What follows belongs to an exercise in optimizing a design on an open flow for a short achievable clock period and few clock cycles; a production flow would make more cautious choices. RTL that was checked went through simulation tests only; none was proved equivalent to the original. Some runs may be left out. An edit can pass the tests and still lose a function that they never use. For run 10, only the layout was checked, not whether the RTL still works.

Fig. 1: run 1, metal 2
Cells faint in the background.
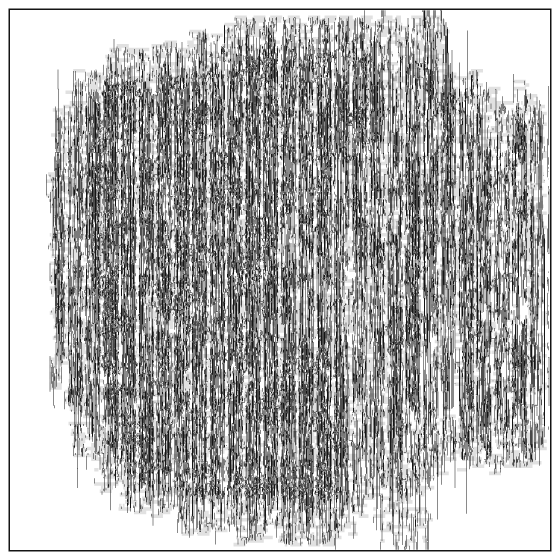
Fig. 2: run 1, the metal 1 layer
Scale bar: 100 um. Supply wires on this layer in grey.
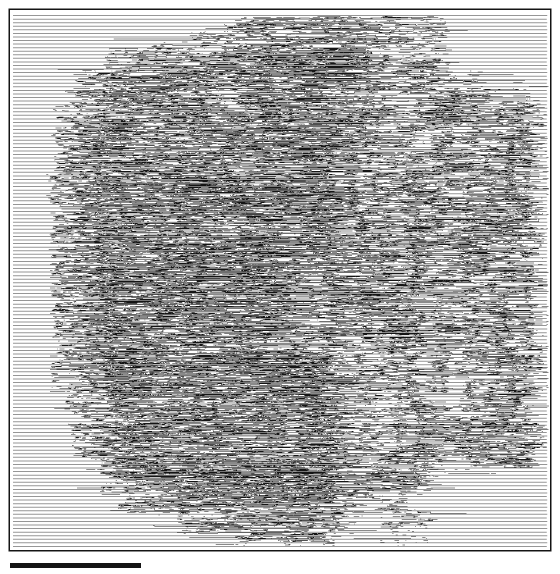
Fig. 3: run 1, routing congestion
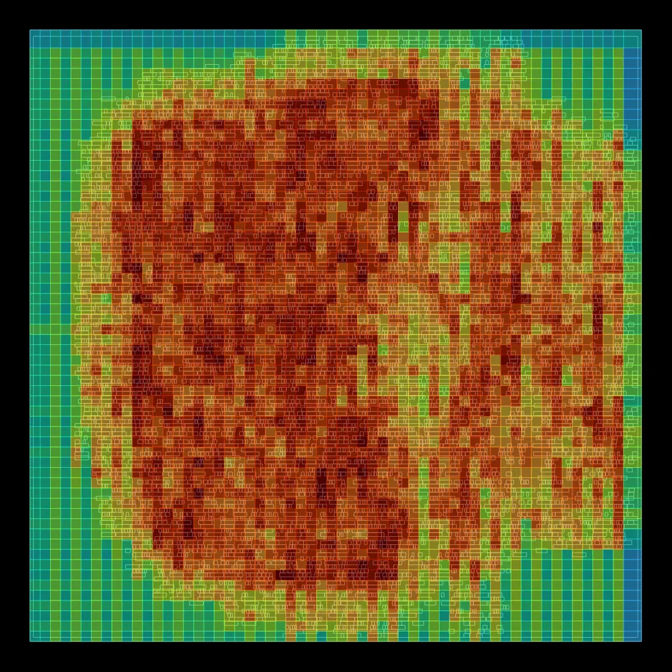
<file path="config.mk">
export PLATFORM = sky130hd
export DESIGN_NAME = kustar
export DESIGN_NICKNAME = kustar
export VERILOG_FILES = /design/flow/design.v
export SDC_FILE = /design/flow/constraint.sdc
export NUM_CORES = 4
export LEC_CHECK = 0
export CAP_MARGIN = 20
export CORE_MARGIN = 2
export CORE_UTILIZATION = 40
export SLEW_MARGIN = 20
</file>
<file path="constraint.sdc">
create_clock -name core_clock -period 5.0 [get_ports {clock}]
set_input_delay 1.0000 -clock core_clock [delete_from_list [all_inputs] [get_ports {clock}]]
set_output_delay 1.0000 -clock core_clock [all_outputs]
set_load 0.01 [all_outputs]
</file>
<file path="design.v">
module kustar(clock, clear, mem_addr, mem_wdata, mem_rdata, mem_read, mem_write);
input clock, clear;
output [31:0] mem_addr, mem_wdata;
input [31:0] mem_rdata;
output mem_read, mem_write;
reg [31:0] addr_q;       
reg        mcyc;         
reg        wr_q, rd_q;
reg [31:0] wd_q;
reg [29:0] npc;          
reg        m_lw;         
reg [4:0]  m_rt;
reg        xv;
reg [29:0] ipc;
reg        x_r, x_lw, x_sw, x_beq, x_and, x_or, x_slt, x_sub;
reg [4:0]  x_rs, x_rt, x_rd;
reg [31:0] x_imm;
reg [29:0] x_bt;
reg [31:0] a_q, b_q;
reg        byp_a, byp_b;
reg [31:0] r_q;          
reg [4:0]  r_tag;
reg [31:0] rf [1:31];
wire [31:0] ins = mem_rdata;
wire [5:0]  f_op = ins[31:26];
wire [4:0]  f_rs = ins[25:21];
wire [4:0]  f_rt = ins[20:16];
wire [4:0]  f_rd = ins[15:11];
wire [5:0]  f_fn = ins[5:0];
wire [29:0] fpc  = addr_q[31:2];
wire [29:0] fpc1 = fpc + 30'd1;
wire [29:0] f_bt = fpc1 + {{14{ins[15]}}, ins[15:0]};
wire [29:0] f_jt = {fpc1[29:26], ins[25:0]};
wire        f_isr  = (f_op == 6'd0);
wire        f_islw = (f_op == 6'd35);
wire        f_issw = (f_op == 6'd43);
wire        f_isbeq = (f_op == 6'd4);
wire        f_isj  = (f_op == 6'd2);
wire        f_beqt = f_isbeq && (f_rs == f_rt);
wire [29:0] f_next = f_isj ? f_jt : (f_beqt ? f_bt : fpc1);
wire        xact = xv && !mcyc;
wire [31:0] aeff = byp_a ? r_q : a_q;
wire [31:0] beff = byp_b ? r_q : b_q;
wire        x_mem = x_lw | x_sw;
wire [31:0] opb  = x_mem ? x_imm : beff;
wire [31:0] opbx = x_sub ? ~opb : opb;
wire [32:0] sum  = {1'b0, aeff} + {1'b0, opbx} + {32'd0, x_sub};
wire        ltu  = ~sum[32];
wire [31:0] res  = x_and ? (aeff & beff) :
                   x_or  ? (aeff | beff) :
                   x_slt ? {31'd0, ltu} : sum[31:0];
wire        eq   = (aeff == beff);
wire        go_m = xact && x_mem;
wire        taken = xact && x_beq && eq;
wire        we_x = xact && x_r && (x_rd != 5'd0);
wire        we_m = mcyc && m_lw && (m_rt != 5'd0);
wire        we   = we_x || we_m;
wire [4:0]  wa   = mcyc ? m_rt : x_rd;
wire [31:0] wdat = mcyc ? mem_rdata : res;
wire        ld_ir = !mcyc;            
wire [4:0]  n_rs  = ld_ir ? f_rs : x_rs;
wire [4:0]  n_rt  = ld_ir ? f_rt : x_rt;
wire [4:0]  n_tag = we ? wa : r_tag;
wire        smc   = mcyc && wr_q && xv && (addr_q[31:2] == ipc);
integer i;
always @(posedge clock or posedge clear)
begin
  if (clear) begin
    addr_q <= 0; mcyc <= 0; wr_q <= 0; rd_q <= 1; wd_q <= 0; npc <= 0;
    m_lw <= 0; m_rt <= 0;
    xv <= 0; ipc <= 0; x_r <= 0; x_lw <= 0; x_sw <= 0; x_beq <= 0;
    x_and <= 0; x_or <= 0; x_slt <= 0; x_sub <= 0;
    x_rs <= 0; x_rt <= 0; x_rd <= 0; x_imm <= 0; x_bt <= 0;
    a_q <= 0; b_q <= 0; byp_a <= 0; byp_b <= 0; r_q <= 0; r_tag <= 0;
    for (i = 1; i < 32; i = i + 1) rf[i] <= 0;
  end else begin
    if (we) begin
      rf[wa] <= wdat;
      r_q <= wdat;
      r_tag <= wa;
    end
    byp_a <= (n_rs == n_tag) && (n_rs != 5'd0);
    byp_b <= (n_rt == n_tag) && (n_rt != 5'd0);
    if (mcyc) begin
      mcyc <= 0;
      wr_q <= 0;
      rd_q <= 1;
      if (smc) begin
        addr_q <= {ipc, 2'b00};
        xv <= 0;
      end else
        addr_q <= {npc, 2'b00};
    end else begin
      xv <= !taken;
      ipc <= fpc;
      x_r <= f_isr;
      x_lw <= f_islw;
      x_sw <= f_issw;
      x_beq <= f_isbeq && !f_beqt;
      x_and <= f_isr && (f_fn == 6'b100100);
      x_or  <= f_isr && (f_fn == 6'b100101);
      x_slt <= f_isr && (f_fn == 6'b101010);
      x_sub <= f_isr && ((f_fn == 6'b100010) || (f_fn == 6'b101010));
      x_rs <= f_rs;
      x_rt <= f_rt;
      x_rd <= f_rd;
      x_imm <= {{16{ins[15]}}, ins[15:0]};
      x_bt <= f_bt;
      a_q <= (f_rs == 5'd0) ? 32'd0 : rf[f_rs];
      b_q <= (f_rt == 5'd0) ? 32'd0 : rf[f_rt];
      if (go_m) begin
        mcyc <= 1;
        addr_q <= sum[31:0];
        npc <= f_next;
        wr_q <= x_sw;
        rd_q <= !x_sw;
        wd_q <= beff;
        m_lw <= x_lw;
        m_rt <= x_rt;
      end else if (taken) begin
        addr_q <= {x_bt, 2'b00};
      end else begin
        addr_q <= {f_next, 2'b00};
      end
    end
  end
end
assign mem_addr  = addr_q;
assign mem_wdata = wd_q;
assign mem_write = wr_q;
assign mem_read  = rd_q;
endmodule
</file>
<file path="run.sh">
#!/bin/bash
# synth_recipe.tcl (not shown) runs the flow's synth.tcl, then flattens the netlist and writes it again
# the make line also repeats each setting of config.mk as NAME=value (left out here)
make -C /OpenROAD-flow-scripts/flow DESIGN_CONFIG=/design/flow/config.mk WORK_HOME=/design/flow/orfs CLKGATE_MAP_FILE= SYNTH_SCRIPT=/design/flow/synth_recipe.tcl finish
</file>
==> flow_summary.json, run 1 <==
{
  "status": "complete, no violations",
  "path_buf_inv": 2,
  "timing.rr.end": "rf[11][28]",
  "placementRows": 149,
  "placed_area_sq_um": 73100,
  "wl_met1_mm": 121,
  "crit_type": "reg -> reg",
  "drtPass1Iterations": 9,
  "postCtsSetupBuffers": 0,
  "fin_ws_ps": 113,
  "yosys_register_bits": 1293,
  "grt_pass1_wl_mm": 469,
  "r2r_start": "x_lw",
  "ios": 100,
  "numPortBuffers": 99,
  "syn_avg_cell_area_sq_um": 9.14,
  "layout.cells.non_filler": 9684,
  "die_h_um": 412,
  "synth_nets": 7459,
  "vias_per_cell": 6.76,
  "maxCapViolCount": 0,
  "cts_max_path_buffers": 3,
  "worst_setup_path_end_kind": "flop",
  "crit_path_max_fanout": 32,
  "root_buffer": "clkbuf_16",
  "timing.final.crit_share": 0.977
}
Testbench counts for the RTL of run 1, summed over its fixed seeds: cycles 30,712.
About Fig. 1:
The wires run mostly vertical. The layer carries 138 mm of wire.
DR vias: 65500
final WL: 336 mm
GR Layer Usage met2: 0.557

About Fig. 2:
The wires run mostly horizontal. The layer carries 121 mm of wire.
met1 GRT Util: 0.475

About Fig. 3:
met3 Use GR: 0.153
average wire per standard cell: 34.7 um
fin util: 0.473
GR peak layer: met2

==> run 1: cell families (layout without fill, tap and decap cells) <==
| kind of cell | after synthesis | count (layout) | share of synthesized area |
|---|---|---|---|
| simple gates | 2128 | 2128 | 0.137 |
| mux | 175 | 175 | 0.0276 |
| xor+xnor | 160 | 160 | 0.0210 |
| flops | 1293 | 1293 | 0.485 |
| fa+ha+maj | 134 | 134 | 0.0254 |
| buf+inv | 754 | 945 | 0.0447 |
| other cells | 0 | 13 | 0 |
| compound gates | 2647 | 2647 | 0.259 |
==> run 1: timing repair <==
item | CTS | global route
setup endpoints to repair | 4 | 32
hold buffers | 0 | 0
resized for setup | 1 | 2
==> run 1: area by class of cell <==
cell class,count,area [sq um]
Clock buffer,191,4160
Inverter,116,439
Antenna cell,13,32.5
Clock inverter,60,773
Tap cell,2189,2740
Multi-Input combinational cell,5244,32100
Sequential cell,1293,32400
Fill cell,15700,87000
Timing Repair Buffer,578,5550
==> run 1: placed cells by master, fill, tap and decap left out, types with 13 or more instances in the layout <==
master	Yosys	layout
a21oi_1	433	427
nand3_1	122	122
a22oi_1	369	368
a211oi_1	47	46
clkinv_2	0	24
nand2b_1	27	27
diode_2	0	13
clkbuf_16	0	150
clkbuf_1	525	16
buf_12	0	70
o221ai_1	17	15
inv_1	111	110
nand2_2	0	31
dfrtp_1	1292	1288
nor3_1	81	74
a222oi_1	64	64
ha_1	132	132
xor2_1	53	53
a21o_1	29	29
nor2_1	506	433
o21a_1	14	14
o21ai_0	865	864
xnor2_1	107	106
o21ai_1	154	154
bufinv_16	0	16
and3_1	17	17
clkbuf_8	0	25
nor4_1	55	53
o21bai_1	14	14
a22o_1	241	241
buf_4	8	404
nand2_1	1095	1063
nand4_1	150	150
o21ai_2	31	32
a221oi_1	241	241
nor2_4	0	61
mux2_2	60	60
o211ai_1	24	24
clkdlybuf4s50_1	0	99
mux2i_1	113	113
==> run 1: registers in the layout, summed over array words and instances (netlist names), 32 cells and up <==
signal and cells:
a_q 32, addr_q 32, b_q 32, r_q 32, rf 992, wd_q 32
==> run 1 -> run 2 <==
--- a/config.mk
+++ b/config.mk
@@ -5,7 +5,9 @@
 export SDC_FILE = /design/flow/constraint.sdc
 export NUM_CORES = 4
 export LEC_CHECK = 0
+export ABC_CLOCK_PERIOD_IN_PS = 2000
 export CAP_MARGIN = 20
 export CORE_MARGIN = 2
 export CORE_UTILIZATION = 40
+export SETUP_SLACK_MARGIN = 2.5
 export SLEW_MARGIN = 20
==> run 2 against run 1 <==
  * Critical path depth increased by 1
  * Count of clock-buffer cells in the layout unchanged
  * Routed wire length increased by 13%
  * Setup slack improved by 500 ps
  * Still clean on timing, DRC and antenna
  * First-iteration DRC count increased by 17%
  * Area after synthesis unchanged
  * Sequential cell count unchanged
  * Cell count increased by 6.4%
  * Sequential share of layout area decreased by 6.1 points
==> flow_summary.json, run 2 <==
{
  "yosys_register_bits": 1293,
  "r2r_start": "byp_b",
  "ios": 100,
  "crit_path_max_fanout": 8,
  "fill_cells": 14300,
  "timing.rr.end": "rf[18][26]",
  "die_h_um": 412,
  "vias_per_cell": 7.01,
  "use_met2": 0.563,
  "multi_input_area_sq_um": 37900,
  "mostFrequentLayoutCell": "dfrtp_1",
  "grtUsageMet1": 0.476,
  "largest-register": "rf",
  "maxCapViolCount": 0,
  "grtUsageMet3": 0.155,
  "layout.cells.non_filler": 10300,
  "placementRows": 149,
  "worst_setup_path_end_kind": "flop",
  "routed_wl_mm": 378,
  "timing.final.crit_share": 0.877,
  "final-seq-area_sq_um": 32400,
  "cts_max_path_buffers": 3,
  "largest_register_ffs": 992,
  "status": "complete, no violations",
  "syn_avg_cell_area_sq_um": 9.14,
  "fin_ws_ps": 613,
  "synth_nets": 7459,
  "crit_type": "reg -> reg",
  "drtPass1Iterations": 13,
  "layout_common_cells": "dfrtp_1, nand2_1, buf_4, o21ai_0, nor2_1",
  "grt_pass1_wl_mm": 472
}
run 2: cell count changes in the layout (fill, tap and decap cells not counted), moves of 55 or more:
cell / change
a21oi_2: +90
buf_12: +116
o21ai_2: +279
a221oi_1: -55
buf_4: +287
o21ai_0: -330
buf_6: +140
a21oi_1: -118
clkdlybuf4s50_1: -84
run 2: per-layer routing:
metal | share of wire | vias to the layer above
met5 | 0.0037 | -
met4 | 0.10 | 41
met3 | 0.16 | 2430
met2 | 0.39 | 6715
met1 | 0.34 | 34900
li1 | - | 28200
run 2: kinds of logic (layout without fill, tap and decap cells):
family | count (synthesis) | after routing | share of synthesized area
compound gates | 2647 | 2650 | 0.259
fa+ha+maj | 134 | 134 | 0.0254
simple gates | 2128 | 2141 | 0.137
mux | 175 | 175 | 0.0276
buf+inv | 754 | 1545 | 0.0447
other cells | 0 | 21 | 0
flops | 1293 | 1293 | 0.485
xor+xnor | 160 | 160 | 0.0210
run 2: what timing repair did:
| action | 4_1_cts | 5_1_grt |
|---|---|---|
| pin swaps | 18 | 570 |
| gates resized for setup | 76 | 1915 |
| setup buffers | 31 | 495 |
| gates cloned | 7 | 84 |
| hold buffers | 0 | 0 |
| setup endpoints to repair | 1310 | 1321 |
run 2: cell type report:
type,count,share of cell area
Sequential cell,1293,0.353
Timing Repair Buffer,1178,0.144
Tap cell,2189,0.0299
Antenna cell,21,0.000573
Inverter,116,0.00479
Clock buffer,191,0.0453
Clock inverter,60,0.00843
Multi-Input combinational cell,5260,0.414
run 2: how the worst max path moves through the flow:
stage | slack (ps) | start | to | cells past startpoint
CTS | 790 | byp_b | rf[12][24] | 17
finish | 610 | byp_b | rf[18][26] | 17
global placement | 60 | byp_b | rf[8][28] | 16
global route | 510 | byp_b | rf[18][26] | 19
floorplan | -13880 | clear | a_q[0] | 1
detailed placement | 30 | byp_b | rf[24][28] | 16
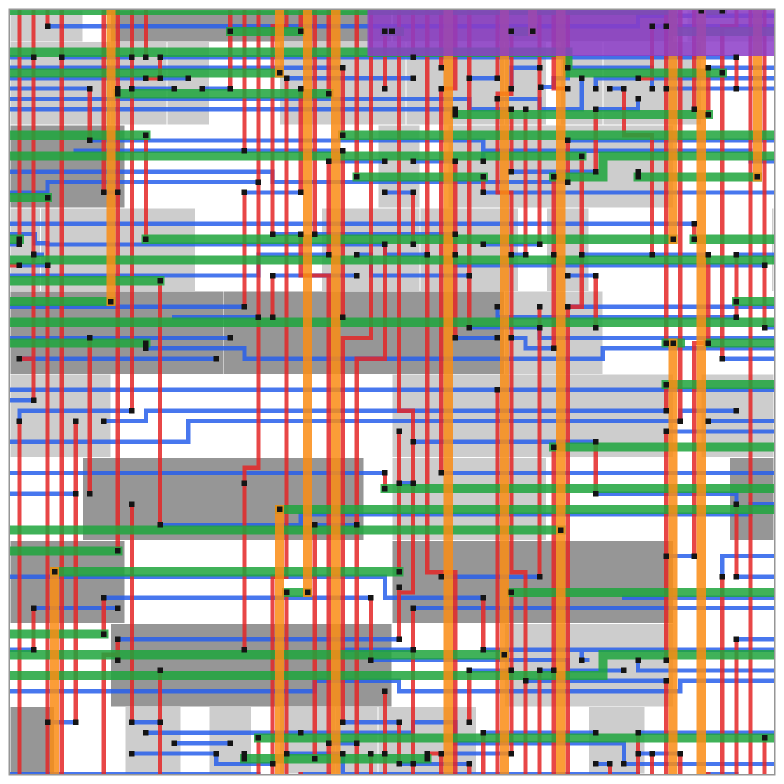
Fig. 4. A small window of the routed layout (run 2).
Region (91, 297) to (116, 322) um. Cells in grey, sequential cells in the stronger grey; small squares are vias.
Red is M2. Blue is M1. Green is M3. Purple is M5. Orange is M4.
Most frequent: nand2_1 (6), dfrtp_1 (5), o21ai_1 (3). Netlist names of flops here include rf (5). 31 logic cells have their middle in the window. Sequential cells in the window: 5.

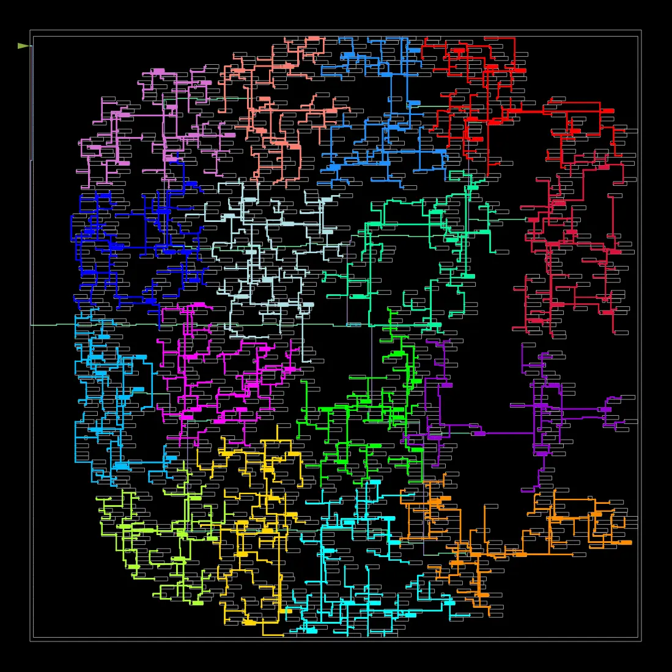
Fig. 5. Clock tree after CTS (run 2).
H-tree levels: 4
CTS buffer count: 143
Sink Count: 1293
sequential cells: 1293
Root Buffer Master: clkbuf_16

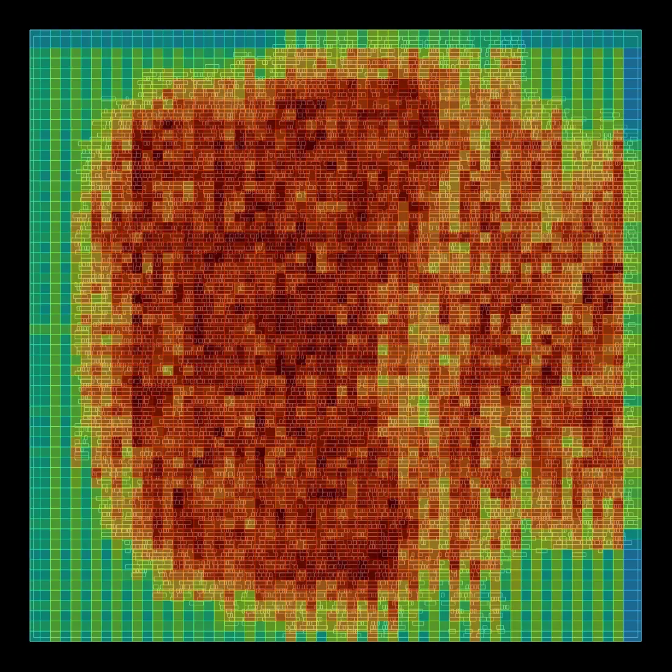
Fig. 6. Routing congestion (run 2).
fin util: 0.555
average wire per standard cell: 36.7 um

==> run 2 -> run 3 <==
==> config.mk (replaced) <==
export PLATFORM = sky130hd
export DESIGN_NAME = kustar
export DESIGN_NICKNAME = kustar
export VERILOG_FILES = /design/flow/design.v
export SDC_FILE = /design/flow/constraint.sdc
export NUM_CORES = 4
export LEC_CHECK = 0
export ABC_CLOCK_PERIOD_IN_PS = 2500
export CAP_MARGIN = 20
export CORE_MARGIN = 2
export CORE_UTILIZATION = 50
export SETUP_SLACK_MARGIN = 2.0
export SLEW_MARGIN = 20
==> run 3 against run 2 <==
  * Largest cell class unchanged
  * Register-to-register slack improved by 20 ps
  * Maximum frequency increased by 0.35%
  * Still clean on timing, DRC and antenna
  * Sequential share of layout area decreased by 0.57 points
  * Hold slack got worse by 2.5 ps
==> flow_summary.json, run 3 <==
{
  "status": "complete, no violations",
  "hold_violations": 0,
  "synth_flop_cell": "dfrtp_1",
  "maxCapViolCount": 0,
  "cts_sinks": 1293,
  "use_met2": 0.706,
  "crit_type": "reg -> reg",
  "hold_depth": 2,
  "overflow": 0,
  "synth_nets": 7459,
  "start_kind": "flop",
  "worstRegToRegCells": 16,
  "cp-startpoint": "x_lw",
  "vias_per_cell": 7.58,
  "die_h_um": 369,
  "slowest_delay_ps": 420,
  "fin_ws_ps": 628,
  "crit_path_max_fanout": 13,
  "post-place-ws_ps": 244,
  "yosys_register_bits": 1293,
  "timing.final.crit_share": 0.874,
  "fill_cells": 9836,
  "grtUsageMet3": 0.288,
  "cts_hold_buffers": 0,
  "largest-register": "rf",
  "numPortBuffers": 99,
  "syn_avg_cell_area_sq_um": 9.14,
  "wl_per_cell_um": 39.9,
  "busiest_layer": "met2",
  "cts_htree_levels": 4,
  "root_buffer": "clkbuf_16",
  "placementRows": 133,
  "grt_pass1_wl_mm": 509,
  "layout_common_cells": "dfrtp_1, nand2_1, o21ai_2, buf_4, nor2_1",
  "core_area_sq_um": 132000,
  "tritoncts": "built",
  "r2r_start": "x_lw",
  "clk_pin_slew_ps": 60,
  "hpwlAfterDp_mm": 215,
  "drcViolationCount": 0,
  "cts_max_path_buffers": 3,
  "ios": 100,
  "largest_register_ffs": 992,
  "mostFrequentLayoutCell": "dfrtp_1",
  "worst_setup_path_end_kind": "flop",
  "drtPass1Iterations": 14,
  "fin_nets": 8081
}
==> run 3: final cells by class <==
class,count,area (sq um),share of cell area
diodes,24,60.1,0.000644
inverters,116,439,0.00471
well taps,1755,2200,0.0236
flip-flops and latches,1293,32400,0.348
clock buffers,211,4290,0.0461
multi-input cells,5252,39700,0.426
clock inverters,47,638,0.00685
repair buffers,1105,13500,0.145
==> run 3: worst max-delay path: cells and delay by family (launching register included) <==
family | cells | cell delay [ps]
buffers and inverters | 2 | 530
and+or+nand+nor | 3 | 780
DFF | 1 | 420
AOI/OAI and AO/OA | 8 | 1880
xor gates and xnor gates | 2 | 310
adders and majority gates | 1 | 390
==> run 3: cells by family after synthesis <==
family / synth area share
AOI/OAI and AO/OA: 0.259
xor gates and xnor gates: 0.0210
adders and majority gates: 0.0254
buffers and inverters: 0.0447
DFF: 0.485
muxes: 0.0276
and+or+nand+nor: 0.137
==> run 3: repair_timing <==
item,in CTS,in global routing
cloned,64,42
endpoints found under the setup margin,1185,1164
buffers inserted,285,165
pin swaps,499,619
hold endpoints to repair,0,0
resized for setup,1262,1344
==> run 3: path summary, 6_finish.rpt <==
path	to	slack, ps
max reg2reg	rf[5][22]	630
min	m_rt[3]	470
min reg2reg	m_rt[3]	470
min in group asynchronous	rf[3][11]	1020
max	rf[5][22]	630
max in group asynchronous	rf[25][21]	2920
==> run 3: layer usage <==
metal | up-vias | wire length (um)
li1 | 28200 | -
met1 | 35900 | 130000
met2 | 7455 | 147000
met3 | 2745 | 70000
met4 | 46 | 43100
met5 | - | 2030
==> run 3: stage by stage <==
stage | hold WS, ps | area (sq um) | utilization | instances
after floorplan | 433 | 66700 | - | 7291
after global placement | 447 | 72500 | 0.549 | 8963
after detailed placement | 453 | 72500 | 0.550 | 8965
after CTS | 468 | 86100 | 0.652 | 9572
after global routing | 492 | 93100 | 0.706 | 9784
final | 469 | 93200 | 0.706 | 9803
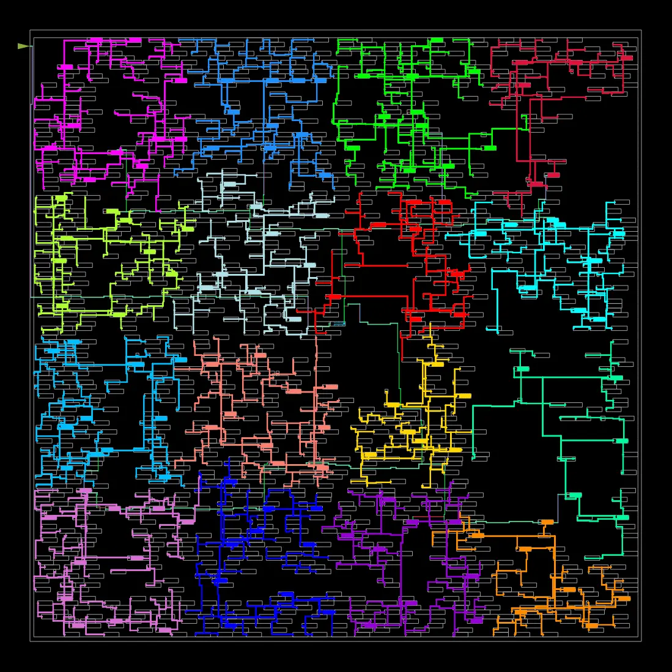
Fig. 7. Clock tree after CTS (run 3).
CTS buffer count: 145

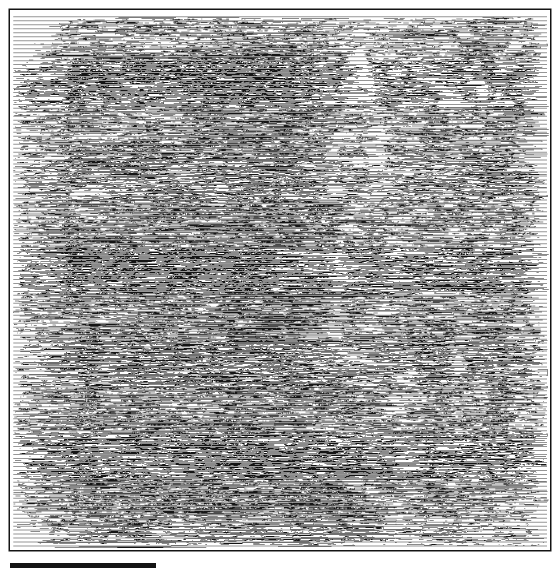
Fig. 8. The metal 1 layer (run 3).
Scale bar: 100 um. Supply wires on this layer in grey.
The layer holds 33% of the routed length. The wires run mostly horizontal. The longest straight run is 133 um. The layer carries 130 mm of wire.
met1 GRT Util: 0.636
final WL: 391 mm
DR vias: 74300

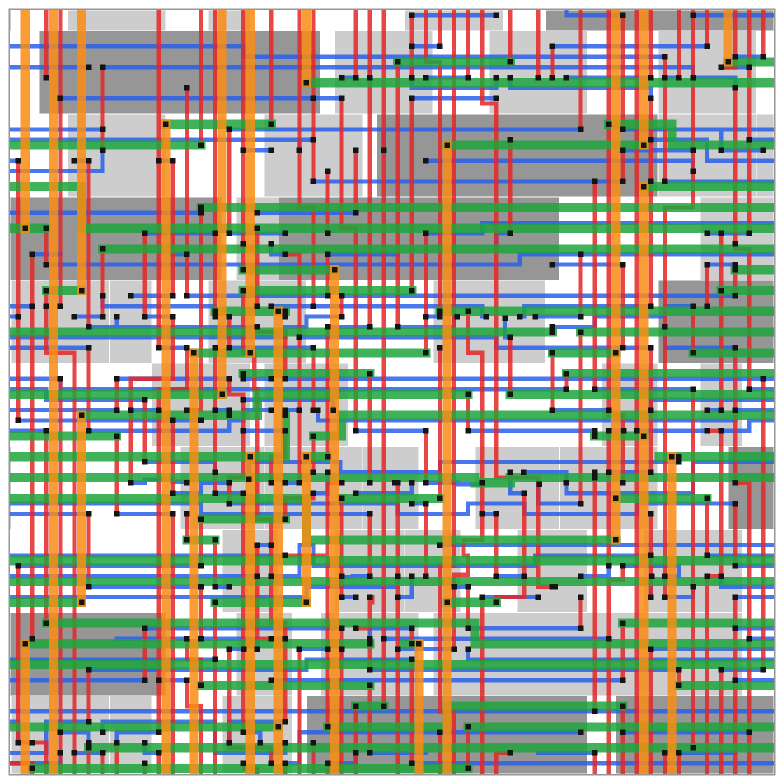
Fig. 9. A small window of the routed layout (run 3).
Region (80, 264) to (105, 289) um. Cells in grey, sequential cells in the stronger grey; small squares are vias.
Orange is M4. Red is M2. Green is M3. Blue is M1.
39 logic cells have their middle in the window. Netlist names of flops here include rf (7). Most frequent: dfrtp_1 (7), a221oi_1 (6). Sequential cells in the window: 7.

--- run 4 (changed files replaced; the others as in run 3) ---
==> design.v <==
module ks_add32(a, b, cin, s, cout);
input  [31:0] a, b;
input         cin;
output [31:0] s;
output        cout;
wire [31:0] p = a ^ b;
wire [31:0] g0 = a & b;
wire [31:0] g1, p1, g2, p2, g3, p3, g4, p4, g5, p5;
wire [31:0] gi = {g0[31:1], g0[0] | (p[0] & cin)};
genvar k;
generate
  for (k = 0; k < 32; k = k + 1) begin : lv
    if (k >= 1) begin
      assign g1[k] = gi[k] | (p[k] & gi[k-1]);
      assign p1[k] = p[k] & p[k-1];
    end else begin
      assign g1[k] = gi[k];
      assign p1[k] = p[k];
    end
    if (k >= 2) begin
      assign g2[k] = g1[k] | (p1[k] & g1[k-2]);
      assign p2[k] = p1[k] & p1[k-2];
    end else begin
      assign g2[k] = g1[k];
      assign p2[k] = p1[k];
    end
    if (k >= 4) begin
      assign g3[k] = g2[k] | (p2[k] & g2[k-4]);
      assign p3[k] = p2[k] & p2[k-4];
    end else begin
      assign g3[k] = g2[k];
      assign p3[k] = p2[k];
    end
    if (k >= 8) begin
      assign g4[k] = g3[k] | (p3[k] & g3[k-8]);
      assign p4[k] = p3[k] & p3[k-8];
    end else begin
      assign g4[k] = g3[k];
      assign p4[k] = p3[k];
    end
    if (k >= 16) begin
      assign g5[k] = g4[k] | (p4[k] & g4[k-16]);
      assign p5[k] = p4[k] & p4[k-16];
    end else begin
      assign g5[k] = g4[k];
      assign p5[k] = p4[k];
    end
  end
endgenerate
assign s = p ^ {g5[30:0], cin};
assign cout = g5[31];
endmodule
module kustar(clock, clear, mem_addr, mem_wdata, mem_rdata, mem_read, mem_write);
input clock, clear;
output [31:0] mem_addr, mem_wdata;
input [31:0] mem_rdata;
output mem_read, mem_write;
reg [31:0] addr_q;       
reg        mcyc;         
reg        wr_q, rd_q;
reg [31:0] wd_q;
reg [29:0] npc;          
reg        m_lw;         
reg [4:0]  m_rt;
reg        xv;
reg [29:0] ipc;
reg        x_r, x_lw, x_sw, x_beq, x_and, x_or, x_slt, x_sub;
reg [4:0]  x_rs, x_rt, x_rd;
reg [31:0] x_imm;
reg [29:0] x_bt;
reg [31:0] a_q, b_q;
reg [31:0] bx_q;         
reg        cin_q, x_add;
reg [31:0] rf [1:31];
reg        w_en;
reg [4:0]  w_tag;
reg [31:0] w_q;
wire [31:0] ins = mem_rdata;
wire [5:0]  f_op = ins[31:26];
wire [4:0]  f_rs = ins[25:21];
wire [4:0]  f_rt = ins[20:16];
wire [4:0]  f_rd = ins[15:11];
wire [5:0]  f_fn = ins[5:0];
wire [29:0] fpc  = addr_q[31:2];
wire [29:0] fpc1 = fpc + 30'd1;
wire [31:0] f_bt_s;
wire        f_bt_c;
ks_add32 btadd({2'b00, fpc}, {2'b00, {14{ins[15]}}, ins[15:0]}, 1'b1, f_bt_s, f_bt_c);
wire [29:0] f_bt = f_bt_s[29:0];
wire [29:0] f_jt = {fpc1[29:26], ins[25:0]};
wire        f_isr  = (f_op == 6'd0);
wire        f_islw = (f_op == 6'd35);
wire        f_issw = (f_op == 6'd43);
wire        f_isbeq = (f_op == 6'd4);
wire        f_isj  = (f_op == 6'd2);
wire        f_beqt = f_isbeq && (f_rs == f_rt);
wire [29:0] f_next = f_isj ? f_jt : (f_beqt ? f_bt : fpc1);
wire        xact = xv && !mcyc;
wire        x_mem = x_lw | x_sw;
wire [31:0] sum;
wire        cout;
ks_add32 adder(a_q, bx_q, cin_q, sum, cout);
wire        ltu  = ~cout;
wire [31:0] res  = ({32{x_and}} & (a_q & b_q)) | ({32{x_or}} & (a_q | b_q)) |
                   ({32{x_add}} & sum) | {31'd0, x_slt & ltu};
wire        eq   = (a_q == b_q);
wire        go_m = xact && x_mem;
wire        taken = xact && x_beq && eq;
wire        we_x = xact && x_r && (x_rd != 5'd0);
wire        we_m = mcyc && m_lw && (m_rt != 5'd0);
wire        we   = we_x || we_m;
wire [4:0]  wa   = mcyc ? m_rt : x_rd;
wire [31:0] wdat = mcyc ? mem_rdata : res;
wire        ld_ir = !mcyc;            
wire [4:0]  o_rs  = ld_ir ? f_rs : x_rs;
wire [4:0]  o_rt  = ld_ir ? f_rt : x_rt;
wire [31:0] rf_a  = (f_rs == 5'd0) ? 32'd0 : (w_en && w_tag == f_rs) ? w_q : rf[f_rs];
wire [31:0] rf_b  = (f_rt == 5'd0) ? 32'd0 : (w_en && w_tag == f_rt) ? w_q : rf[f_rt];
wire [31:0] base_a = ld_ir ? rf_a : a_q;
wire [31:0] base_b = ld_ir ? rf_b : b_q;
wire [31:0] n_a = (we && wa == o_rs) ? wdat : base_a;
wire [31:0] n_b = (we && wa == o_rt) ? wdat : base_b;
wire        f_and = f_isr && (f_fn == 6'b100100);
wire        f_or  = f_isr && (f_fn == 6'b100101);
wire        f_slt = f_isr && (f_fn == 6'b101010);
wire        f_sub = f_isr && ((f_fn == 6'b100010) || (f_fn == 6'b101010));
wire        o_mem = ld_ir ? (f_islw | f_issw) : x_mem;
wire        o_sub = ld_ir ? f_sub : x_sub;
wire [31:0] o_imm = ld_ir ? {{16{ins[15]}}, ins[15:0]} : x_imm;
wire [31:0] n_bx  = o_mem ? o_imm : (o_sub ? ~n_b : n_b);
wire        smc   = mcyc && wr_q && xv && (addr_q[31:2] == ipc);
integer i;
always @(posedge clock or posedge clear)
begin
  if (clear) begin
    addr_q <= 0; mcyc <= 0; wr_q <= 0; rd_q <= 1; wd_q <= 0; npc <= 0;
    m_lw <= 0; m_rt <= 0;
    xv <= 0; ipc <= 0; x_r <= 0; x_lw <= 0; x_sw <= 0; x_beq <= 0;
    x_and <= 0; x_or <= 0; x_slt <= 0; x_sub <= 0;
    x_rs <= 0; x_rt <= 0; x_rd <= 0; x_imm <= 0; x_bt <= 0;
    a_q <= 0; b_q <= 0; bx_q <= 0; cin_q <= 0; x_add <= 0;
    for (i = 1; i < 32; i = i + 1) rf[i] <= 0;
    w_en <= 0; w_tag <= 0; w_q <= 0;
  end else begin
    if (w_en) rf[w_tag] <= w_q;
    w_en <= we;
    w_tag <= wa;
    w_q <= wdat;
    a_q <= n_a;
    b_q <= n_b;
    bx_q <= n_bx;
    cin_q <= o_sub && !o_mem;
    if (mcyc) begin
      mcyc <= 0;
      wr_q <= 0;
      rd_q <= 1;
      if (smc) begin
        addr_q <= {ipc, 2'b00};
        xv <= 0;
      end else
        addr_q <= {npc, 2'b00};
    end else begin
      xv <= !taken;
      ipc <= fpc;
      x_r <= f_isr;
      x_lw <= f_islw;
      x_sw <= f_issw;
      x_beq <= f_isbeq && !f_beqt;
      x_and <= f_and;
      x_or  <= f_or;
      x_slt <= f_slt;
      x_sub <= f_sub;
      x_add <= !(f_and || f_or || f_slt);
      x_rs <= f_rs;
      x_rt <= f_rt;
      x_rd <= f_rd;
      x_imm <= {{16{ins[15]}}, ins[15:0]};
      x_bt <= f_bt;
      if (go_m) begin
        mcyc <= 1;
        addr_q <= sum;
        npc <= f_next;
        wr_q <= x_sw;
        rd_q <= !x_sw;
        wd_q <= b_q;
        m_lw <= x_lw;
        m_rt <= x_rt;
      end else if (taken) begin
        addr_q <= {x_bt, 2'b00};
      end else begin
        addr_q <= {f_next, 2'b00};
      end
    end
  end
end
assign mem_addr  = addr_q;
assign mem_wdata = wd_q;
assign mem_write = wr_q;
assign mem_read  = rd_q;
endmodule
==> config.mk <==
export PLATFORM = sky130hd
export DESIGN_NAME = kustar
export DESIGN_NICKNAME = kustar
export VERILOG_FILES = /design/flow/design.v
export SDC_FILE = /design/flow/constraint.sdc
export NUM_CORES = 4
export LEC_CHECK = 0
export CAP_MARGIN = 20
export CORE_MARGIN = 2
export CORE_UTILIZATION = 45
export SETUP_SLACK_MARGIN = 2.2
export SLEW_MARGIN = 20
==> run 4 against run 3 <==
  * Still clean
  * Sequential cell count grew 54
  * Cell count is 4.3% lower
  * Setup slack gained 970 ps
  * Maximum frequency is 28% higher
  * Critical path depth fell by 4
  * Global-route usage shrank 7.0 points
==> flow_summary.json, run 4 <==
{
  "status": "complete, no violations",
  "min_period_ps": 3400,
  "crit_type": "reg -> reg",
  "synth_top_family_by_area": "multiplexers",
  "numCtsBuffers": 154,
  "synthSimpleGateAreaFrac": 0.103,
  "synth_fa_ha_area_frac": 0.0228,
  "cts_htree_levels": 4,
  "hold_start": "x_rt[0]",
  "hpwlAfterDp_mm": 237,
  "clk_pin_slew_ps": 60,
  "yosys_register_bits": 1347,
  "largest_register_ffs": 992,
  "core_area_sq_um": 157000,
  "start_kind": "flop",
  "root_buffer": "clkbuf_16",
  "largest-register": "rf",
  "grt_pass1_wl_mm": 521,
  "post-place-ws_ps": -391,
  "tritoncts": "built",
  "muxShareOfSynthArea": 0.175,
  "fin_nets": 7342,
  "hold_violations": 0,
  "die_h_um": 402,
  "timing.rr.end": "bx_q[29]",
  "max_freq_mhz": 294,
  "drcViolationCount": 0,
  "min_to": "m_rt[0]",
  "ys.warnings.count": 2,
  "rrSetupSlack_ps": 1600,
  "synth_nets": 6712,
  "maxCapViolCount": 0,
  "syn_avg_cell_area_sq_um": 10.9,
  "ys_types": 100,
  "ios": 100,
  "synth_xor_area_frac": 0.0160,
  "r2r_start": "bx_q[0]",
  "wl_per_cell_um": 40.9,
  "timing.final.crit_share": 0.681,
  "hold_depth": 2,
  "numPortBuffers": 99,
  "cts_sinks": 1347,
  "mostFrequentLayoutCell": "dfrtp_1",
  "async_reset_ff_frac": 1.00,
  "fin_ws_ps": 1600,
  "synth_edf_count": 0,
  "overflow": 0,
  "worst_setup_path_end_kind": "flop",
  "drtPass1Iterations": 10,
  "synth-compound-area-share": 0.169,
  "cts_max_path_buffers": 3,
  "vias_per_cell": 7.13,
  "tns_ps": 0,
  "layout_common_cells": "dfrtp_1, mux2_2, a22oi_1, buf_4, nand2_1",
  "synth_flop_cell": "dfrtp_1",
  "crit_path_max_fanout": 4
}
Testbench counts for the RTL of run 4, summed over its fixed seeds: cycles 30,712.
==> run 4: what timing repair did <==
| action | CTS | global route |
|---|---|---|
| gates cloned | 17 | 9 |
| endpoints found under the setup margin | 351 | 215 |
| resized for setup | 769 | 308 |
| setup buffers | 341 | 130 |
| hold buffers | 0 | 0 |
| pin swaps | 240 | 179 |
==> run 4: worst max-delay path: stages, from the launching register on <==
cell and delay, ps:
dfrtp_1 390, fa_2 420, buf_6 130, buf_6 120, a211oi_4 240, o21ai_2 130, a2111o_1 530, and3_4 250
o21ba_4 220, or4_4 430, nand3_4 140, mux2i_1 210, nor3_1 70
==> run 4: metrics by stage <==
step,hold WS [ps],area (sq um),instances,utilization
finish,468,91300,9383,0.583
global placement,445,76900,8581,0.491
CTS,467,88600,9226,0.566
floorplan,433,71100,6550,-
global route,492,91300,9370,0.583
detailed placement,458,76900,8584,0.491
==> run 4: metal layers <==
| layer | wire length [um] | GRT usage |
|---|---|---|
| met1 | 137000 | 0.549 |
| met2 | 162000 | 0.668 |
| met3 | 47100 | 0.167 |
| met4 | 38000 | 0.368 |
| met5 | 237 | 0.00357 |
==> run 4: how the worst max path moves through the flow <==
stage | from | endpoint | cells after the start
global route | bx_q[0] | bx_q[15] | 13
detailed placement | mem_rdata[19] | bx_q[13] | 13
global placement | mem_rdata[19] | bx_q[20] | 12
floorplan | clear | a_q[0] | 1
CTS | bx_q[0] | bx_q[24] | 12
finish | bx_q[0] | bx_q[29] | 12
==> run 4: area by class of cell <==
cell class / count / area [sq um]
antenna: 17 / 42.5
timing repair buffer: 1039 / 10700
multi-input combinational: 4516 / 38400
tap: 2058 / 2570
sequential: 1347 / 33800
clock buffer: 229 / 4590
inverter: 122 / 472
clock inverter: 55 / 786
fill: 13200 / 65200
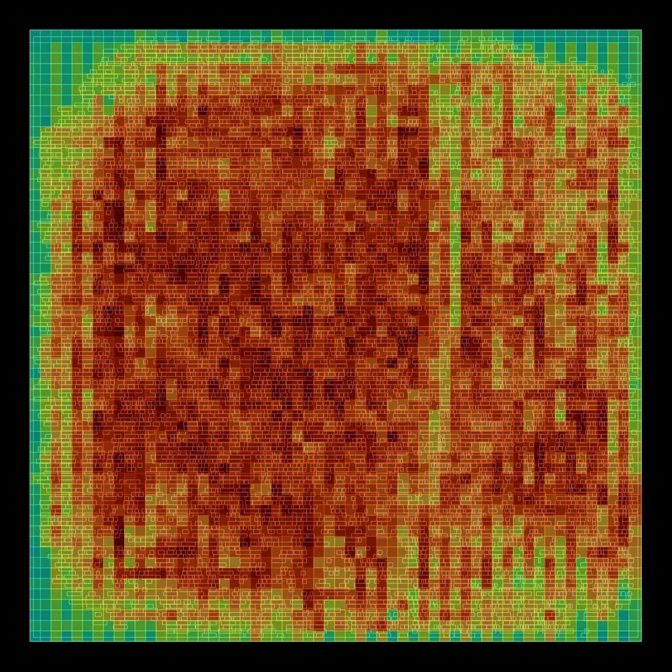
Fig. 10. Routing congestion (run 4).
met3 Use GR: 0.167
Tot GR Track Use: 0.460

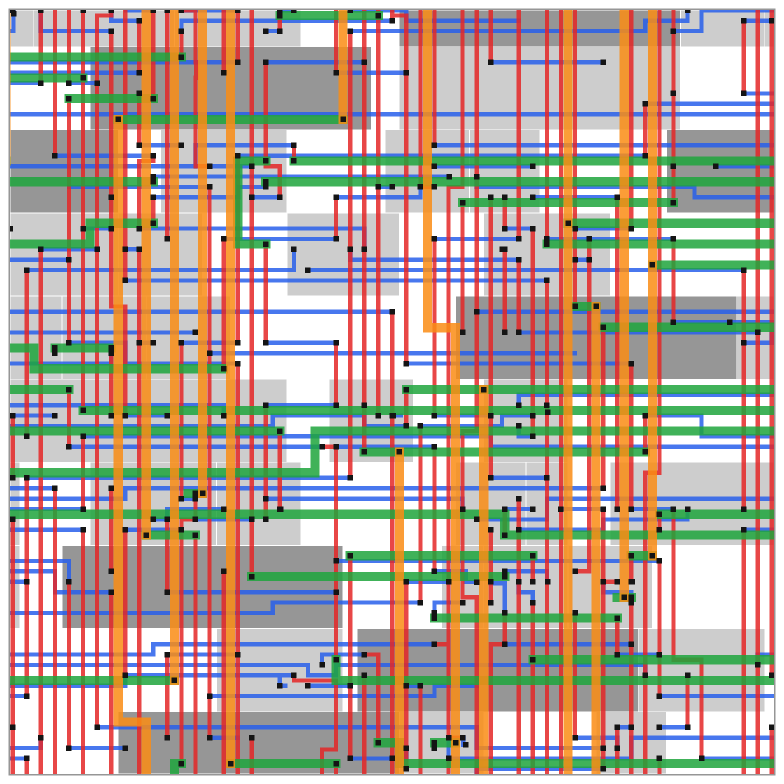
Fig. 11. A small window of the routed layout (run 4).
Region (88, 289) to (113, 314) um. Cells in grey, sequential cells in the stronger grey; small squares are vias.
Green is M3. Orange is M4. Blue is M1. Red is M2.
Most frequent: a22oi_1 (7), mux2_2 (5), dfrtp_1 (5). 30 logic cells have their middle in the window. Sequential cells in the window: 5. Netlist names of flops here include rf (5).

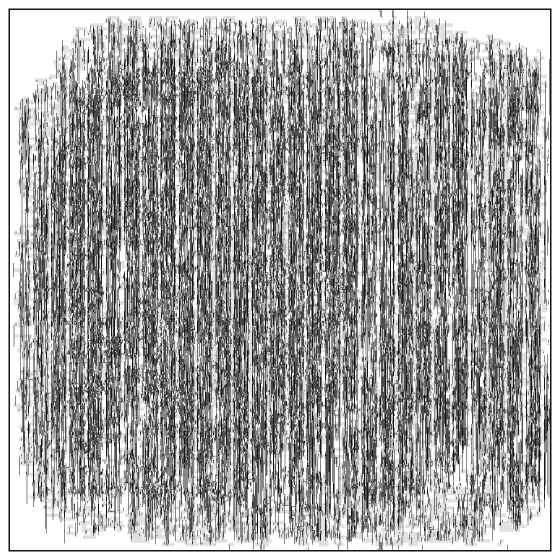
Fig. 12. Metal 2 (run 4).
Cells faint in the background.
The layer carries 162 mm of wire. 6464 nets have wire on it. The longest straight run is 165 um.
DR vias: 66900
final WL: 384 mm

--- run 5 (changed files replaced; the others as in run 4) ---
==> design.v <==
module ks_add32(a, b, cin, s, cout);
input  [31:0] a, b;
input         cin;
output [31:0] s;
output        cout;
wire [31:0] p = a ^ b;
wire [31:0] g0 = a & b;
wire [31:0] g1, p1, g2, p2, g3, p3, g4, p4, g5, p5;
wire [31:0] gi = {g0[31:1], g0[0] | (p[0] & cin)};
genvar k;
generate
  for (k = 0; k < 32; k = k + 1) begin : lv
    if (k >= 1) begin
      assign g1[k] = gi[k] | (p[k] & gi[k-1]);
      assign p1[k] = p[k] & p[k-1];
    end else begin
      assign g1[k] = gi[k];
      assign p1[k] = p[k];
    end
    if (k >= 2) begin
      assign g2[k] = g1[k] | (p1[k] & g1[k-2]);
      assign p2[k] = p1[k] & p1[k-2];
    end else begin
      assign g2[k] = g1[k];
      assign p2[k] = p1[k];
    end
    if (k >= 4) begin
      assign g3[k] = g2[k] | (p2[k] & g2[k-4]);
      assign p3[k] = p2[k] & p2[k-4];
    end else begin
      assign g3[k] = g2[k];
      assign p3[k] = p2[k];
    end
    if (k >= 8) begin
      assign g4[k] = g3[k] | (p3[k] & g3[k-8]);
      assign p4[k] = p3[k] & p3[k-8];
    end else begin
      assign g4[k] = g3[k];
      assign p4[k] = p3[k];
    end
    if (k >= 16) begin
      assign g5[k] = g4[k] | (p4[k] & g4[k-16]);
      assign p5[k] = p4[k] & p4[k-16];
    end else begin
      assign g5[k] = g4[k];
      assign p5[k] = p4[k];
    end
  end
endgenerate
assign s = p ^ {g5[30:0], cin};
assign cout = g5[31];
endmodule
module pfx_add32(g, p, cin, s, cout);
input  [31:0] g, p;
input         cin;
output [31:0] s;
output        cout;
wire [31:0] g1, p1, g2, p2, g3, p3, g4, p4, g5;
genvar k;
generate
  for (k = 0; k < 32; k = k + 1) begin : lv
    if (k >= 1) begin
      assign g1[k] = g[k] | (p[k] & g[k-1]);
      assign p1[k] = p[k] & p[k-1];
    end else begin
      assign g1[k] = g[k];
      assign p1[k] = p[k];
    end
    if (k >= 2) begin
      assign g2[k] = g1[k] | (p1[k] & g1[k-2]);
      assign p2[k] = p1[k] & p1[k-2];
    end else begin
      assign g2[k] = g1[k];
      assign p2[k] = p1[k];
    end
    if (k >= 4) begin
      assign g3[k] = g2[k] | (p2[k] & g2[k-4]);
      assign p3[k] = p2[k] & p2[k-4];
    end else begin
      assign g3[k] = g2[k];
      assign p3[k] = p2[k];
    end
    if (k >= 8) begin
      assign g4[k] = g3[k] | (p3[k] & g3[k-8]);
      assign p4[k] = p3[k] & p3[k-8];
    end else begin
      assign g4[k] = g3[k];
      assign p4[k] = p3[k];
    end
    if (k >= 16)
      assign g5[k] = g4[k] | (p4[k] & g4[k-16]);
    else
      assign g5[k] = g4[k];
  end
endgenerate
assign s = p ^ {g5[30:0], cin};
assign cout = g5[31];
endmodule
module kustar(clock, clear, mem_addr, mem_wdata, mem_rdata, mem_read, mem_write);
input clock, clear;
output [31:0] mem_addr, mem_wdata;
input [31:0] mem_rdata;
output mem_read, mem_write;
reg [31:0] addr_q;       
reg        mcyc;         
reg        wr_q, rd_q;
reg [31:0] wd_q;
reg [29:0] npc;          
reg        m_lw;         
reg [4:0]  m_rt;
reg        xv;
reg [29:0] ipc;
reg        x_r, x_lw, x_sw, x_beq, x_and, x_or, x_slt, x_sub;
reg [4:0]  x_rs, x_rt, x_rd;
reg [31:0] x_imm;
reg [29:0] x_bt;
reg [31:0] a_q, b_q;
reg [31:0] p_q, g_q;     
reg        cin_q, x_add;
reg [31:0] rf [1:31];
reg        w_en;
reg [4:0]  w_tag;
reg [31:0] w_q;
wire [31:0] ins = mem_rdata;
wire [5:0]  f_op = ins[31:26];
wire [4:0]  f_rs = ins[25:21];
wire [4:0]  f_rt = ins[20:16];
wire [4:0]  f_rd = ins[15:11];
wire [5:0]  f_fn = ins[5:0];
wire [29:0] fpc  = addr_q[31:2];
wire [29:0] fpc1 = fpc + 30'd1;
wire [31:0] f_bt_s;
wire        f_bt_c;
ks_add32 btadd({16'd0, fpc[15:0]}, {16'd0, ins[15:0]}, 1'b1, f_bt_s, f_bt_c);
wire [13:0] fhi_p = fpc[29:16] + 14'd1;
wire [13:0] fhi_m = fpc[29:16] - 14'd1;
wire [13:0] f_bt_hi = (f_bt_s[16] && !ins[15]) ? fhi_p :
                      (!f_bt_s[16] && ins[15]) ? fhi_m : fpc[29:16];
wire [29:0] f_bt = {f_bt_hi, f_bt_s[15:0]};
wire [29:0] f_jt = {fpc1[29:26], ins[25:0]};
wire        f_isr  = (f_op == 6'd0);
wire        f_islw = (f_op == 6'd35);
wire        f_issw = (f_op == 6'd43);
wire        f_isbeq = (f_op == 6'd4);
wire        f_isj  = (f_op == 6'd2);
wire        f_beqt = f_isbeq && (f_rs == f_rt);
wire [29:0] f_next = f_isj ? f_jt : (f_beqt ? f_bt : fpc1);
wire        xact = xv && !mcyc;
wire        x_mem = x_lw | x_sw;
wire [31:0] sum;
wire        cout;
pfx_add32 adder(g_q, p_q, cin_q, sum, cout);
wire        ltu  = ~cout;
wire [31:0] res  = ({32{x_and}} & g_q) | ({32{x_or}} & (g_q | p_q)) |
                   ({32{x_add}} & sum) | {31'd0, x_slt & ltu};
wire        eq   = ~|p_q;
wire        go_m = xact && x_mem;
wire        taken = xact && x_beq && eq;
wire        we_x = xact && x_r && (x_rd != 5'd0);
wire        we_m = mcyc && m_lw && (m_rt != 5'd0);
wire        we   = we_x || we_m;
wire [4:0]  wa   = mcyc ? m_rt : x_rd;
wire [31:0] wdat = mcyc ? mem_rdata : res;
wire        ld_ir = !mcyc;            
wire [4:0]  o_rs  = ld_ir ? f_rs : x_rs;
wire [4:0]  o_rt  = ld_ir ? f_rt : x_rt;
wire [31:0] rf_a  = (f_rs == 5'd0) ? 32'd0 : (w_en && w_tag == f_rs) ? w_q : rf[f_rs];
wire [31:0] rf_b  = (f_rt == 5'd0) ? 32'd0 : (w_en && w_tag == f_rt) ? w_q : rf[f_rt];
wire        haz_new = we_x && ((x_rd == f_rs) || (x_rd == f_rt));
wire [31:0] held_a = (w_en && w_tag == x_rs) ? w_q : a_q;
wire [31:0] held_b = (w_en && w_tag == x_rt) ? w_q : b_q;
wire [31:0] n_a = ld_ir ? rf_a : (we_m && m_rt == x_rs) ? mem_rdata : held_a;
wire [31:0] n_b = ld_ir ? rf_b : (we_m && m_rt == x_rt) ? mem_rdata : held_b;
wire        f_and = f_isr && (f_fn == 6'b100100);
wire        f_or  = f_isr && (f_fn == 6'b100101);
wire        f_slt = f_isr && (f_fn == 6'b101010);
wire        f_sub = f_isr && ((f_fn == 6'b100010) || (f_fn == 6'b101010));
wire        o_mem = ld_ir ? (f_islw | f_issw) : x_mem;
wire        o_sub = ld_ir ? f_sub : x_sub;
wire [31:0] o_imm = ld_ir ? {{16{ins[15]}}, ins[15:0]} : x_imm;
wire [31:0] n_bx  = o_mem ? o_imm : (o_sub ? ~n_b : n_b);
wire        n_cin = o_sub && !o_mem;
wire [31:0] n_p   = n_a ^ n_bx;
wire [31:0] n_g   = {n_a[31:1] & n_bx[31:1], (n_a[0] & n_bx[0]) | (n_p[0] & n_cin)};
wire        smc   = mcyc && wr_q && xv && (addr_q[31:2] == ipc);
integer i;
always @(posedge clock or posedge clear)
begin
  if (clear) begin
    addr_q <= 0; mcyc <= 0; wr_q <= 0; rd_q <= 1; wd_q <= 0; npc <= 0;
    m_lw <= 0; m_rt <= 0;
    xv <= 0; ipc <= 0; x_r <= 0; x_lw <= 0; x_sw <= 0; x_beq <= 0;
    x_and <= 0; x_or <= 0; x_slt <= 0; x_sub <= 0;
    x_rs <= 0; x_rt <= 0; x_rd <= 0; x_imm <= 0; x_bt <= 0;
    a_q <= 0; b_q <= 0; p_q <= 0; g_q <= 0; cin_q <= 0; x_add <= 0;
    for (i = 1; i < 32; i = i + 1) rf[i] <= 0;
    w_en <= 0; w_tag <= 0; w_q <= 0;
  end else begin
    if (w_en) rf[w_tag] <= w_q;
    w_en <= we;
    w_tag <= wa;
    w_q <= wdat;
    a_q <= n_a;
    b_q <= n_b;
    p_q <= n_p;
    g_q <= n_g;
    cin_q <= n_cin;
    if (mcyc) begin
      mcyc <= 0;
      wr_q <= 0;
      rd_q <= 1;
      if (smc) begin
        addr_q <= {ipc, 2'b00};
        xv <= 0;
      end else
        addr_q <= {npc, 2'b00};
    end else begin
      xv <= !taken;
      ipc <= fpc;
      x_r <= f_isr;
      x_lw <= f_islw;
      x_sw <= f_issw;
      x_beq <= f_isbeq && !f_beqt;
      x_and <= f_and;
      x_or  <= f_or;
      x_slt <= f_slt;
      x_sub <= f_sub;
      x_add <= !(f_and || f_or || f_slt);
      x_rs <= f_rs;
      x_rt <= f_rt;
      x_rd <= f_rd;
      x_imm <= {{16{ins[15]}}, ins[15:0]};
      x_bt <= f_bt;
      if (haz_new) begin
        mcyc <= 1;
        addr_q <= {f_next, 2'b00};
        npc <= f_next;
        wr_q <= 0;
        rd_q <= 1;
        m_lw <= 0;
      end else if (go_m) begin
        mcyc <= 1;
        addr_q <= sum;
        npc <= f_next;
        wr_q <= x_sw;
        rd_q <= !x_sw;
        wd_q <= b_q;
        m_lw <= x_lw;
        m_rt <= x_rt;
      end else if (taken) begin
        addr_q <= {x_bt, 2'b00};
      end else begin
        addr_q <= {f_next, 2'b00};
      end
    end
  end
end
assign mem_addr  = addr_q;
assign mem_wdata = wd_q;
assign mem_write = wr_q;
assign mem_read  = rd_q;
endmodule
==> config.mk <==
export PLATFORM = sky130hd
export DESIGN_NAME = kustar
export DESIGN_NICKNAME = kustar
export VERILOG_FILES = /design/flow/design.v
export SDC_FILE = /design/flow/constraint.sdc
export NUM_CORES = 4
export LEC_CHECK = 0
export CAP_MARGIN = 20
export CORE_MARGIN = 2
export CORE_UTILIZATION = 45
export SETUP_SLACK_MARGIN = 2.3
export SLEW_MARGIN = 20
==> run 5 against run 4 <==
  * Still clean
  * Critical endpoint is now p_q[19]
  * Area after synthesis rose by 3.0%
  * Clock skew fell by 0.60 ps
  * Highest routed layer unchanged
  * Synthesized cell count rose by 7.3%
  * Utilization rose by 0.57 points
==> flow_summary.json, run 5 <==
{
  "drcViolationCount": 0,
  "highest_layer": "met5",
  "worstRegToRegCells": 13,
  "syn_avg_cell_area_sq_um": 10.4,
  "ys.warnings.count": 2,
  "die_h_um": 407,
  "rrSetupSlack_ps": 1940,
  "hold_start": "b_q[21]",
  "crit_type": "in -> reg",
  "holdWs_ps": 467,
  "maxCapViolCount": 0,
  "yosys_register_bits": 1379,
  "hold_depth": 2,
  "largest_register_ffs": 992,
  "root_buffer": "clkbuf_16",
  "cts_max_path_buffers": 3,
  "clock_skew_ps": 33.2,
  "worst_setup_path_end_kind": "flop",
  "synth_flop_cell": "dfrtp_1",
  "drtPass1Iterations": 9,
  "layout_common_cells": "dfrtp_1, mux2_2, nand3_1, buf_4, nand2_1",
  "placementRows": 148,
  "cts_hold_buffers": 0,
  "fin_ws_ps": 1710,
  "final-seq-area_sq_um": 34600,
  "grt_pass1_wl_mm": 523,
  "crit_path_max_fanout": 6,
  "fin_nets": 7600,
  "hpwlAfterDp_mm": 225,
  "fin_area_sq_um": 95500,
  "start_kind": "input port",
  "route.met3.wl_mm": 51.6,
  "multi_input_area_sq_um": 39400,
  "status": "complete, no violations",
  "overflow": 0,
  "synth_nets": 7114,
  "rsz0062_at_grt": "yes",
  "tritoncts": "built",
  "timing.final.crit_share": 0.659,
  "vias_per_cell": 7.19,
  "min_to": "wd_q[21]",
  "fill_cells": 13600,
  "r2r_start": "w_tag[4]",
  "cts_htree_levels": 4,
  "max_freq_mhz": 304,
  "numPortBuffers": 99,
  "async_reset_ff_frac": 1.00,
  "post-place-ws_ps": 9.45,
  "ys_types": 95,
  "largest-register": "rf",
  "wl_met1_mm": 135,
  "synth_edf_count": 0
}
Testbench counts for the RTL of run 5, summed over its fixed seeds: cycles 31,194.
[run 5: what timing repair did]
item,in CTS,in global routing
setup endpoints to repair,1095,421
gates resized for setup,825,406
cloned,51,26
buffers inserted,288,131
pin swaps,222,234
[run 5: cell type report]
type | instances | area share
Antenna cell | 11 | 0.000288
Clock buffer | 208 | 0.0455
Clock inverter | 80 | 0.0133
Inverter | 49 | 0.00204
Multi-Input combinational cell | 4863 | 0.412
Sequential cell | 1379 | 0.362
Tap cell | 2175 | 0.0285
Timing Repair Buffer | 1063 | 0.136
[run 5: worst max-delay path by stage]
stage / slack, ps / end / from / cells past startpoint
2_1_floorplan: -15080 / a_q[0] / clear / 1
3_3_place_gp: -60 / p_q[4] / mem_rdata[19] / 12
3_5_place_dp: 9 / p_q[4] / mem_rdata[19] / 12
4_1_cts: 1990 / addr_q[26] / addr_q[2] / 12
5_1_grt: 1750 / p_q[19] / mem_rdata[18] / 14
6_report: 1710 / p_q[19] / mem_rdata[20] / 15
[run 5: metrics by stage]
stage,utilization,cells,TNS [ps]
after global routing,0.589,9820,0
after CTS,0.565,9660,0
after global placement,0.488,9032,-63.4
after floorplan,-,7027,-
final,0.589,9828,0
after detailed placement,0.488,9033,0
[run 5: cell families after synthesis]
kind of cell / Yosys count / synth area share
simple gates: 2154 / 0.150
xor+xnor: 156 / 0.0187
flops: 1379 / 0.471
mux: 1178 / 0.179
buf+inv: 788 / 0.0439
fa+ha+maj: 53 / 0.00916
compound gates: 1319 / 0.129
[run 5: worst max-delay path: stages]
cell and delay, ps:
buf_12 130, buf_12 140, buf_6 120, nor3b_4 300, buf_6 180, buf_12 170
buf_4 150, nand3_1 70, nand4_1 140, nor4_1 90, a211oi_2 710, a211o_1 230
mux2i_1 200, a31oi_1 60, ha_1 290
[run 5: layer usage]
metal  GRT usage  vias to the layer above
li1            -                    27400
met5     0.00891                        -
met3       0.151                     2001
met4       0.327                       22
met1       0.540                    35300
met2       0.631                     5992
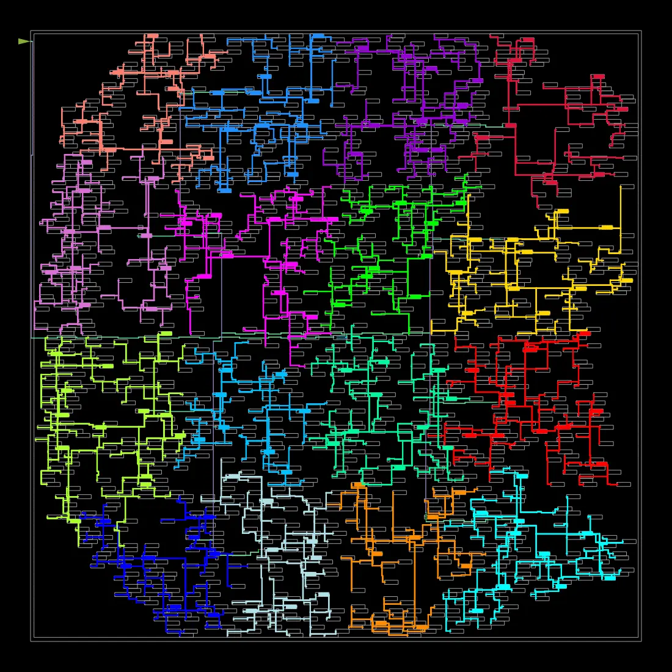
Fig. 13. Clock tree after CTS (run 5).
CTS buffer count: 157
sequential cells: 1379
Sink Count: 1379

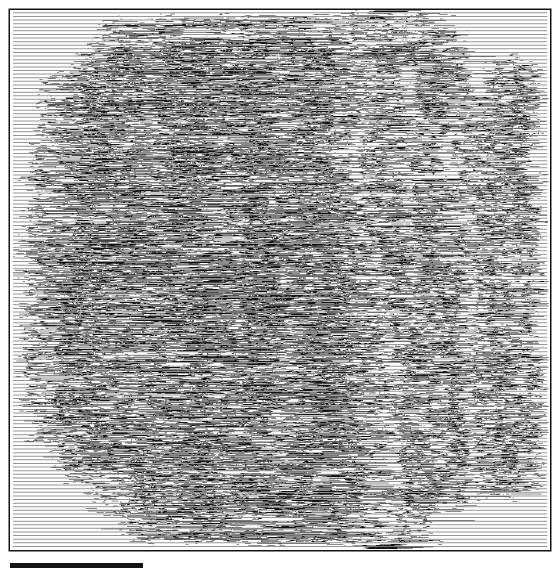
Fig. 14. The metal 1 layer (run 5).
Scale bar: 100 um. Supply wires on this layer in grey.
DR vias: 70700
final WL: 382 mm
met1 GRT Util: 0.540

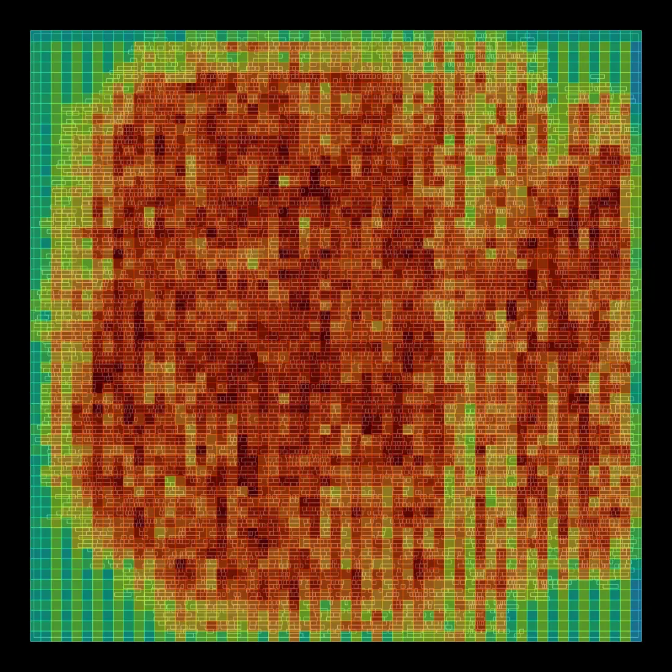
Fig. 15. Routing congestion (run 5).
fin util: 0.589
Tot GR Track Use: 0.438
met3 Use GR: 0.151
average wire per standard cell: 38.9 um

--- run 6 (changed files replaced; the others as in run 5) ---
==> design.v <==
module ks_add32(a, b, cin, s, cout);
input  [31:0] a, b;
input         cin;
output [31:0] s;
output        cout;
wire [31:0] p = a ^ b;
wire [31:0] g0 = a & b;
wire [31:0] g1, p1, g2, p2, g3, p3, g4, p4, g5, p5;
wire [31:0] gi = {g0[31:1], g0[0] | (p[0] & cin)};
genvar k;
generate
  for (k = 0; k < 32; k = k + 1) begin : lv
    if (k >= 1) begin
      assign g1[k] = gi[k] | (p[k] & gi[k-1]);
      assign p1[k] = p[k] & p[k-1];
    end else begin
      assign g1[k] = gi[k];
      assign p1[k] = p[k];
    end
    if (k >= 2) begin
      assign g2[k] = g1[k] | (p1[k] & g1[k-2]);
      assign p2[k] = p1[k] & p1[k-2];
    end else begin
      assign g2[k] = g1[k];
      assign p2[k] = p1[k];
    end
    if (k >= 4) begin
      assign g3[k] = g2[k] | (p2[k] & g2[k-4]);
      assign p3[k] = p2[k] & p2[k-4];
    end else begin
      assign g3[k] = g2[k];
      assign p3[k] = p2[k];
    end
    if (k >= 8) begin
      assign g4[k] = g3[k] | (p3[k] & g3[k-8]);
      assign p4[k] = p3[k] & p3[k-8];
    end else begin
      assign g4[k] = g3[k];
      assign p4[k] = p3[k];
    end
    if (k >= 16) begin
      assign g5[k] = g4[k] | (p4[k] & g4[k-16]);
      assign p5[k] = p4[k] & p4[k-16];
    end else begin
      assign g5[k] = g4[k];
      assign p5[k] = p4[k];
    end
  end
endgenerate
assign s = p ^ {g5[30:0], cin};
assign cout = g5[31];
endmodule
module pfx_add32(g, p, cin, s, cout);
input  [31:0] g, p;
input         cin;
output [31:0] s;
output        cout;
wire [31:0] g1, p1, g2, p2, g3, p3, g4, p4, g5;
genvar k;
generate
  for (k = 0; k < 32; k = k + 1) begin : lv
    if (k >= 1) begin
      assign g1[k] = g[k] | (p[k] & g[k-1]);
      assign p1[k] = p[k] & p[k-1];
    end else begin
      assign g1[k] = g[k];
      assign p1[k] = p[k];
    end
    if (k >= 2) begin
      assign g2[k] = g1[k] | (p1[k] & g1[k-2]);
      assign p2[k] = p1[k] & p1[k-2];
    end else begin
      assign g2[k] = g1[k];
      assign p2[k] = p1[k];
    end
    if (k >= 4) begin
      assign g3[k] = g2[k] | (p2[k] & g2[k-4]);
      assign p3[k] = p2[k] & p2[k-4];
    end else begin
      assign g3[k] = g2[k];
      assign p3[k] = p2[k];
    end
    if (k >= 8) begin
      assign g4[k] = g3[k] | (p3[k] & g3[k-8]);
      assign p4[k] = p3[k] & p3[k-8];
    end else begin
      assign g4[k] = g3[k];
      assign p4[k] = p3[k];
    end
    if (k >= 16)
      assign g5[k] = g4[k] | (p4[k] & g4[k-16]);
    else
      assign g5[k] = g4[k];
  end
endgenerate
assign s = p ^ {g5[30:0], cin};
assign cout = g5[31];
endmodule
module kustar(clock, clear, mem_addr, mem_wdata, mem_rdata, mem_read, mem_write);
input clock, clear;
output [31:0] mem_addr, mem_wdata;
input [31:0] mem_rdata;
output mem_read, mem_write;
reg [29:0] pc_q;         
reg [31:0] ea_q;         
reg        mcyc;         
reg        wr_q, rd_q;
reg [31:0] wd_q;
reg        m_lw;         
reg [4:0]  m_rt;
reg        xv;
reg [29:0] ipc;
reg        x_r, x_lw, x_sw, x_beq, x_and, x_or, x_slt, x_sub;
reg [4:0]  x_rs, x_rt, x_rd;
reg [31:0] x_imm;
reg [29:0] x_bt;
reg [31:0] a_q, b_q;
reg [31:0] bx_q;         
reg        cin_q, x_add;
reg [31:0] rf [1:31];
reg        w_en;
reg [4:0]  w_tag;
reg [31:0] w_q;          
reg [31:0] l_q;          
reg        w_isl;        
wire [31:0] ins = mem_rdata;
wire [5:0]  f_op = ins[31:26];
wire [4:0]  f_rs = ins[25:21];
wire [4:0]  f_rt = ins[20:16];
wire [4:0]  f_rd = ins[15:11];
wire [5:0]  f_fn = ins[5:0];
wire [29:0] fpc  = pc_q;
wire [29:0] fpc1 = fpc + 30'd1;
wire [31:0] f_bt_s;
wire        f_bt_c;
ks_add32 btadd({16'd0, fpc[15:0]}, {16'd0, ins[15:0]}, 1'b1, f_bt_s, f_bt_c);
wire [13:0] fhi_p = fpc[29:16] + 14'd1;
wire [13:0] fhi_m = fpc[29:16] - 14'd1;
wire [13:0] f_bt_hi = (f_bt_s[16] && !ins[15]) ? fhi_p :
                      (!f_bt_s[16] && ins[15]) ? fhi_m : fpc[29:16];
wire [29:0] f_bt = {f_bt_hi, f_bt_s[15:0]};
wire [29:0] f_jt = {fpc1[29:26], ins[25:0]};
wire        f_isr  = (f_op == 6'd0);
wire        f_islw = (f_op == 6'd35);
wire        f_issw = (f_op == 6'd43);
wire        f_isbeq = (f_op == 6'd4);
wire        f_isj  = (f_op == 6'd2);
wire        f_beqt = f_isbeq && (f_rs == f_rt);
wire [29:0] f_next = f_isj ? f_jt : (f_beqt ? f_bt : fpc1);
wire        xact = xv && !mcyc;
wire        x_mem = x_lw | x_sw;
wire [31:0] sum;
wire        cout;
wire [31:0] p_x = a_q ^ bx_q;
wire [31:0] g_x = {a_q[31:1] & bx_q[31:1], (a_q[0] & bx_q[0]) | (p_x[0] & cin_q)};
pfx_add32 adder(g_x, p_x, cin_q, sum, cout);
wire        ltu  = ~cout;
wire [31:0] res  = ({32{x_and}} & (a_q & b_q)) | ({32{x_or}} & (a_q | b_q)) |
                   ({32{x_add}} & sum) | {31'd0, x_slt & ltu};
wire        eq   = (a_q == b_q);
wire        go_m = xact && x_mem;
wire        taken = xact && x_beq && eq;
wire        we_x = xact && x_r && (x_rd != 5'd0);
wire        we_m = mcyc && m_lw && (m_rt != 5'd0);
wire        we   = we_x || we_m;
wire [4:0]  wa   = mcyc ? m_rt : x_rd;
wire [31:0] wv   = w_isl ? l_q : w_q;    
wire        ld_ir = !mcyc;            
wire [4:0]  o_rs  = ld_ir ? f_rs : x_rs;
wire [4:0]  o_rt  = ld_ir ? f_rt : x_rt;
wire [31:0] rf_a  = (f_rs == 5'd0) ? 32'd0 : (w_en && w_tag == f_rs) ? wv : rf[f_rs];
wire [31:0] rf_b  = (f_rt == 5'd0) ? 32'd0 : (w_en && w_tag == f_rt) ? wv : rf[f_rt];
wire        f_users = f_isr | f_islw | f_issw | (f_isbeq & !f_beqt);
wire        f_usert = f_isr | f_issw | (f_isbeq & !f_beqt);
wire        haz_new = we_x && ((f_users && x_rd == f_rs) || (f_usert && x_rd == f_rt));
wire [31:0] held_a = (w_en && w_tag == x_rs) ? wv : a_q;
wire [31:0] held_b = (w_en && w_tag == x_rt) ? wv : b_q;
wire [31:0] n_a = ld_ir ? rf_a : (we_m && m_rt == x_rs) ? mem_rdata : held_a;
wire [31:0] n_b = ld_ir ? rf_b : (we_m && m_rt == x_rt) ? mem_rdata : held_b;
wire        f_and = f_isr && (f_fn == 6'b100100);
wire        f_or  = f_isr && (f_fn == 6'b100101);
wire        f_slt = f_isr && (f_fn == 6'b101010);
wire        f_sub = f_isr && ((f_fn == 6'b100010) || (f_fn == 6'b101010));
wire        o_mem = ld_ir ? (f_islw | f_issw) : x_mem;
wire        o_sub = ld_ir ? f_sub : x_sub;
wire [31:0] o_imm = ld_ir ? {{16{ins[15]}}, ins[15:0]} : x_imm;
wire [31:0] n_bx  = o_mem ? o_imm : (o_sub ? ~n_b : n_b);
wire        n_cin = o_sub && !o_mem;
wire        smc   = mcyc && wr_q && xv && (ea_q[31:2] == ipc);
integer i;
always @(posedge clock or posedge clear)
begin
  if (clear) begin
    pc_q <= 0; mcyc <= 0; wr_q <= 0; rd_q <= 1;
    m_lw <= 0;
    xv <= 0; x_r <= 0; x_lw <= 0; x_sw <= 0; x_beq <= 0;
    x_and <= 0; x_or <= 0; x_slt <= 0; x_sub <= 0; x_add <= 0;
    for (i = 1; i < 32; i = i + 1) rf[i] <= 0;
    w_en <= 0;
  end else begin
    if (w_en) rf[w_tag] <= wv;
    w_en <= we;
    if (mcyc) begin
      mcyc <= 0;
      wr_q <= 0;
      rd_q <= 1;
      if (smc) begin
        pc_q <= ipc;
        xv <= 0;
      end
    end else begin
      xv <= !taken;
      x_r <= f_isr;
      x_lw <= f_islw;
      x_sw <= f_issw;
      x_beq <= f_isbeq && !f_beqt;
      x_and <= f_and;
      x_or  <= f_or;
      x_slt <= f_slt;
      x_sub <= f_sub;
      x_add <= !(f_and || f_or || f_slt);
      if (haz_new) begin
        mcyc <= 1;
        pc_q <= f_next;
        wr_q <= 0;
        rd_q <= 1;
        m_lw <= 0;
      end else if (go_m) begin
        mcyc <= 1;
        pc_q <= f_next;
        wr_q <= x_sw;
        rd_q <= !x_sw;
        m_lw <= x_lw;
      end else if (taken) begin
        pc_q <= x_bt;
      end else begin
        pc_q <= f_next;
      end
    end
  end
end
always @(posedge clock)
begin
  w_tag <= wa;
  w_q <= res;
  ea_q <= sum;
  l_q <= mem_rdata;
  w_isl <= mcyc;
  a_q <= n_a;
  b_q <= n_b;
  bx_q <= n_bx;
  cin_q <= n_cin;
  if (!mcyc) begin
    ipc <= fpc;
    x_rs <= f_rs;
    x_rt <= f_rt;
    x_rd <= f_rd;
    x_imm <= {{16{ins[15]}}, ins[15:0]};
    x_bt <= f_bt;
    if (!haz_new && go_m) begin
      wd_q <= b_q;
      m_rt <= x_rt;
    end
  end
end
assign mem_addr  = mcyc ? ea_q : {pc_q, 2'b00};
assign mem_wdata = wd_q;
assign mem_write = wr_q;
assign mem_read  = rd_q;
endmodule
==> config.mk <==
export PLATFORM = sky130hd
export DESIGN_NAME = kustar
export DESIGN_NICKNAME = kustar
export VERILOG_FILES = /design/flow/design.v
export SDC_FILE = /design/flow/constraint.sdc
export NUM_CORES = 4
export LEC_CHECK = 0
export CAP_MARGIN = 20
export CORE_MARGIN = 2
export CORE_UTILIZATION = 45
export SETUP_SLACK_MARGIN = 2.5
export SLEW_MARGIN = 20
==> run 6 against run 5 <==
  * Critical path depth is 11 lower
  * Still clean on timing, DRC and antenna
  * Clock skew is 3.5 ps lower
  * Sequential cell count is 1 higher
  * Largest cell class unchanged
  * Area after synthesis is 8.0% lower
  * Utilization is 3.6 points higher
  * Non-clock buffer count is 181 higher
  * Routed wire length is 4.6% higher
  * Design area is 3.1% lower
==> flow_summary.json, run 6 <==
{
  "status": "complete, no violations",
  "syn_avg_cell_area_sq_um": 9.27,
  "crit_slowest_cell": "dfrtp_4",
  "placementRows": 141,
  "worstPathCellList": "buf_16, buf_8, mux2_4, buf_6",
  "largest_register_ffs": 992,
  "grt_pass1_wl_mm": 527,
  "maxCapViolCount": 0,
  "mostFrequentLayoutCell": "dfrtp_1",
  "synth_flop_cell": "dfrtp_1",
  "cts_htree_levels": 4,
  "busiest_layer": "met2",
  "cts_max_path_buffers": 3,
  "cts_sinks": 1380,
  "final_core_util": 0.625,
  "clk_pin_slew_ps": 60,
  "core_area_sq_um": 148000,
  "synth_nets": 7421,
  "rsz0062_at_grt": "yes",
  "tritoncts": "built",
  "highest_layer": "met5",
  "ys.warnings.count": 2,
  "crit_path_max_fanout": 6,
  "start_kind": "flop",
  "drtPass1Iterations": 12,
  "async_reset_ff_frac": 0.751,
  "fill_cells": 12200,
  "route.met3.wl_mm": 58.8,
  "numPortBuffers": 99,
  "synthSimpleGateAreaFrac": 0.135,
  "synth_xor_area_frac": 0.0237,
  "die_h_um": 391,
  "yosys_register_bits": 1380,
  "clock_skew_ps": 29.7,
  "worst_setup_path_end_kind": "primary output",
  "layout_common_cells": "dfrtp_1, nand2_1, a21oi_1, nor2_1, a22oi_1",
  "grt_util_all_layers": 0.497
}
Testbench counts for the RTL of run 6, summed over its fixed seeds: cycles 31,117.
==> run 6: cell families (layout without fill, tap and decap cells) <==
family / count (synthesis) / count (layout)
compound gates: 2535 / 2535
simple gates: 2114 / 2129
buf+inv: 755 / 1646
fa+ha+maj: 117 / 117
xor+xnor: 182 / 182
other cells: 0 / 10
flops: 1380 / 1380
mux: 187 / 187
==> run 6: path summary, 6_finish.rpt <==
path,startpoint,endpoint,slack [ps],depth (start not counted)
max,mcyc,mem_addr[9],1720,4
min,mem_rdata[31],l_q[31],330,1
max reg2reg,a_q[0],w_q[20],1760,13
min reg2reg,x_imm[26],x_imm[26],450,2
max in group asynchronous,clear,rf[26][8],3090,5
min in group asynchronous,clear,mcyc,570,2
==> run 6: area by class of cell <==
| cell class | count | area [sq um] | share of cell area |
|---|---|---|---|
| timing repair inverter | 1 | 8.76 | 0.0000946 |
| clock inverter | 61 | 612 | 0.00661 |
| sequential | 1380 | 34300 | 0.371 |
| timing repair buffer | 1244 | 14500 | 0.157 |
| inverter | 115 | 450 | 0.00487 |
| antenna | 10 | 25.0 | 0.000270 |
| tap | 1930 | 2410 | 0.0261 |
| clock buffer | 225 | 4620 | 0.0500 |
| multi-input combinational | 5150 | 35600 | 0.385 |
==> run 6: what timing repair did <==
| item | 4_1_cts | 5_1_grt |
|---|---|---|
| gates resized for setup | 1125 | 668 |
| setup endpoints to repair | 1069 | 480 |
| buffers inserted | 418 | 239 |
| hold endpoints to repair | 0 | 0 |
| pin swaps | 357 | 386 |
| cloned | 44 | 18 |
==> run 6: worst max-delay path: cells and delay by family, from the launching register on <==
kind / cells / cell delay [ps]
buf+inv: 3 / 500
flops: 1 / 600
mux: 1 / 330
==> run 6: through the flow <==
step                instance area, sq um  setup slack, ps  hold WS (ps)  instances
finish                             92600             1720           330      10100
global route                       92500             1680           313      10100
CTS                                87200             1710           322       9848
detailed placement                 73500            -84.4           431       9100
global placement                   73400             -103           423       9098
floorplan                          67600           -10300           362       7270
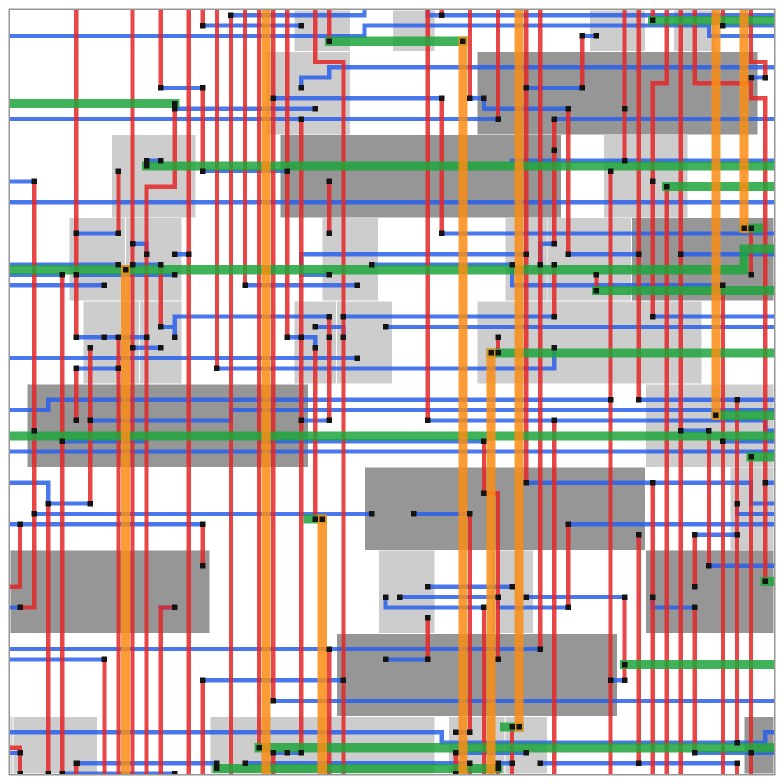
Fig. 16. A small window of the routed layout (run 6).
Region (85, 281) to (110, 306) um. Cells in grey, sequential cells in the stronger grey; small squares are vias.
Orange is M4. Blue is M1. Red is M2. Green is M3.
Most frequent: dfrtp_1 (7), a21oi_1 (4), buf_4 (4). Netlist names of flops here include rf (7). 28 logic cells have their middle in the window. Sequential cells in the window: 7.

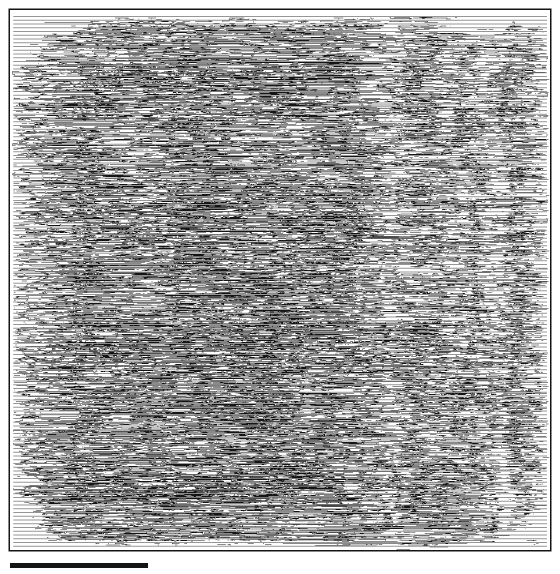
Fig. 17. The metal 1 layer (run 6).
Scale bar: 100 um. Supply wires on this layer in grey.
The layer holds 35% of the routed length. The layer carries 139 mm of wire.
DR vias: 71100
final WL: 400 mm
met1 GRT Util: 0.602

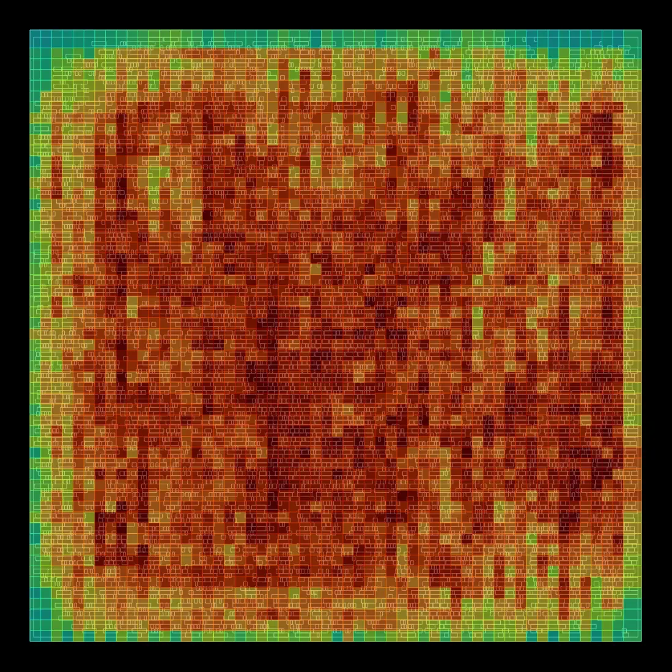
Fig. 18. Routing congestion (run 6).
met3 Use GR: 0.201
GR Layer Usage met2: 0.702

==> run 6 -> run 7 <==
--- a/design.v
+++ b/design.v
@@ -103,6 +103,7 @@
 output mem_read, mem_write;
 reg [29:0] pc_q;         
 reg [31:0] ea_q;         
+reg        asel_q;       
 reg        mcyc;         
 reg        wr_q, rd_q;
 reg [31:0] wd_q;
@@ -120,7 +121,10 @@
 reg [31:0] rf [1:31];
 reg        w_en;
 reg [4:0]  w_tag;
-reg [31:0] w_q;          
+reg [31:0] lg_q;         
+reg        slt_q;        
+reg        w_lg, w_slt;  
+reg        smc_q;        
 reg [31:0] l_q;          
 reg        w_isl;        
 wire [31:0] ins = mem_rdata;
@@ -147,7 +151,7 @@
 wire        f_isj  = (f_op == 6'd2);
 wire        f_beqt = f_isbeq && (f_rs == f_rt);
 wire [29:0] f_next = f_isj ? f_jt : (f_beqt ? f_bt : fpc1);
-wire        xact = xv && !mcyc;
+wire        xact = xv && !mcyc && !smc_q;
 wire        x_mem = x_lw | x_sw;
 wire [31:0] sum;
 wire        cout;
@@ -155,8 +159,6 @@
 wire [31:0] g_x = {a_q[31:1] & bx_q[31:1], (a_q[0] & bx_q[0]) | (p_x[0] & cin_q)};
 pfx_add32 adder(g_x, p_x, cin_q, sum, cout);
 wire        ltu  = ~cout;
-wire [31:0] res  = ({32{x_and}} & (a_q & b_q)) | ({32{x_or}} & (a_q | b_q)) |
-                   ({32{x_add}} & sum) | {31'd0, x_slt & ltu};
 wire        eq   = (a_q == b_q);
 wire        go_m = xact && x_mem;
 wire        taken = xact && x_beq && eq;
@@ -164,7 +166,7 @@
 wire        we_m = mcyc && m_lw && (m_rt != 5'd0);
 wire        we   = we_x || we_m;
 wire [4:0]  wa   = mcyc ? m_rt : x_rd;
-wire [31:0] wv   = w_isl ? l_q : w_q;    
+wire [31:0] wv   = w_isl ? l_q : w_slt ? {31'd0, slt_q} : w_lg ? lg_q : ea_q;
 wire        ld_ir = !mcyc;            
 wire [4:0]  o_rs  = ld_ir ? f_rs : x_rs;
 wire [4:0]  o_rt  = ld_ir ? f_rt : x_rt;
@@ -191,7 +193,7 @@
 always @(posedge clock or posedge clear)
 begin
   if (clear) begin
-    pc_q <= 0; mcyc <= 0; wr_q <= 0; rd_q <= 1;
+    pc_q <= 0; mcyc <= 0; asel_q <= 0; smc_q <= 0; wr_q <= 0; rd_q <= 1;
     m_lw <= 0;
     xv <= 0; x_r <= 0; x_lw <= 0; x_sw <= 0; x_beq <= 0;
     x_and <= 0; x_or <= 0; x_slt <= 0; x_sub <= 0; x_add <= 0;
@@ -200,14 +202,12 @@
   end else begin
     if (w_en) rf[w_tag] <= wv;
     w_en <= we;
+    asel_q <= 0;
+    smc_q <= smc;
     if (mcyc) begin
       mcyc <= 0;
       wr_q <= 0;
       rd_q <= 1;
-      if (smc) begin
-        pc_q <= ipc;
-        xv <= 0;
-      end
     end else begin
       xv <= !taken;
       x_r <= f_isr;
@@ -219,7 +219,10 @@
       x_slt <= f_slt;
       x_sub <= f_sub;
       x_add <= !(f_and || f_or || f_slt);
-      if (haz_new) begin
+      if (smc_q) begin
+        xv <= 0;
+        pc_q <= ipc;
+      end else if (haz_new) begin
         mcyc <= 1;
         pc_q <= f_next;
         wr_q <= 0;
@@ -227,6 +230,7 @@
         m_lw <= 0;
       end else if (go_m) begin
         mcyc <= 1;
+        asel_q <= 1;
         pc_q <= f_next;
         wr_q <= x_sw;
         rd_q <= !x_sw;
@@ -242,7 +246,10 @@
 always @(posedge clock)
 begin
   w_tag <= wa;
-  w_q <= res;
+  lg_q <= x_and ? (a_q & b_q) : (a_q | b_q);
+  slt_q <= ltu;
+  w_lg <= x_and | x_or;
+  w_slt <= x_slt;
   ea_q <= sum;
   l_q <= mem_rdata;
   w_isl <= mcyc;
@@ -263,7 +270,7 @@
     end
   end
 end
-assign mem_addr  = mcyc ? ea_q : {pc_q, 2'b00};
+assign mem_addr  = asel_q ? ea_q : {pc_q, 2'b00};
 assign mem_wdata = wd_q;
 assign mem_write = wr_q;
 assign mem_read  = rd_q;
--- a/config.mk
+++ b/config.mk
@@ -7,6 +7,6 @@
 export LEC_CHECK = 0
 export CAP_MARGIN = 20
 export CORE_MARGIN = 2
-export CORE_UTILIZATION = 45
+export CORE_UTILIZATION = 40
 export SETUP_SLACK_MARGIN = 2.5
 export SLEW_MARGIN = 20
==> run 7 against run 6 <==
  * Still clean on timing, DRC and antenna
  * Die area grew 13%
  * Sequential share of layout area is 0.21 points lower
  * Maximum frequency is 6.7% higher
  * Critical endpoint is now mem_addr[24]
  * Largest cell class unchanged
==> flow_summary.json, run 7 <==
{
  "max_freq_mhz": 325,
  "synth-compound-area-share": 0.235,
  "vias_per_cell": 6.95,
  "grt_util_all_layers": 0.436,
  "core_area_sq_um": 169000,
  "layout.cells.non_filler": 10400,
  "status": "complete, no violations",
  "overflow": 0,
  "post-place-ws_ps": 46.7,
  "final-seq-area_sq_um": 34400,
  "fin_nets": 8193,
  "numCtsBuffers": 157,
  "drtPass1Iterations": 13,
  "drive_above_1_share": 0.289,
  "placementRows": 151,
  "start_kind": "flop",
  "synthSimpleGateAreaFrac": 0.149,
  "tns_ps": 0,
  "min_period_ps": 3080,
  "dp.cells": 9392,
  "final_core_util": 0.552,
  "clock_skew_ps": 35.4,
  "ys_types": 83,
  "drcViolationCount": 0,
  "synth_xor_area_frac": 0.0231,
  "crit_path_max_fanout": 8,
  "hold_violations": 0,
  "layout_common_cells": "dfrtp_1, nor2_1, nand2_1, a21oi_1, a22oi_1",
  "root_buffer": "clkbuf_16",
  "muxShareOfSynthArea": 0.0204,
  "grt_pass1_wl_mm": 530,
  "largest_register_ffs": 992,
  "worst_setup_path_end_kind": "primary output",
  "synth_fa_ha_area_frac": 0.0219,
  "clk_pin_slew_ps": 60,
  "die_h_um": 416,
  "fin_ws_ps": 1920,
  "mostFrequentLayoutCell": "dfrtp_1",
  "synth_nets": 7485,
  "synth_edf_count": 144,
  "cts_max_path_buffers": 3,
  "cts_hold_buffers": 0,
  "timing.final.crit_share": 0.615,
  "async_reset_ff_frac": 0.750,
  "wl_per_cell_um": 38.8,
  "ios": 100,
  "hpwlAfterDp_mm": 226,
  "rsz0062_at_grt": "yes",
  "crit_type": "reg -> out",
  "largest-register": "rf",
  "multi_input_area_sq_um": 36200,
  "synth_flop_cell": "dfrtp_1"
}
Testbench counts for the RTL of run 7, summed over its fixed seeds: cycles 31,117.
==> run 7: cell count changes after synthesis, moves of 39 or more <==
cell,change
and3_1,+135
nand2_1,-60
xor2_1,-47
nor3_1,-53
a2111oi_0,+39
a21oi_1,-59
a221o_1,-43
buf_2,+43
mux2i_1,-39
xnor2_1,+44
==> run 7: layout make-up <==
cell class              instances  share of cell area
inverters                     113             0.00478
diodes                         32            0.000857
repair buffers               1192               0.150
well taps                    2218              0.0297
multi-input cells            5194               0.387
clock buffers                 224              0.0493
flip-flops and latches       1384               0.368
clock inverters                67             0.00908
==> run 7: final timing paths <==
path	startpoint	to	slack [ps]	cells past startpoint
setup / recovery	asel_q	mem_addr[24]	1920	4
hold / removal	mem_rdata[31]	l_q[31]	350	1
setup reg to reg	a_q[0]	slt_q	1920	13
hold reg to reg	x_slt	w_slt	370	0
max in group asynchronous	clear	rf[18][19]	3010	4
min in group asynchronous	clear	rf[1][10]	1120	3
==> run 7: per-layer routing <==
metal / routed length [um] / global-route usage / part of all wire
met4: 43500 / 0.343 / 0.11
met5: 943 / 0.00861 / 0.0023
met1: 139000 / 0.514 / 0.34
met2: 161000 / 0.617 / 0.40
met3: 60100 / 0.191 / 0.15
==> run 7: timing repair <==
action / in CTS / in global routing
endpoints found under the setup margin: 1007 / 620
gates resized for setup: 1302 / 499
gates cloned: 47 / 19
pin swaps: 407 / 406
setup buffers: 400 / 243
==> run 7: worst max-delay path: stages, from the launching register on <==
cell     delay (ps)
dfrtp_4         520
buf_12          170
buf_12          130
mux2_2          300
buf_6           130
==> run 7: logic make-up after synthesis <==
kind of cell             after synthesis
XOR/XNOR                             179
flip-flops                          1384
AND/OR/NAND/NOR                     2227
adder cells (fa/ha/maj)              117
multiplexers                         126
AO/OA/AOI/OAI                       2528
buffers and inverters                773
==> run 7: metrics by stage <==
step / instance area [sq um]
6_report: 93400
5_1_grt: 93300
4_1_cts: 88400
3_5_place_dp: 73900
3_3_place_gp: 73800
2_1_floorplan: 68300
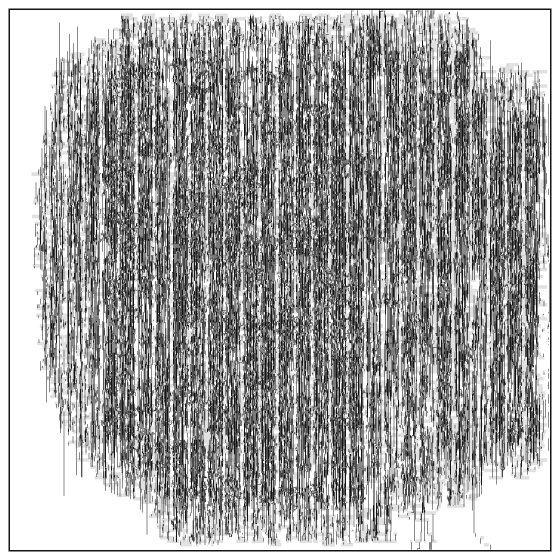
Fig. 19. Metal 2 (run 7).
Cells faint in the background.
DR vias: 72400
GR Layer Usage met2: 0.617
final WL: 405 mm

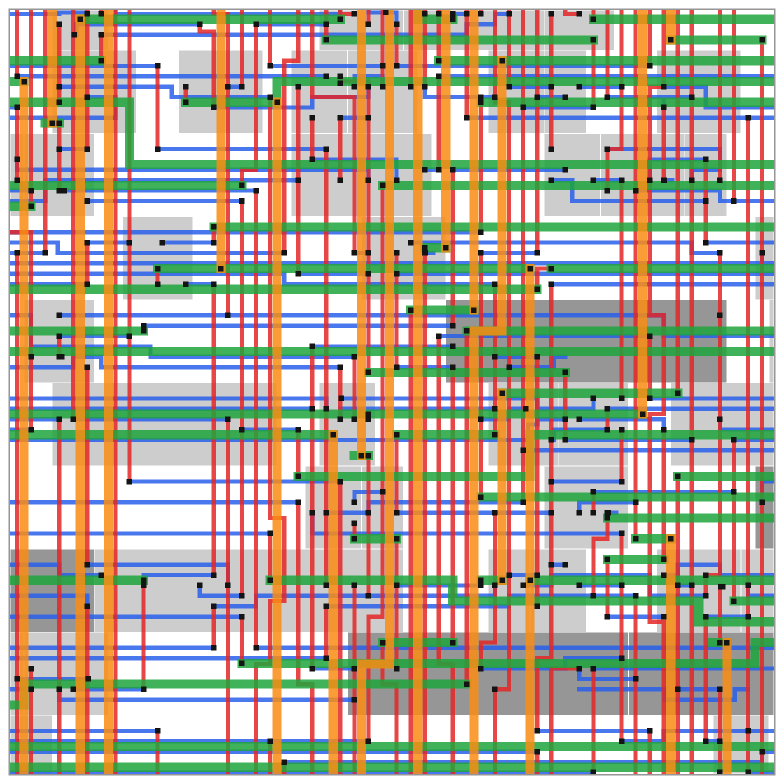
Fig. 20. A small window of the routed layout (run 7).
Region (92, 300) to (117, 325) um. Cells in grey, sequential cells in the stronger grey; small squares are vias.
Orange is M4. Green is M3. Blue is M1. Red is M2.
Netlist names of flops here include rf (3). Sequential cells in the window: 3. 33 logic cells have their middle in the window. Most frequent: a22oi_1 (5), and3_1 (4), buf_4 (4).

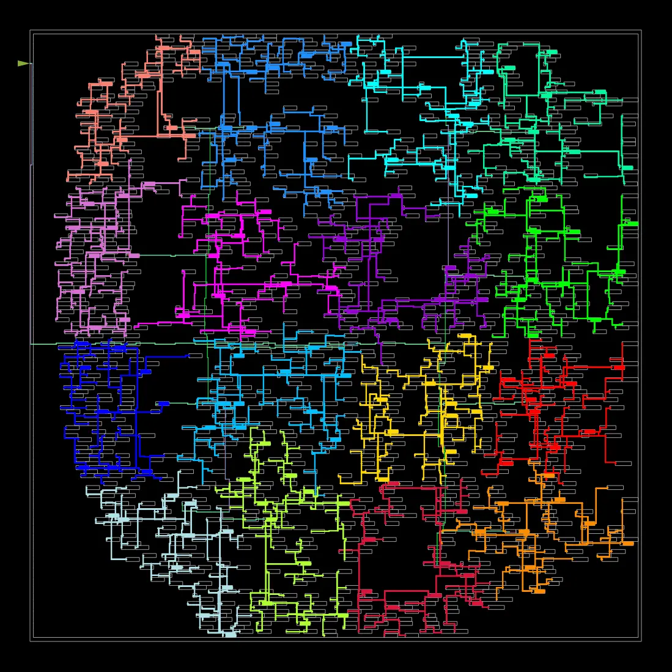
Fig. 21. Clock tree after CTS (run 7).
Sink Count: 1384
sequential cells: 1384

==> run 7 -> run 8 <==
--- a/config.mk
+++ b/config.mk
@@ -7,6 +7,6 @@
 export LEC_CHECK = 0
 export CAP_MARGIN = 20
 export CORE_MARGIN = 2
-export CORE_UTILIZATION = 40
+export CORE_UTILIZATION = 35
 export SETUP_SLACK_MARGIN = 2.5
 export SLEW_MARGIN = 20
==> run 8 against run 7 <==
  * Synthesized cell count unchanged
  * Sequential share of layout area about the same
  * Sequential cell count unchanged
  * Critical path type unchanged
  * Critical endpoint is now mem_addr[21]
==> flow_summary.json, run 8 <==
{
  "status": "complete, no violations",
  "busiest_layer": "met2",
  "numPortBuffers": 99,
  "final-seq-area_sq_um": 34400,
  "grtUsageMet3": 0.167,
  "cts_hold_buffers": 0,
  "multi_input_area_sq_um": 36400,
  "ios": 100,
  "wl_per_cell_um": 37.1,
  "highest_layer": "met5",
  "rsz0062_at_grt": "yes",
  "holdWs_ps": 400,
  "worstPathCellList": "buf_12, buf_6, mux2_2, buf_6",
  "slowest_delay_ps": 580,
  "vias_per_cell": 6.70,
  "final_core_util": 0.485,
  "overflow": 0,
  "timing.final.crit_share": 0.640,
  "ys.warnings.count": 2,
  "cts_sinks": 1384,
  "drive_above_1_share": 0.289,
  "ys_types": 83,
  "yosys_register_bits": 1384,
  "max_freq_mhz": 312,
  "largest_register_ffs": 992,
  "placementRows": 161,
  "largest-register": "rf",
  "crit_top_cell": "buf_6",
  "route.met3.wl_mm": 59.0,
  "hpwlAfterDp_mm": 227
}
[run 8: cell counts after synthesis]
No cell type changed its count.
[run 8: cells by family (layout without fill, tap and decap cells)]
| group | Yosys count | after routing | synth area share |
|---|---|---|---|
| buf+inv | 773 | 1580 | 0.0460 |
| mux | 126 | 126 | 0.0204 |
| simple gates | 2227 | 2240 | 0.149 |
| other cells | 0 | 25 | 0 |
| xor+xnor | 179 | 179 | 0.0231 |
| compound gates | 2528 | 2528 | 0.235 |
| flops | 1384 | 1384 | 0.505 |
| fa+ha+maj | 117 | 117 | 0.0219 |
[run 8: timing repair]
action | in CTS | in global routing
gates resized for setup | 1422 | 488
setup endpoints to repair | 1149 | 408
endpoints found under the hold margin | 0 | 0
setup buffers | 476 | 153
pin swaps | 446 | 393
cloned | 44 | 17
[run 8: through the flow]
stage / instances / setup WS, ps / cell area (sq um)
6_report: 10700 / 1800 / 93600
5_1_grt: 10700 / 1800 / 93500
4_1_cts: 10500 / 1800 / 89400
3_5_place_dp: 9706 / 95.5 / 74000
3_3_place_gp: 9705 / 4.85 / 74000
2_1_floorplan: 7334 / -10310 / 68300
[run 8: area by class of cell]
class	instances	share of cell area
sequential	1384	0.368
multi-input combinational	5190	0.389
clock buffer	225	0.0482
antenna	25	0.000669
tap	2526	0.0338
inverter	113	0.00488
clock inverter	59	0.00634
timing repair buffer	1181	0.149
timing repair inverter	2	0.000214
[run 8: worst paths after layout]
| path | cells after the start | to | slack (ps) | startpoint |
|---|---|---|---|---|
| worst min register to register | 0 | w_slt | 400 | x_slt |
| min in group asynchronous | 3 | rf[29][8] | 870 | clear |
| worst max-delay path | 4 | mem_addr[21] | 1800 | asel_q |
| worst max register to register | 13 | slt_q | 1880 | a_q[0] |
| max in group asynchronous | 4 | asel_q | 3150 | clear |
| worst min-delay path | 0 | w_slt | 400 | x_slt |
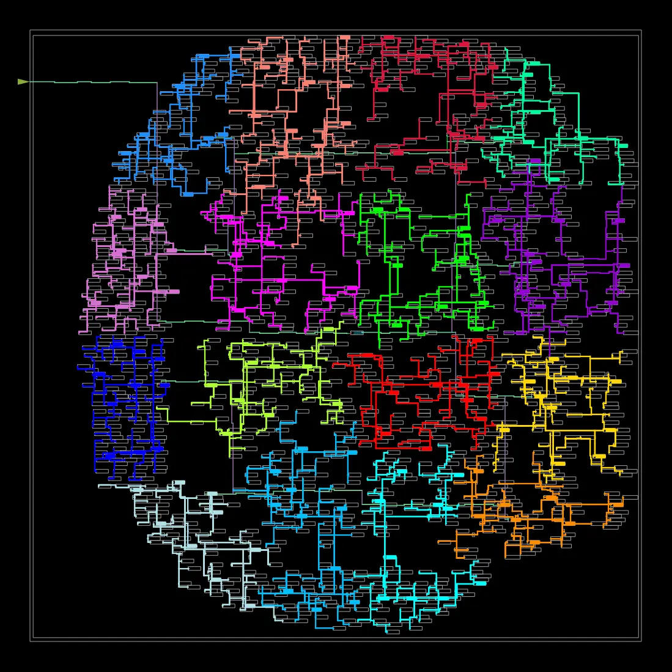
Fig. 22. Clock tree after CTS (run 8).

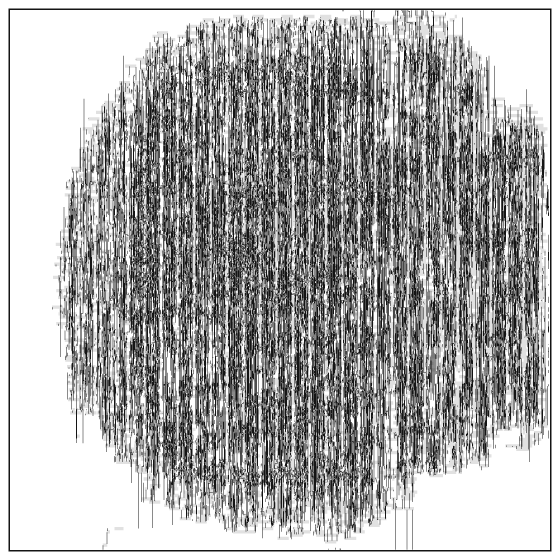
Fig. 23. Metal 2 (run 8).
Cells faint in the background.
DR vias: 71700
GR Layer Usage met2: 0.537
final WL: 397 mm

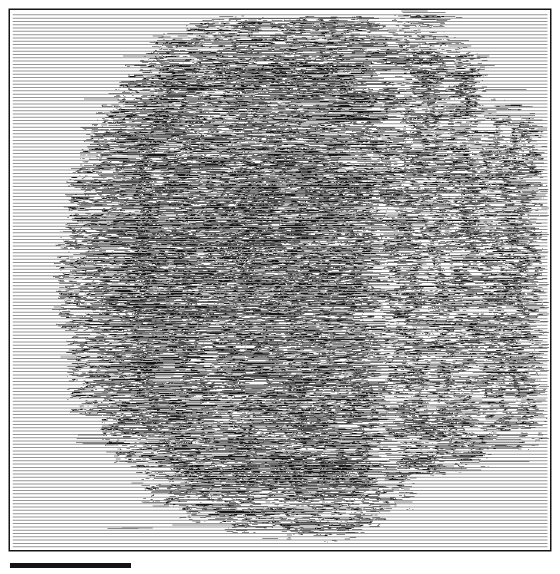
Fig. 24. The metal 1 layer (run 8).
Scale bar: 100 um. Supply wires on this layer in grey.
met1 GRT Util: 0.450

==> run 8 -> run 9 <==
--- a/config.mk
+++ b/config.mk
@@ -7,6 +7,6 @@
 export LEC_CHECK = 0
 export CAP_MARGIN = 20
 export CORE_MARGIN = 2
-export CORE_UTILIZATION = 35
-export SETUP_SLACK_MARGIN = 2.5
+export CORE_UTILIZATION = 40
+export SETUP_SLACK_MARGIN = 2.7
 export SLEW_MARGIN = 20
==> run 9 against run 8 <==
  * Sequential share of layout area decreased by 0.12 points
  * Non-clock buffer count fell by 16
  * Via count rose by 1.7%
  * First-iteration DRC count increased by 9.8%
  * Critical path depth stayed put
  * Clock skew grew 28 ps
  * Critical path type unchanged
  * Critical endpoint is now mem_addr[24]
==> flow_summary.json, run 9 <==
{
  "status": "complete, no violations",
  "hpwlAfterDp_mm": 226,
  "cts_hold_buffers": 0,
  "overflow": 0,
  "maxCapViolCount": 0,
  "largest_register_ffs": 992,
  "placed_area_sq_um": 73900,
  "rsz0062_at_grt": "yes",
  "core_area_sq_um": 169000,
  "numPortBuffers": 99,
  "vias_per_cell": 7.01,
  "cts_htree_levels": 4,
  "synth_edf_count": 144,
  "ios": 100,
  "ant_nets": 0,
  "mostFrequentLayoutCell": "dfrtp_1",
  "async_reset_ff_frac": 0.750,
  "r2r_start": "a_q[0]",
  "syn_avg_cell_area_sq_um": 9.27,
  "crit_path_max_fanout": 8,
  "cts_max_path_buffers": 3,
  "max_freq_mhz": 324,
  "largest-register": "rf",
  "drive_above_1_share": 0.292,
  "drtPass1Iterations": 13,
  "crit_type": "reg -> out",
  "synth_nets": 7485,
  "fill_cells": 14300,
  "root_buffer": "clkbuf_16",
  "fin_area_sq_um": 93800,
  "numCtsBuffers": 157,
  "cp-startpoint": "asel_q",
  "fin_nets": 8176,
  "ys_types": 83,
  "hold_start": "mem_rdata[30]",
  "ys.warnings.count": 2,
  "hold_path.class": "in -> reg",
  "tns_ps": 0,
  "hold_violations": 0,
  "placementRows": 151,
  "grt_pass1_wl_mm": 539,
  "clk_pin_slew_ps": 60,
  "yosys_register_bits": 1384,
  "timing.final.crit_share": 0.618,
  "die_h_um": 416,
  "start_kind": "flop",
  "cts_sinks": 1384,
  "clock_skew_ps": 73.4,
  "layout_common_cells": "dfrtp_1, nor2_1, nand2_1, a21oi_1, a22oi_1",
  "worst_setup_path_end_kind": "primary output"
}
[run 9: critical path: stages, from the launching register on]
cell and delay (ps):
dfrtp_4 530, buf_12 170, buf_12 130, mux2_2 290, buf_6 130
[run 9: area by class of cell]
class,instances,area [sq um],area share
Tap cell,2218,2780,0.0296
Antenna cell,32,80.1,0.000853
Timing Repair Buffer,1165,14300,0.152
Sequential cell,1384,34400,0.367
Multi-Input combinational cell,5204,36400,0.388
Clock inverter,67,848,0.00904
Clock buffer,224,4610,0.0491
Inverter,113,444,0.00473
[run 9: cell families after synthesis]
family / count (synthesis) / synth area share
muxes: 126 / 0.0204
and+or+nand+nor: 2227 / 0.149
adders and majority gates: 117 / 0.0219
AOI/OAI and AO/OA: 2528 / 0.235
buffers and inverters: 773 / 0.0460
DFF: 1384 / 0.505
xor gates and xnor gates: 179 / 0.0231
[run 9: worst paths after layout]
kind | cells after the start | end | slack, ps
setup / recovery | 4 | mem_addr[24] | 1910
hold / removal | 1 | l_q[30] | 330
setup reg to reg | 13 | slt_q | 1920
max in group asynchronous | 4 | rf[18][19] | 3030
min in group asynchronous | 3 | rf[26][0] | 1090
hold reg to reg | 0 | w_slt | 370
[run 9: stage by stage]
step                      hold WS (ps)  instances  utilization  setup WS [ps]
after floorplan                    345       7334            -         -10310
after global placement             367       9387        0.436            121
after detailed placement           354       9392        0.437           46.7
after CTS                          275      10200        0.528           1890
after global routing               303      10400        0.554           1860
final                              327      10400        0.555           1910
[run 9: repair_timing]
item / 4_1_cts / 5_1_grt
setup endpoints to repair: 1303 / 790
setup buffers: 439 / 164
gates cloned: 60 / 29
gates resized for setup: 1421 / 487
pin swaps: 446 / 361
[run 9: routing by layer]
layer | routed length, um | vias up | GRT usage
met5 | 691 | - | 0.0206
met4 | 46500 | 46 | 0.361
met3 | 63400 | 2527 | 0.201
met2 | 163000 | 6824 | 0.626
met1 | 140000 | 35300 | 0.517
li1 | - | 28300 | -
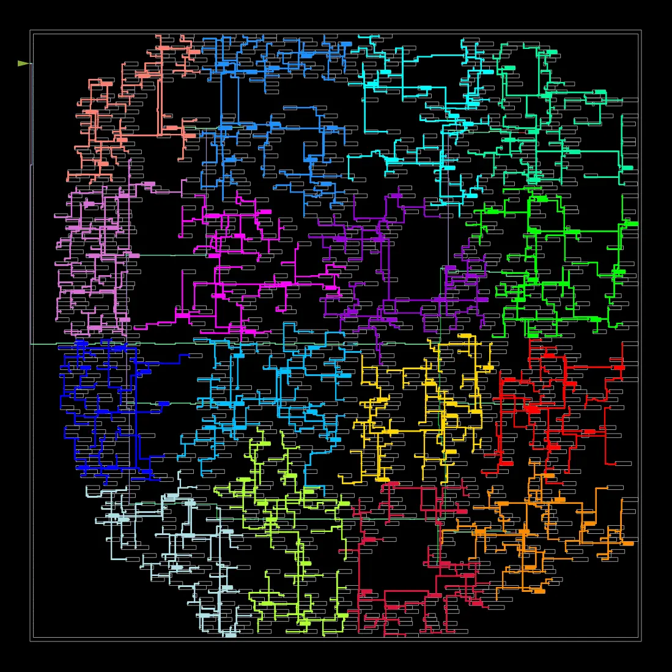
Fig. 25. Clock tree after CTS (run 9).

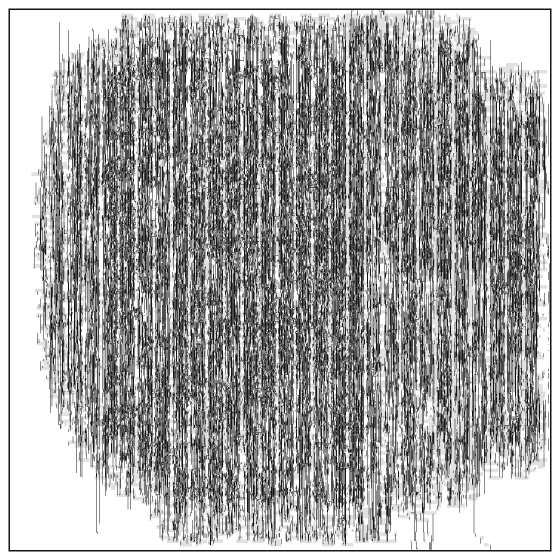
Fig. 26. Metal 2 (run 9).
Cells faint in the background.
The layer holds 39% of the routed length. The longest straight run is 153 um. The layer carries 163 mm of wire.
DR vias: 72900
GR Layer Usage met2: 0.626
final WL: 413 mm

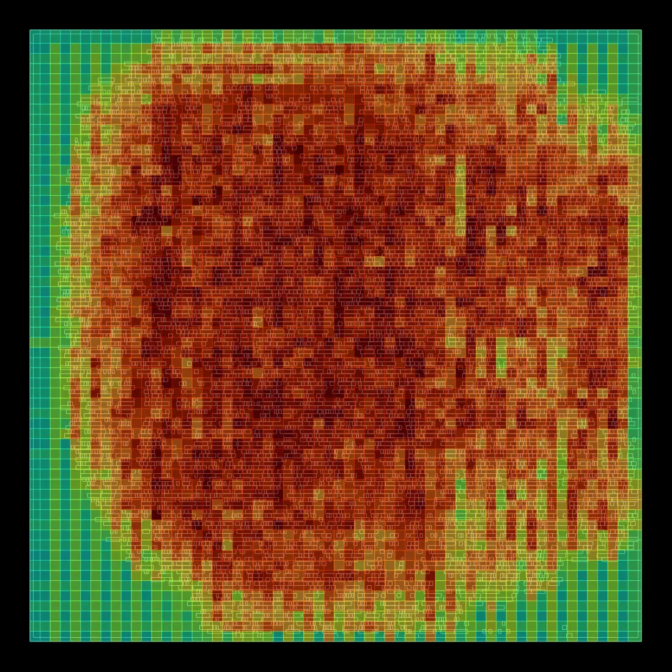
Fig. 27. Routing congestion (run 9).
average wire per standard cell: 39.7 um
Tot GR Track Use: 0.445

## Run 10: large edit since run 9, in outline
design.v: 277 -> 342 lines; modules unchanged: 0
  mux2to1: new, 13 lines
  mux2to1_5bit: new, 12 lines
  ALU: new, 28 lines
  single_register: new, 12 lines
  mux4to1: new, 16 lines
  signextd: new, 9 lines
  shiftleft2: new, 9 lines
  concatenate4to28: new, 9 lines
  registerfile: new, 22 lines
  mcu: new, 142 lines
  acu: new, 30 lines
  kustar: edited, 179 -> 40 lines
  removed: ks_add32, pfx_add32
==> module mux2to1 as of run 10 <==
module mux2to1(datain0,datain1, dataout, select);
input [31:0] datain0, datain1;
input select;
output [31:0] dataout; 
reg [31:0] dataout;
    always @(datain0 or datain1 or select)  
    begin 
    if (select == 0)  
       dataout = datain0;
    else  
       dataout = datain1;
    end 
endmodule
==> module mux2to1_5bit as of run 10 <==
module mux2to1_5bit(datain0, datain1, dataout, select);
input [4:0] datain0, datain1;
input select;
output reg [4:0] dataout;
    always @(datain0 or datain1 or select)  
    begin 
    if (select == 0)  
       dataout = datain0;
    else  
       dataout = datain1;
    end 
endmodule
==> module ALU as of run 10 <==
module ALU(inputA, inputB, ALUop, result, zero);
input [31:0] inputA, inputB;  
input [2:0] ALUop;  
output [31:0] result;  
reg [31:0] result;
output zero;  
reg zero;
always @(inputA or inputB or ALUop)  
begin 
	case(ALUop)  
		3'b000: result=inputA&inputB;   
		3'b100: result=inputA&inputB;
		3'b001: result=inputA|inputB;    
		3'b101: result=inputA|inputB;
		3'b010: result=inputA+inputB;   
		3'b110: result=inputA-inputB;   
		3'b011: if(inputA<inputB)result=1;  
			else result=0;
		3'b111: if(inputA<inputB)result=1;  
			else result=0;
		default: result=1'bx;  
	endcase
   if (inputA == inputB)  
       zero = 1;  
   else  
       zero = 0;  
end 
endmodule
==> module kustar as of run 10 <==
module kustar(clock, clear, mem_addr, mem_wdata, mem_rdata, mem_read, mem_write);
input clock, clear;
output [31:0] mem_addr, mem_wdata;
input [31:0] mem_rdata;
output mem_read, mem_write;
wire [5:0] Op ;
wire PCWriteCond, PCWrite, IorD, MemRead, MemWrite, MemtoReg, IRWrite,  ALUSrcA, RegWrite, RegDst;
wire [1:0] PCSource, ALUOp, ALUSrcB;
wire [2:0] ALUcontrol;
wire Zero;
wire [31:0] MuxtoPC, PCtoMux, MuxtoMem, MemtoInstReg, SigntoShift, ShifttoMux, MemdatatoMux, MuxtoWriteData;
wire [31:0] RegtoA, RegtoB, AtoMux, BtoMux, AMuxtoALU, BMuxtoALU, ALUtoALUOut, ALUOuttoMux , ShifttoConcat, ConcattoMux;
wire [4:0] Rs, Rt, MuxtoWriteReg;
wire [15:0] AddrorConst ;
single_register PC (MuxtoPC, PCtoMux, clock, clear, (Zero&PCWriteCond)|PCWrite);  
single_register IR (MemtoInstReg, {Op,Rs,Rt,AddrorConst}, clock, clear, IRWrite);  
single_register MDR (MemtoInstReg, MemdatatoMux, clock, clear, 1'b1);  
single_register RRA (RegtoA, AtoMux, clock, clear, 1'b1);  
single_register RRB (RegtoB, BtoMux, clock, clear, 1'b1);  
single_register ALUOut (ALUtoALUOut, ALUOuttoMux, clock, clear, 1'b1);  
mux2to1 mux0 (PCtoMux, ALUOuttoMux, MuxtoMem, IorD);  
mux2to1_5bit mux1 (Rt, AddrorConst[15:11], MuxtoWriteReg, RegDst);  
mux2to1 mux2 (ALUOuttoMux, MemdatatoMux, MuxtoWriteData, MemtoReg);  
mux2to1 mux3 (PCtoMux, AtoMux, AMuxtoALU, ALUSrcA);  
mux4to1 mux4 (BtoMux, 4, SigntoShift, ShifttoMux, BMuxtoALU, ALUSrcB);  
mux4to1 mux5 (ALUtoALUOut, ALUOuttoMux, ConcattoMux, 0, MuxtoPC, PCSource);  
signextd signextd (AddrorConst, SigntoShift);  
shiftleft2 shiftleft0 ({6'd0,Rs,Rt,AddrorConst}, ShifttoConcat); 
shiftleft2 shiftleft1 (SigntoShift, ShifttoMux); 
concatenate4to28 concatenate0(ShifttoConcat, PCtoMux, ConcattoMux); 
ALU ALU (AMuxtoALU, BMuxtoALU, ALUcontrol, ALUtoALUOut, Zero);  
mcu MainControlUnit (clock, clear, Op, PCWriteCond, PCWrite, IorD, MemRead, MemWrite, MemtoReg, IRWrite, PCSource, ALUOp, ALUSrcB, ALUSrcA, RegWrite, RegDst);  
acu ALUControlUnit (AddrorConst[5:0], ALUOp, ALUcontrol);  
registerfile RegisterFile(Rs, RegtoA, Rt, RegtoB, MuxtoWriteReg, MuxtoWriteData, clock, clear, RegWrite);  
assign mem_addr = MuxtoMem;
assign mem_wdata = BtoMux;
assign MemtoInstReg = mem_rdata;
assign mem_read = MemRead;
assign mem_write = MemWrite;
endmodule
==> module single_register as of run 10 <==
module single_register(datain, dataout, clk, clr, WE);
    input [31:0] datain;  
    output [31:0] dataout;  
    input clk, clr, WE;  
    reg [31:0] register;
    always @(posedge clk or posedge clr)  
    begin
	if(clr) register<=0;  
	else if(WE) register<=datain;  
    end
    assign dataout=register;  
endmodule
==> module signextd as of run 10 <==
module signextd(datain, dataout);
    input [15:0] datain;  
    output [31:0] dataout;  
    reg [31:0] dataout;
    always @(datain)  
    begin
	dataout={{16{datain[15]}},datain[15:0]};  
    end
endmodule
--- a/config.mk
+++ b/config.mk
@@ -9,4 +9,3 @@
 export CORE_MARGIN = 2
 export CORE_UTILIZATION = 40
-export SETUP_SLACK_MARGIN = 2.7
 export SLEW_MARGIN = 20
==> run 10 against run 9 <==
  * Setup slack got worse by 1500 ps
  * Area after synthesis shrank 13%
  * Maximum frequency decreased by 32%
  * Sequential share of layout area grew 7.3 points
  * Utilization shrank 9.3 points
  * Synthesized cell count down 13%
  * Cell count down 20%
  * Die area shrank 12%
  * Non-clock buffer count decreased by 846
  * Sequential cell count fell by 181
  * Critical path type is now reg -> reg
==> flow_summary.json, run 10 <==
{
  "placementRows": 141,
  "ys.warnings.count": 12,
  "hpwlAfterDp_mm": 172,
  "overflow": 0,
  "clk_pin_slew_ps": 60,
  "async_reset_ff_frac": 0.984,
  "root_buffer": "clkbuf_16",
  "ios": 100,
  "fill_cells": 13900,
  "worstRegToRegCells": 15,
  "core_area_sq_um": 148000,
  "hold_violations": 0,
  "largest-register": "RegisterFile.register",
  "cts_htree_levels": 4,
  "drcViolationCount": 0,
  "cts_max_path_buffers": 3,
  "rrSetupSlack_ps": 430,
  "min_to": "RegisterFile.register[29][10]",
  "hold_depth": 2,
  "layout_common_cells": "dfrtp_1, nand2_1, nor2_1, a22oi_1, a21oi_1",
  "drive_above_1_share": 0.109,
  "vias_per_cell": 6.96,
  "grt_pass1_wl_mm": 418,
  "synth_flop_cell": "dfrtp_1",
  "grt_pass1_vias": 54100,
  "tns_ps": 0,
  "synth_edf_count": 0,
  "fin_nets": 6414,
  "postCtsSetupBuffers": 0,
  "mostFrequentLayoutCell": "dfrtp_1",
  "ys_types": 88,
  "synth_nets": 6532,
  "max_freq_mhz": 219,
  "status": "complete, no violations",
  "yosys_register_bits": 1203,
  "grt_util_all_layers": 0.387,
  "r2r_start": "MainControlUnit.current_state[30]",
  "crit_type": "reg -> reg",
  "worst_setup_path_end_kind": "flop",
  "numPortBuffers": 99,
  "hold_start": "RegisterFile.register[29][10]",
  "maxCapViolCount": 0,
  "cts_sinks": 1203,
  "die_h_um": 389,
  "start_kind": "flop",
  "numCtsBuffers": 134
}
-- run 10: cell types whose count changed in the layout (fill, tap and decap cells not counted), moves of 144 or more --
cell,change
buf_4,-354
buf_6,-220
buf_12,-195
a22oi_2,-173
dfxtp_1,-162
dfrtp_1,+160
edfxtp_1,-144
-- run 10: cell type report --
class                   count  area (sq um)  area share
diodes                     21          52.6    0.000770
repair buffers            319          3150      0.0461
multi-input cells        4508         27700       0.406
clock inverters            59           754      0.0111
flip-flops and latches   1203         30000       0.440
well taps                1930          2410      0.0354
clock buffers             178          3740      0.0548
inverters                 113           428     0.00627
-- run 10: worst max path at each step --
stage / start / endpoint / slack [ps] / cells after the start
floorplan: clear / flop / -14830 / 6
global placement: MainControlUnit.current_state[30] / PC.register[23] / 520 / 15
detailed placement: MainControlUnit.current_state[30] / PC.register[29] / 510 / 15
CTS: MainControlUnit.current_state[30] / PC.register[29] / 500 / 15
global route: MainControlUnit.current_state[30] / PC.register[27] / 50 / 16
finish: MainControlUnit.current_state[30] / PC.register[29] / 430 / 15
-- run 10: worst max-delay path, stage by stage (launching register included) --
cell and delay, ps:
dfxtp_2 370, buf_4 310, inv_1 100, nand2_1 430, nand2_1 110, o21ai_0 140, ha_1 410, nor2b_2 110
nor3_1 450, a2111oi_2 170, o311ai_1 550, a31oi_1 300, a221oi_2 370, xnor2_1 150, o221ai_1 210, a22o_1 270
-- run 10: metrics by stage --
stage               cell area, sq um  hold WS, ps  worst slack [ps]  std cells
finish                         68200          506               430       8331
global route                   68200          525              53.1       8317
CTS                            68100          511               498       8307
detailed placement             63600          497               513       8070
global placement               63500          486               521       8066
floorplan                      59400          464            -14830       6397
-- run 10: routing by layer --
layer / part of all wire / vias to the layer above / routed length [um] / track usage
li1: - / 23200 / - / -
met2: 0.40 / 5074 / 121000 / 0.541
met5: 0.0016 / - / 488 / 0.0131
met4: 0.079 / 36 / 23800 / 0.241
met3: 0.16 / 1552 / 47600 / 0.175
met1: 0.36 / 28000 / 107000 / 0.484
-- run 10: cells by family after synthesis --
family / count (synthesis) / synth area share
multiplexers: 134 / 0.0244
XOR/XNOR: 46 / 0.00678
buffers and inverters: 686 / 0.0441
AO/OA/AOI/OAI: 2407 / 0.265
flip-flops: 1203 / 0.505
AND/OR/NAND/NOR: 1820 / 0.133
adder cells (fa/ha/maj): 101 / 0.0215
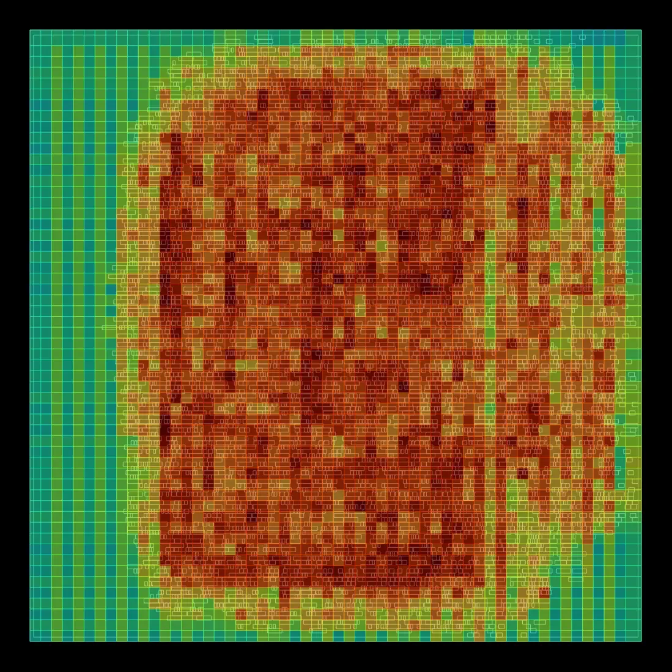
Fig. 28. Routing congestion (run 10).
met1 GRT Util: 0.484
fin util: 0.462
met3 Use GR: 0.175
average wire per standard cell: 36.0 um
GR Layer Usage met2: 0.541

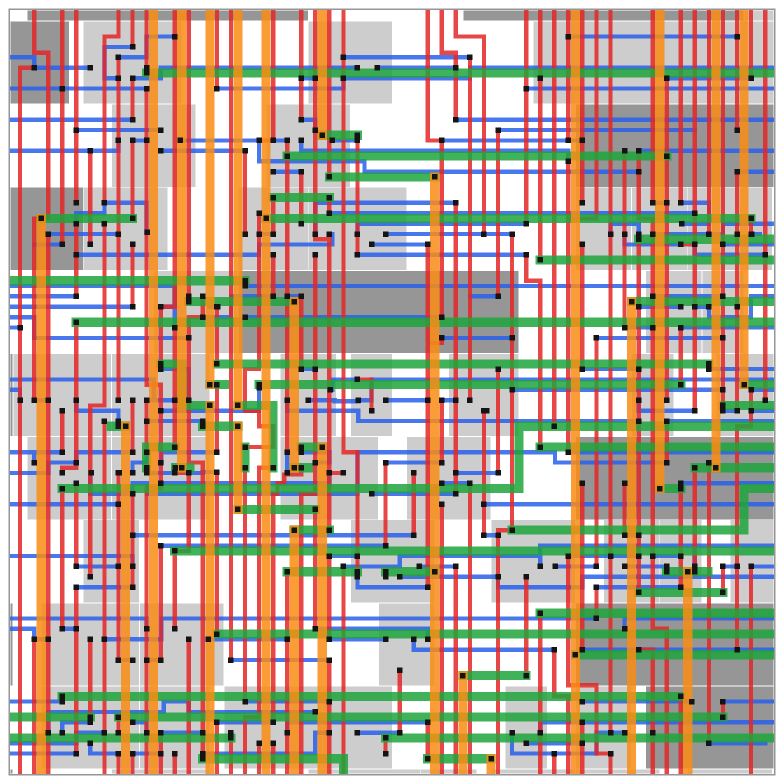
Fig. 29. A small window of the routed layout (run 10).
Region (85, 280) to (110, 305) um. Cells in grey, sequential cells in the stronger grey; small squares are vias.
Orange is M4. Green is M3. Red is M2. Blue is M1.
44 logic cells have their middle in the window. Most frequent: a22oi_1 (11), a22o_1 (5). Sequential cells in the window: 4. Netlist names of flops here include RegisterFile.register (4).

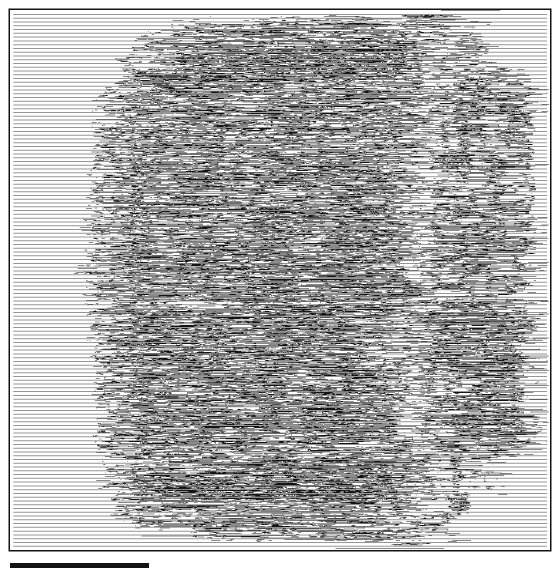
Fig. 30. The metal 1 layer (run 10).
Scale bar: 100 um. Supply wires on this layer in grey.
DR vias: 57900
final WL: 300 mm

[re-timing with driven ports]
No port has a modelled driver above. Below, the same layouts with a new extraction and two added sets of constraints. Step 1 (the two cells are an assumption about what drives the block):
set clk [get_ports {clock}]
set_driving_cell -lib_cell sky130_fd_sc_hd__clkbuf_16 $clk
set_driving_cell -lib_cell sky130_fd_sc_hd__buf_2 [delete_from_list [all_inputs] $clk]
Step 2 also shifts input and output timing later by t, the mid clock arrival at the registers, as if the neighbouring blocks saw the same clock. a / b / c = ideal / step 1 / step 2; a / b = the first two.
run	t, ns	slack for setup (ns)	cell pins on the clock port's net
run 1	0.903	0.113 / 0.113 / 0.021	1
run 2	0.907	0.613 / 0.613 / 0.563	1
run 3	0.902	0.628 / 0.628 / 0.628	1
run 4	0.899	1.596 / 1.596 / 0.792	1
run 5	0.924	1.707 / 1.740 / 0.815	1
run 6	0.919	1.718 / 1.635 / 0.944	1
run 7	0.906	1.923 / 1.838 / 1.062	1
run 8	0.936	1.798 / 1.701 / 0.920	1
run 9	0.933	1.912 / 1.827 / 1.042	1
run 10	0.895	0.430 / 0.430 / 0.430	1
After both steps setup and hold are still met in every run listed. For run 5, which loses most, drivers alone change the setup slack by +0.033 ns; drivers and shift together by -0.892 ns.
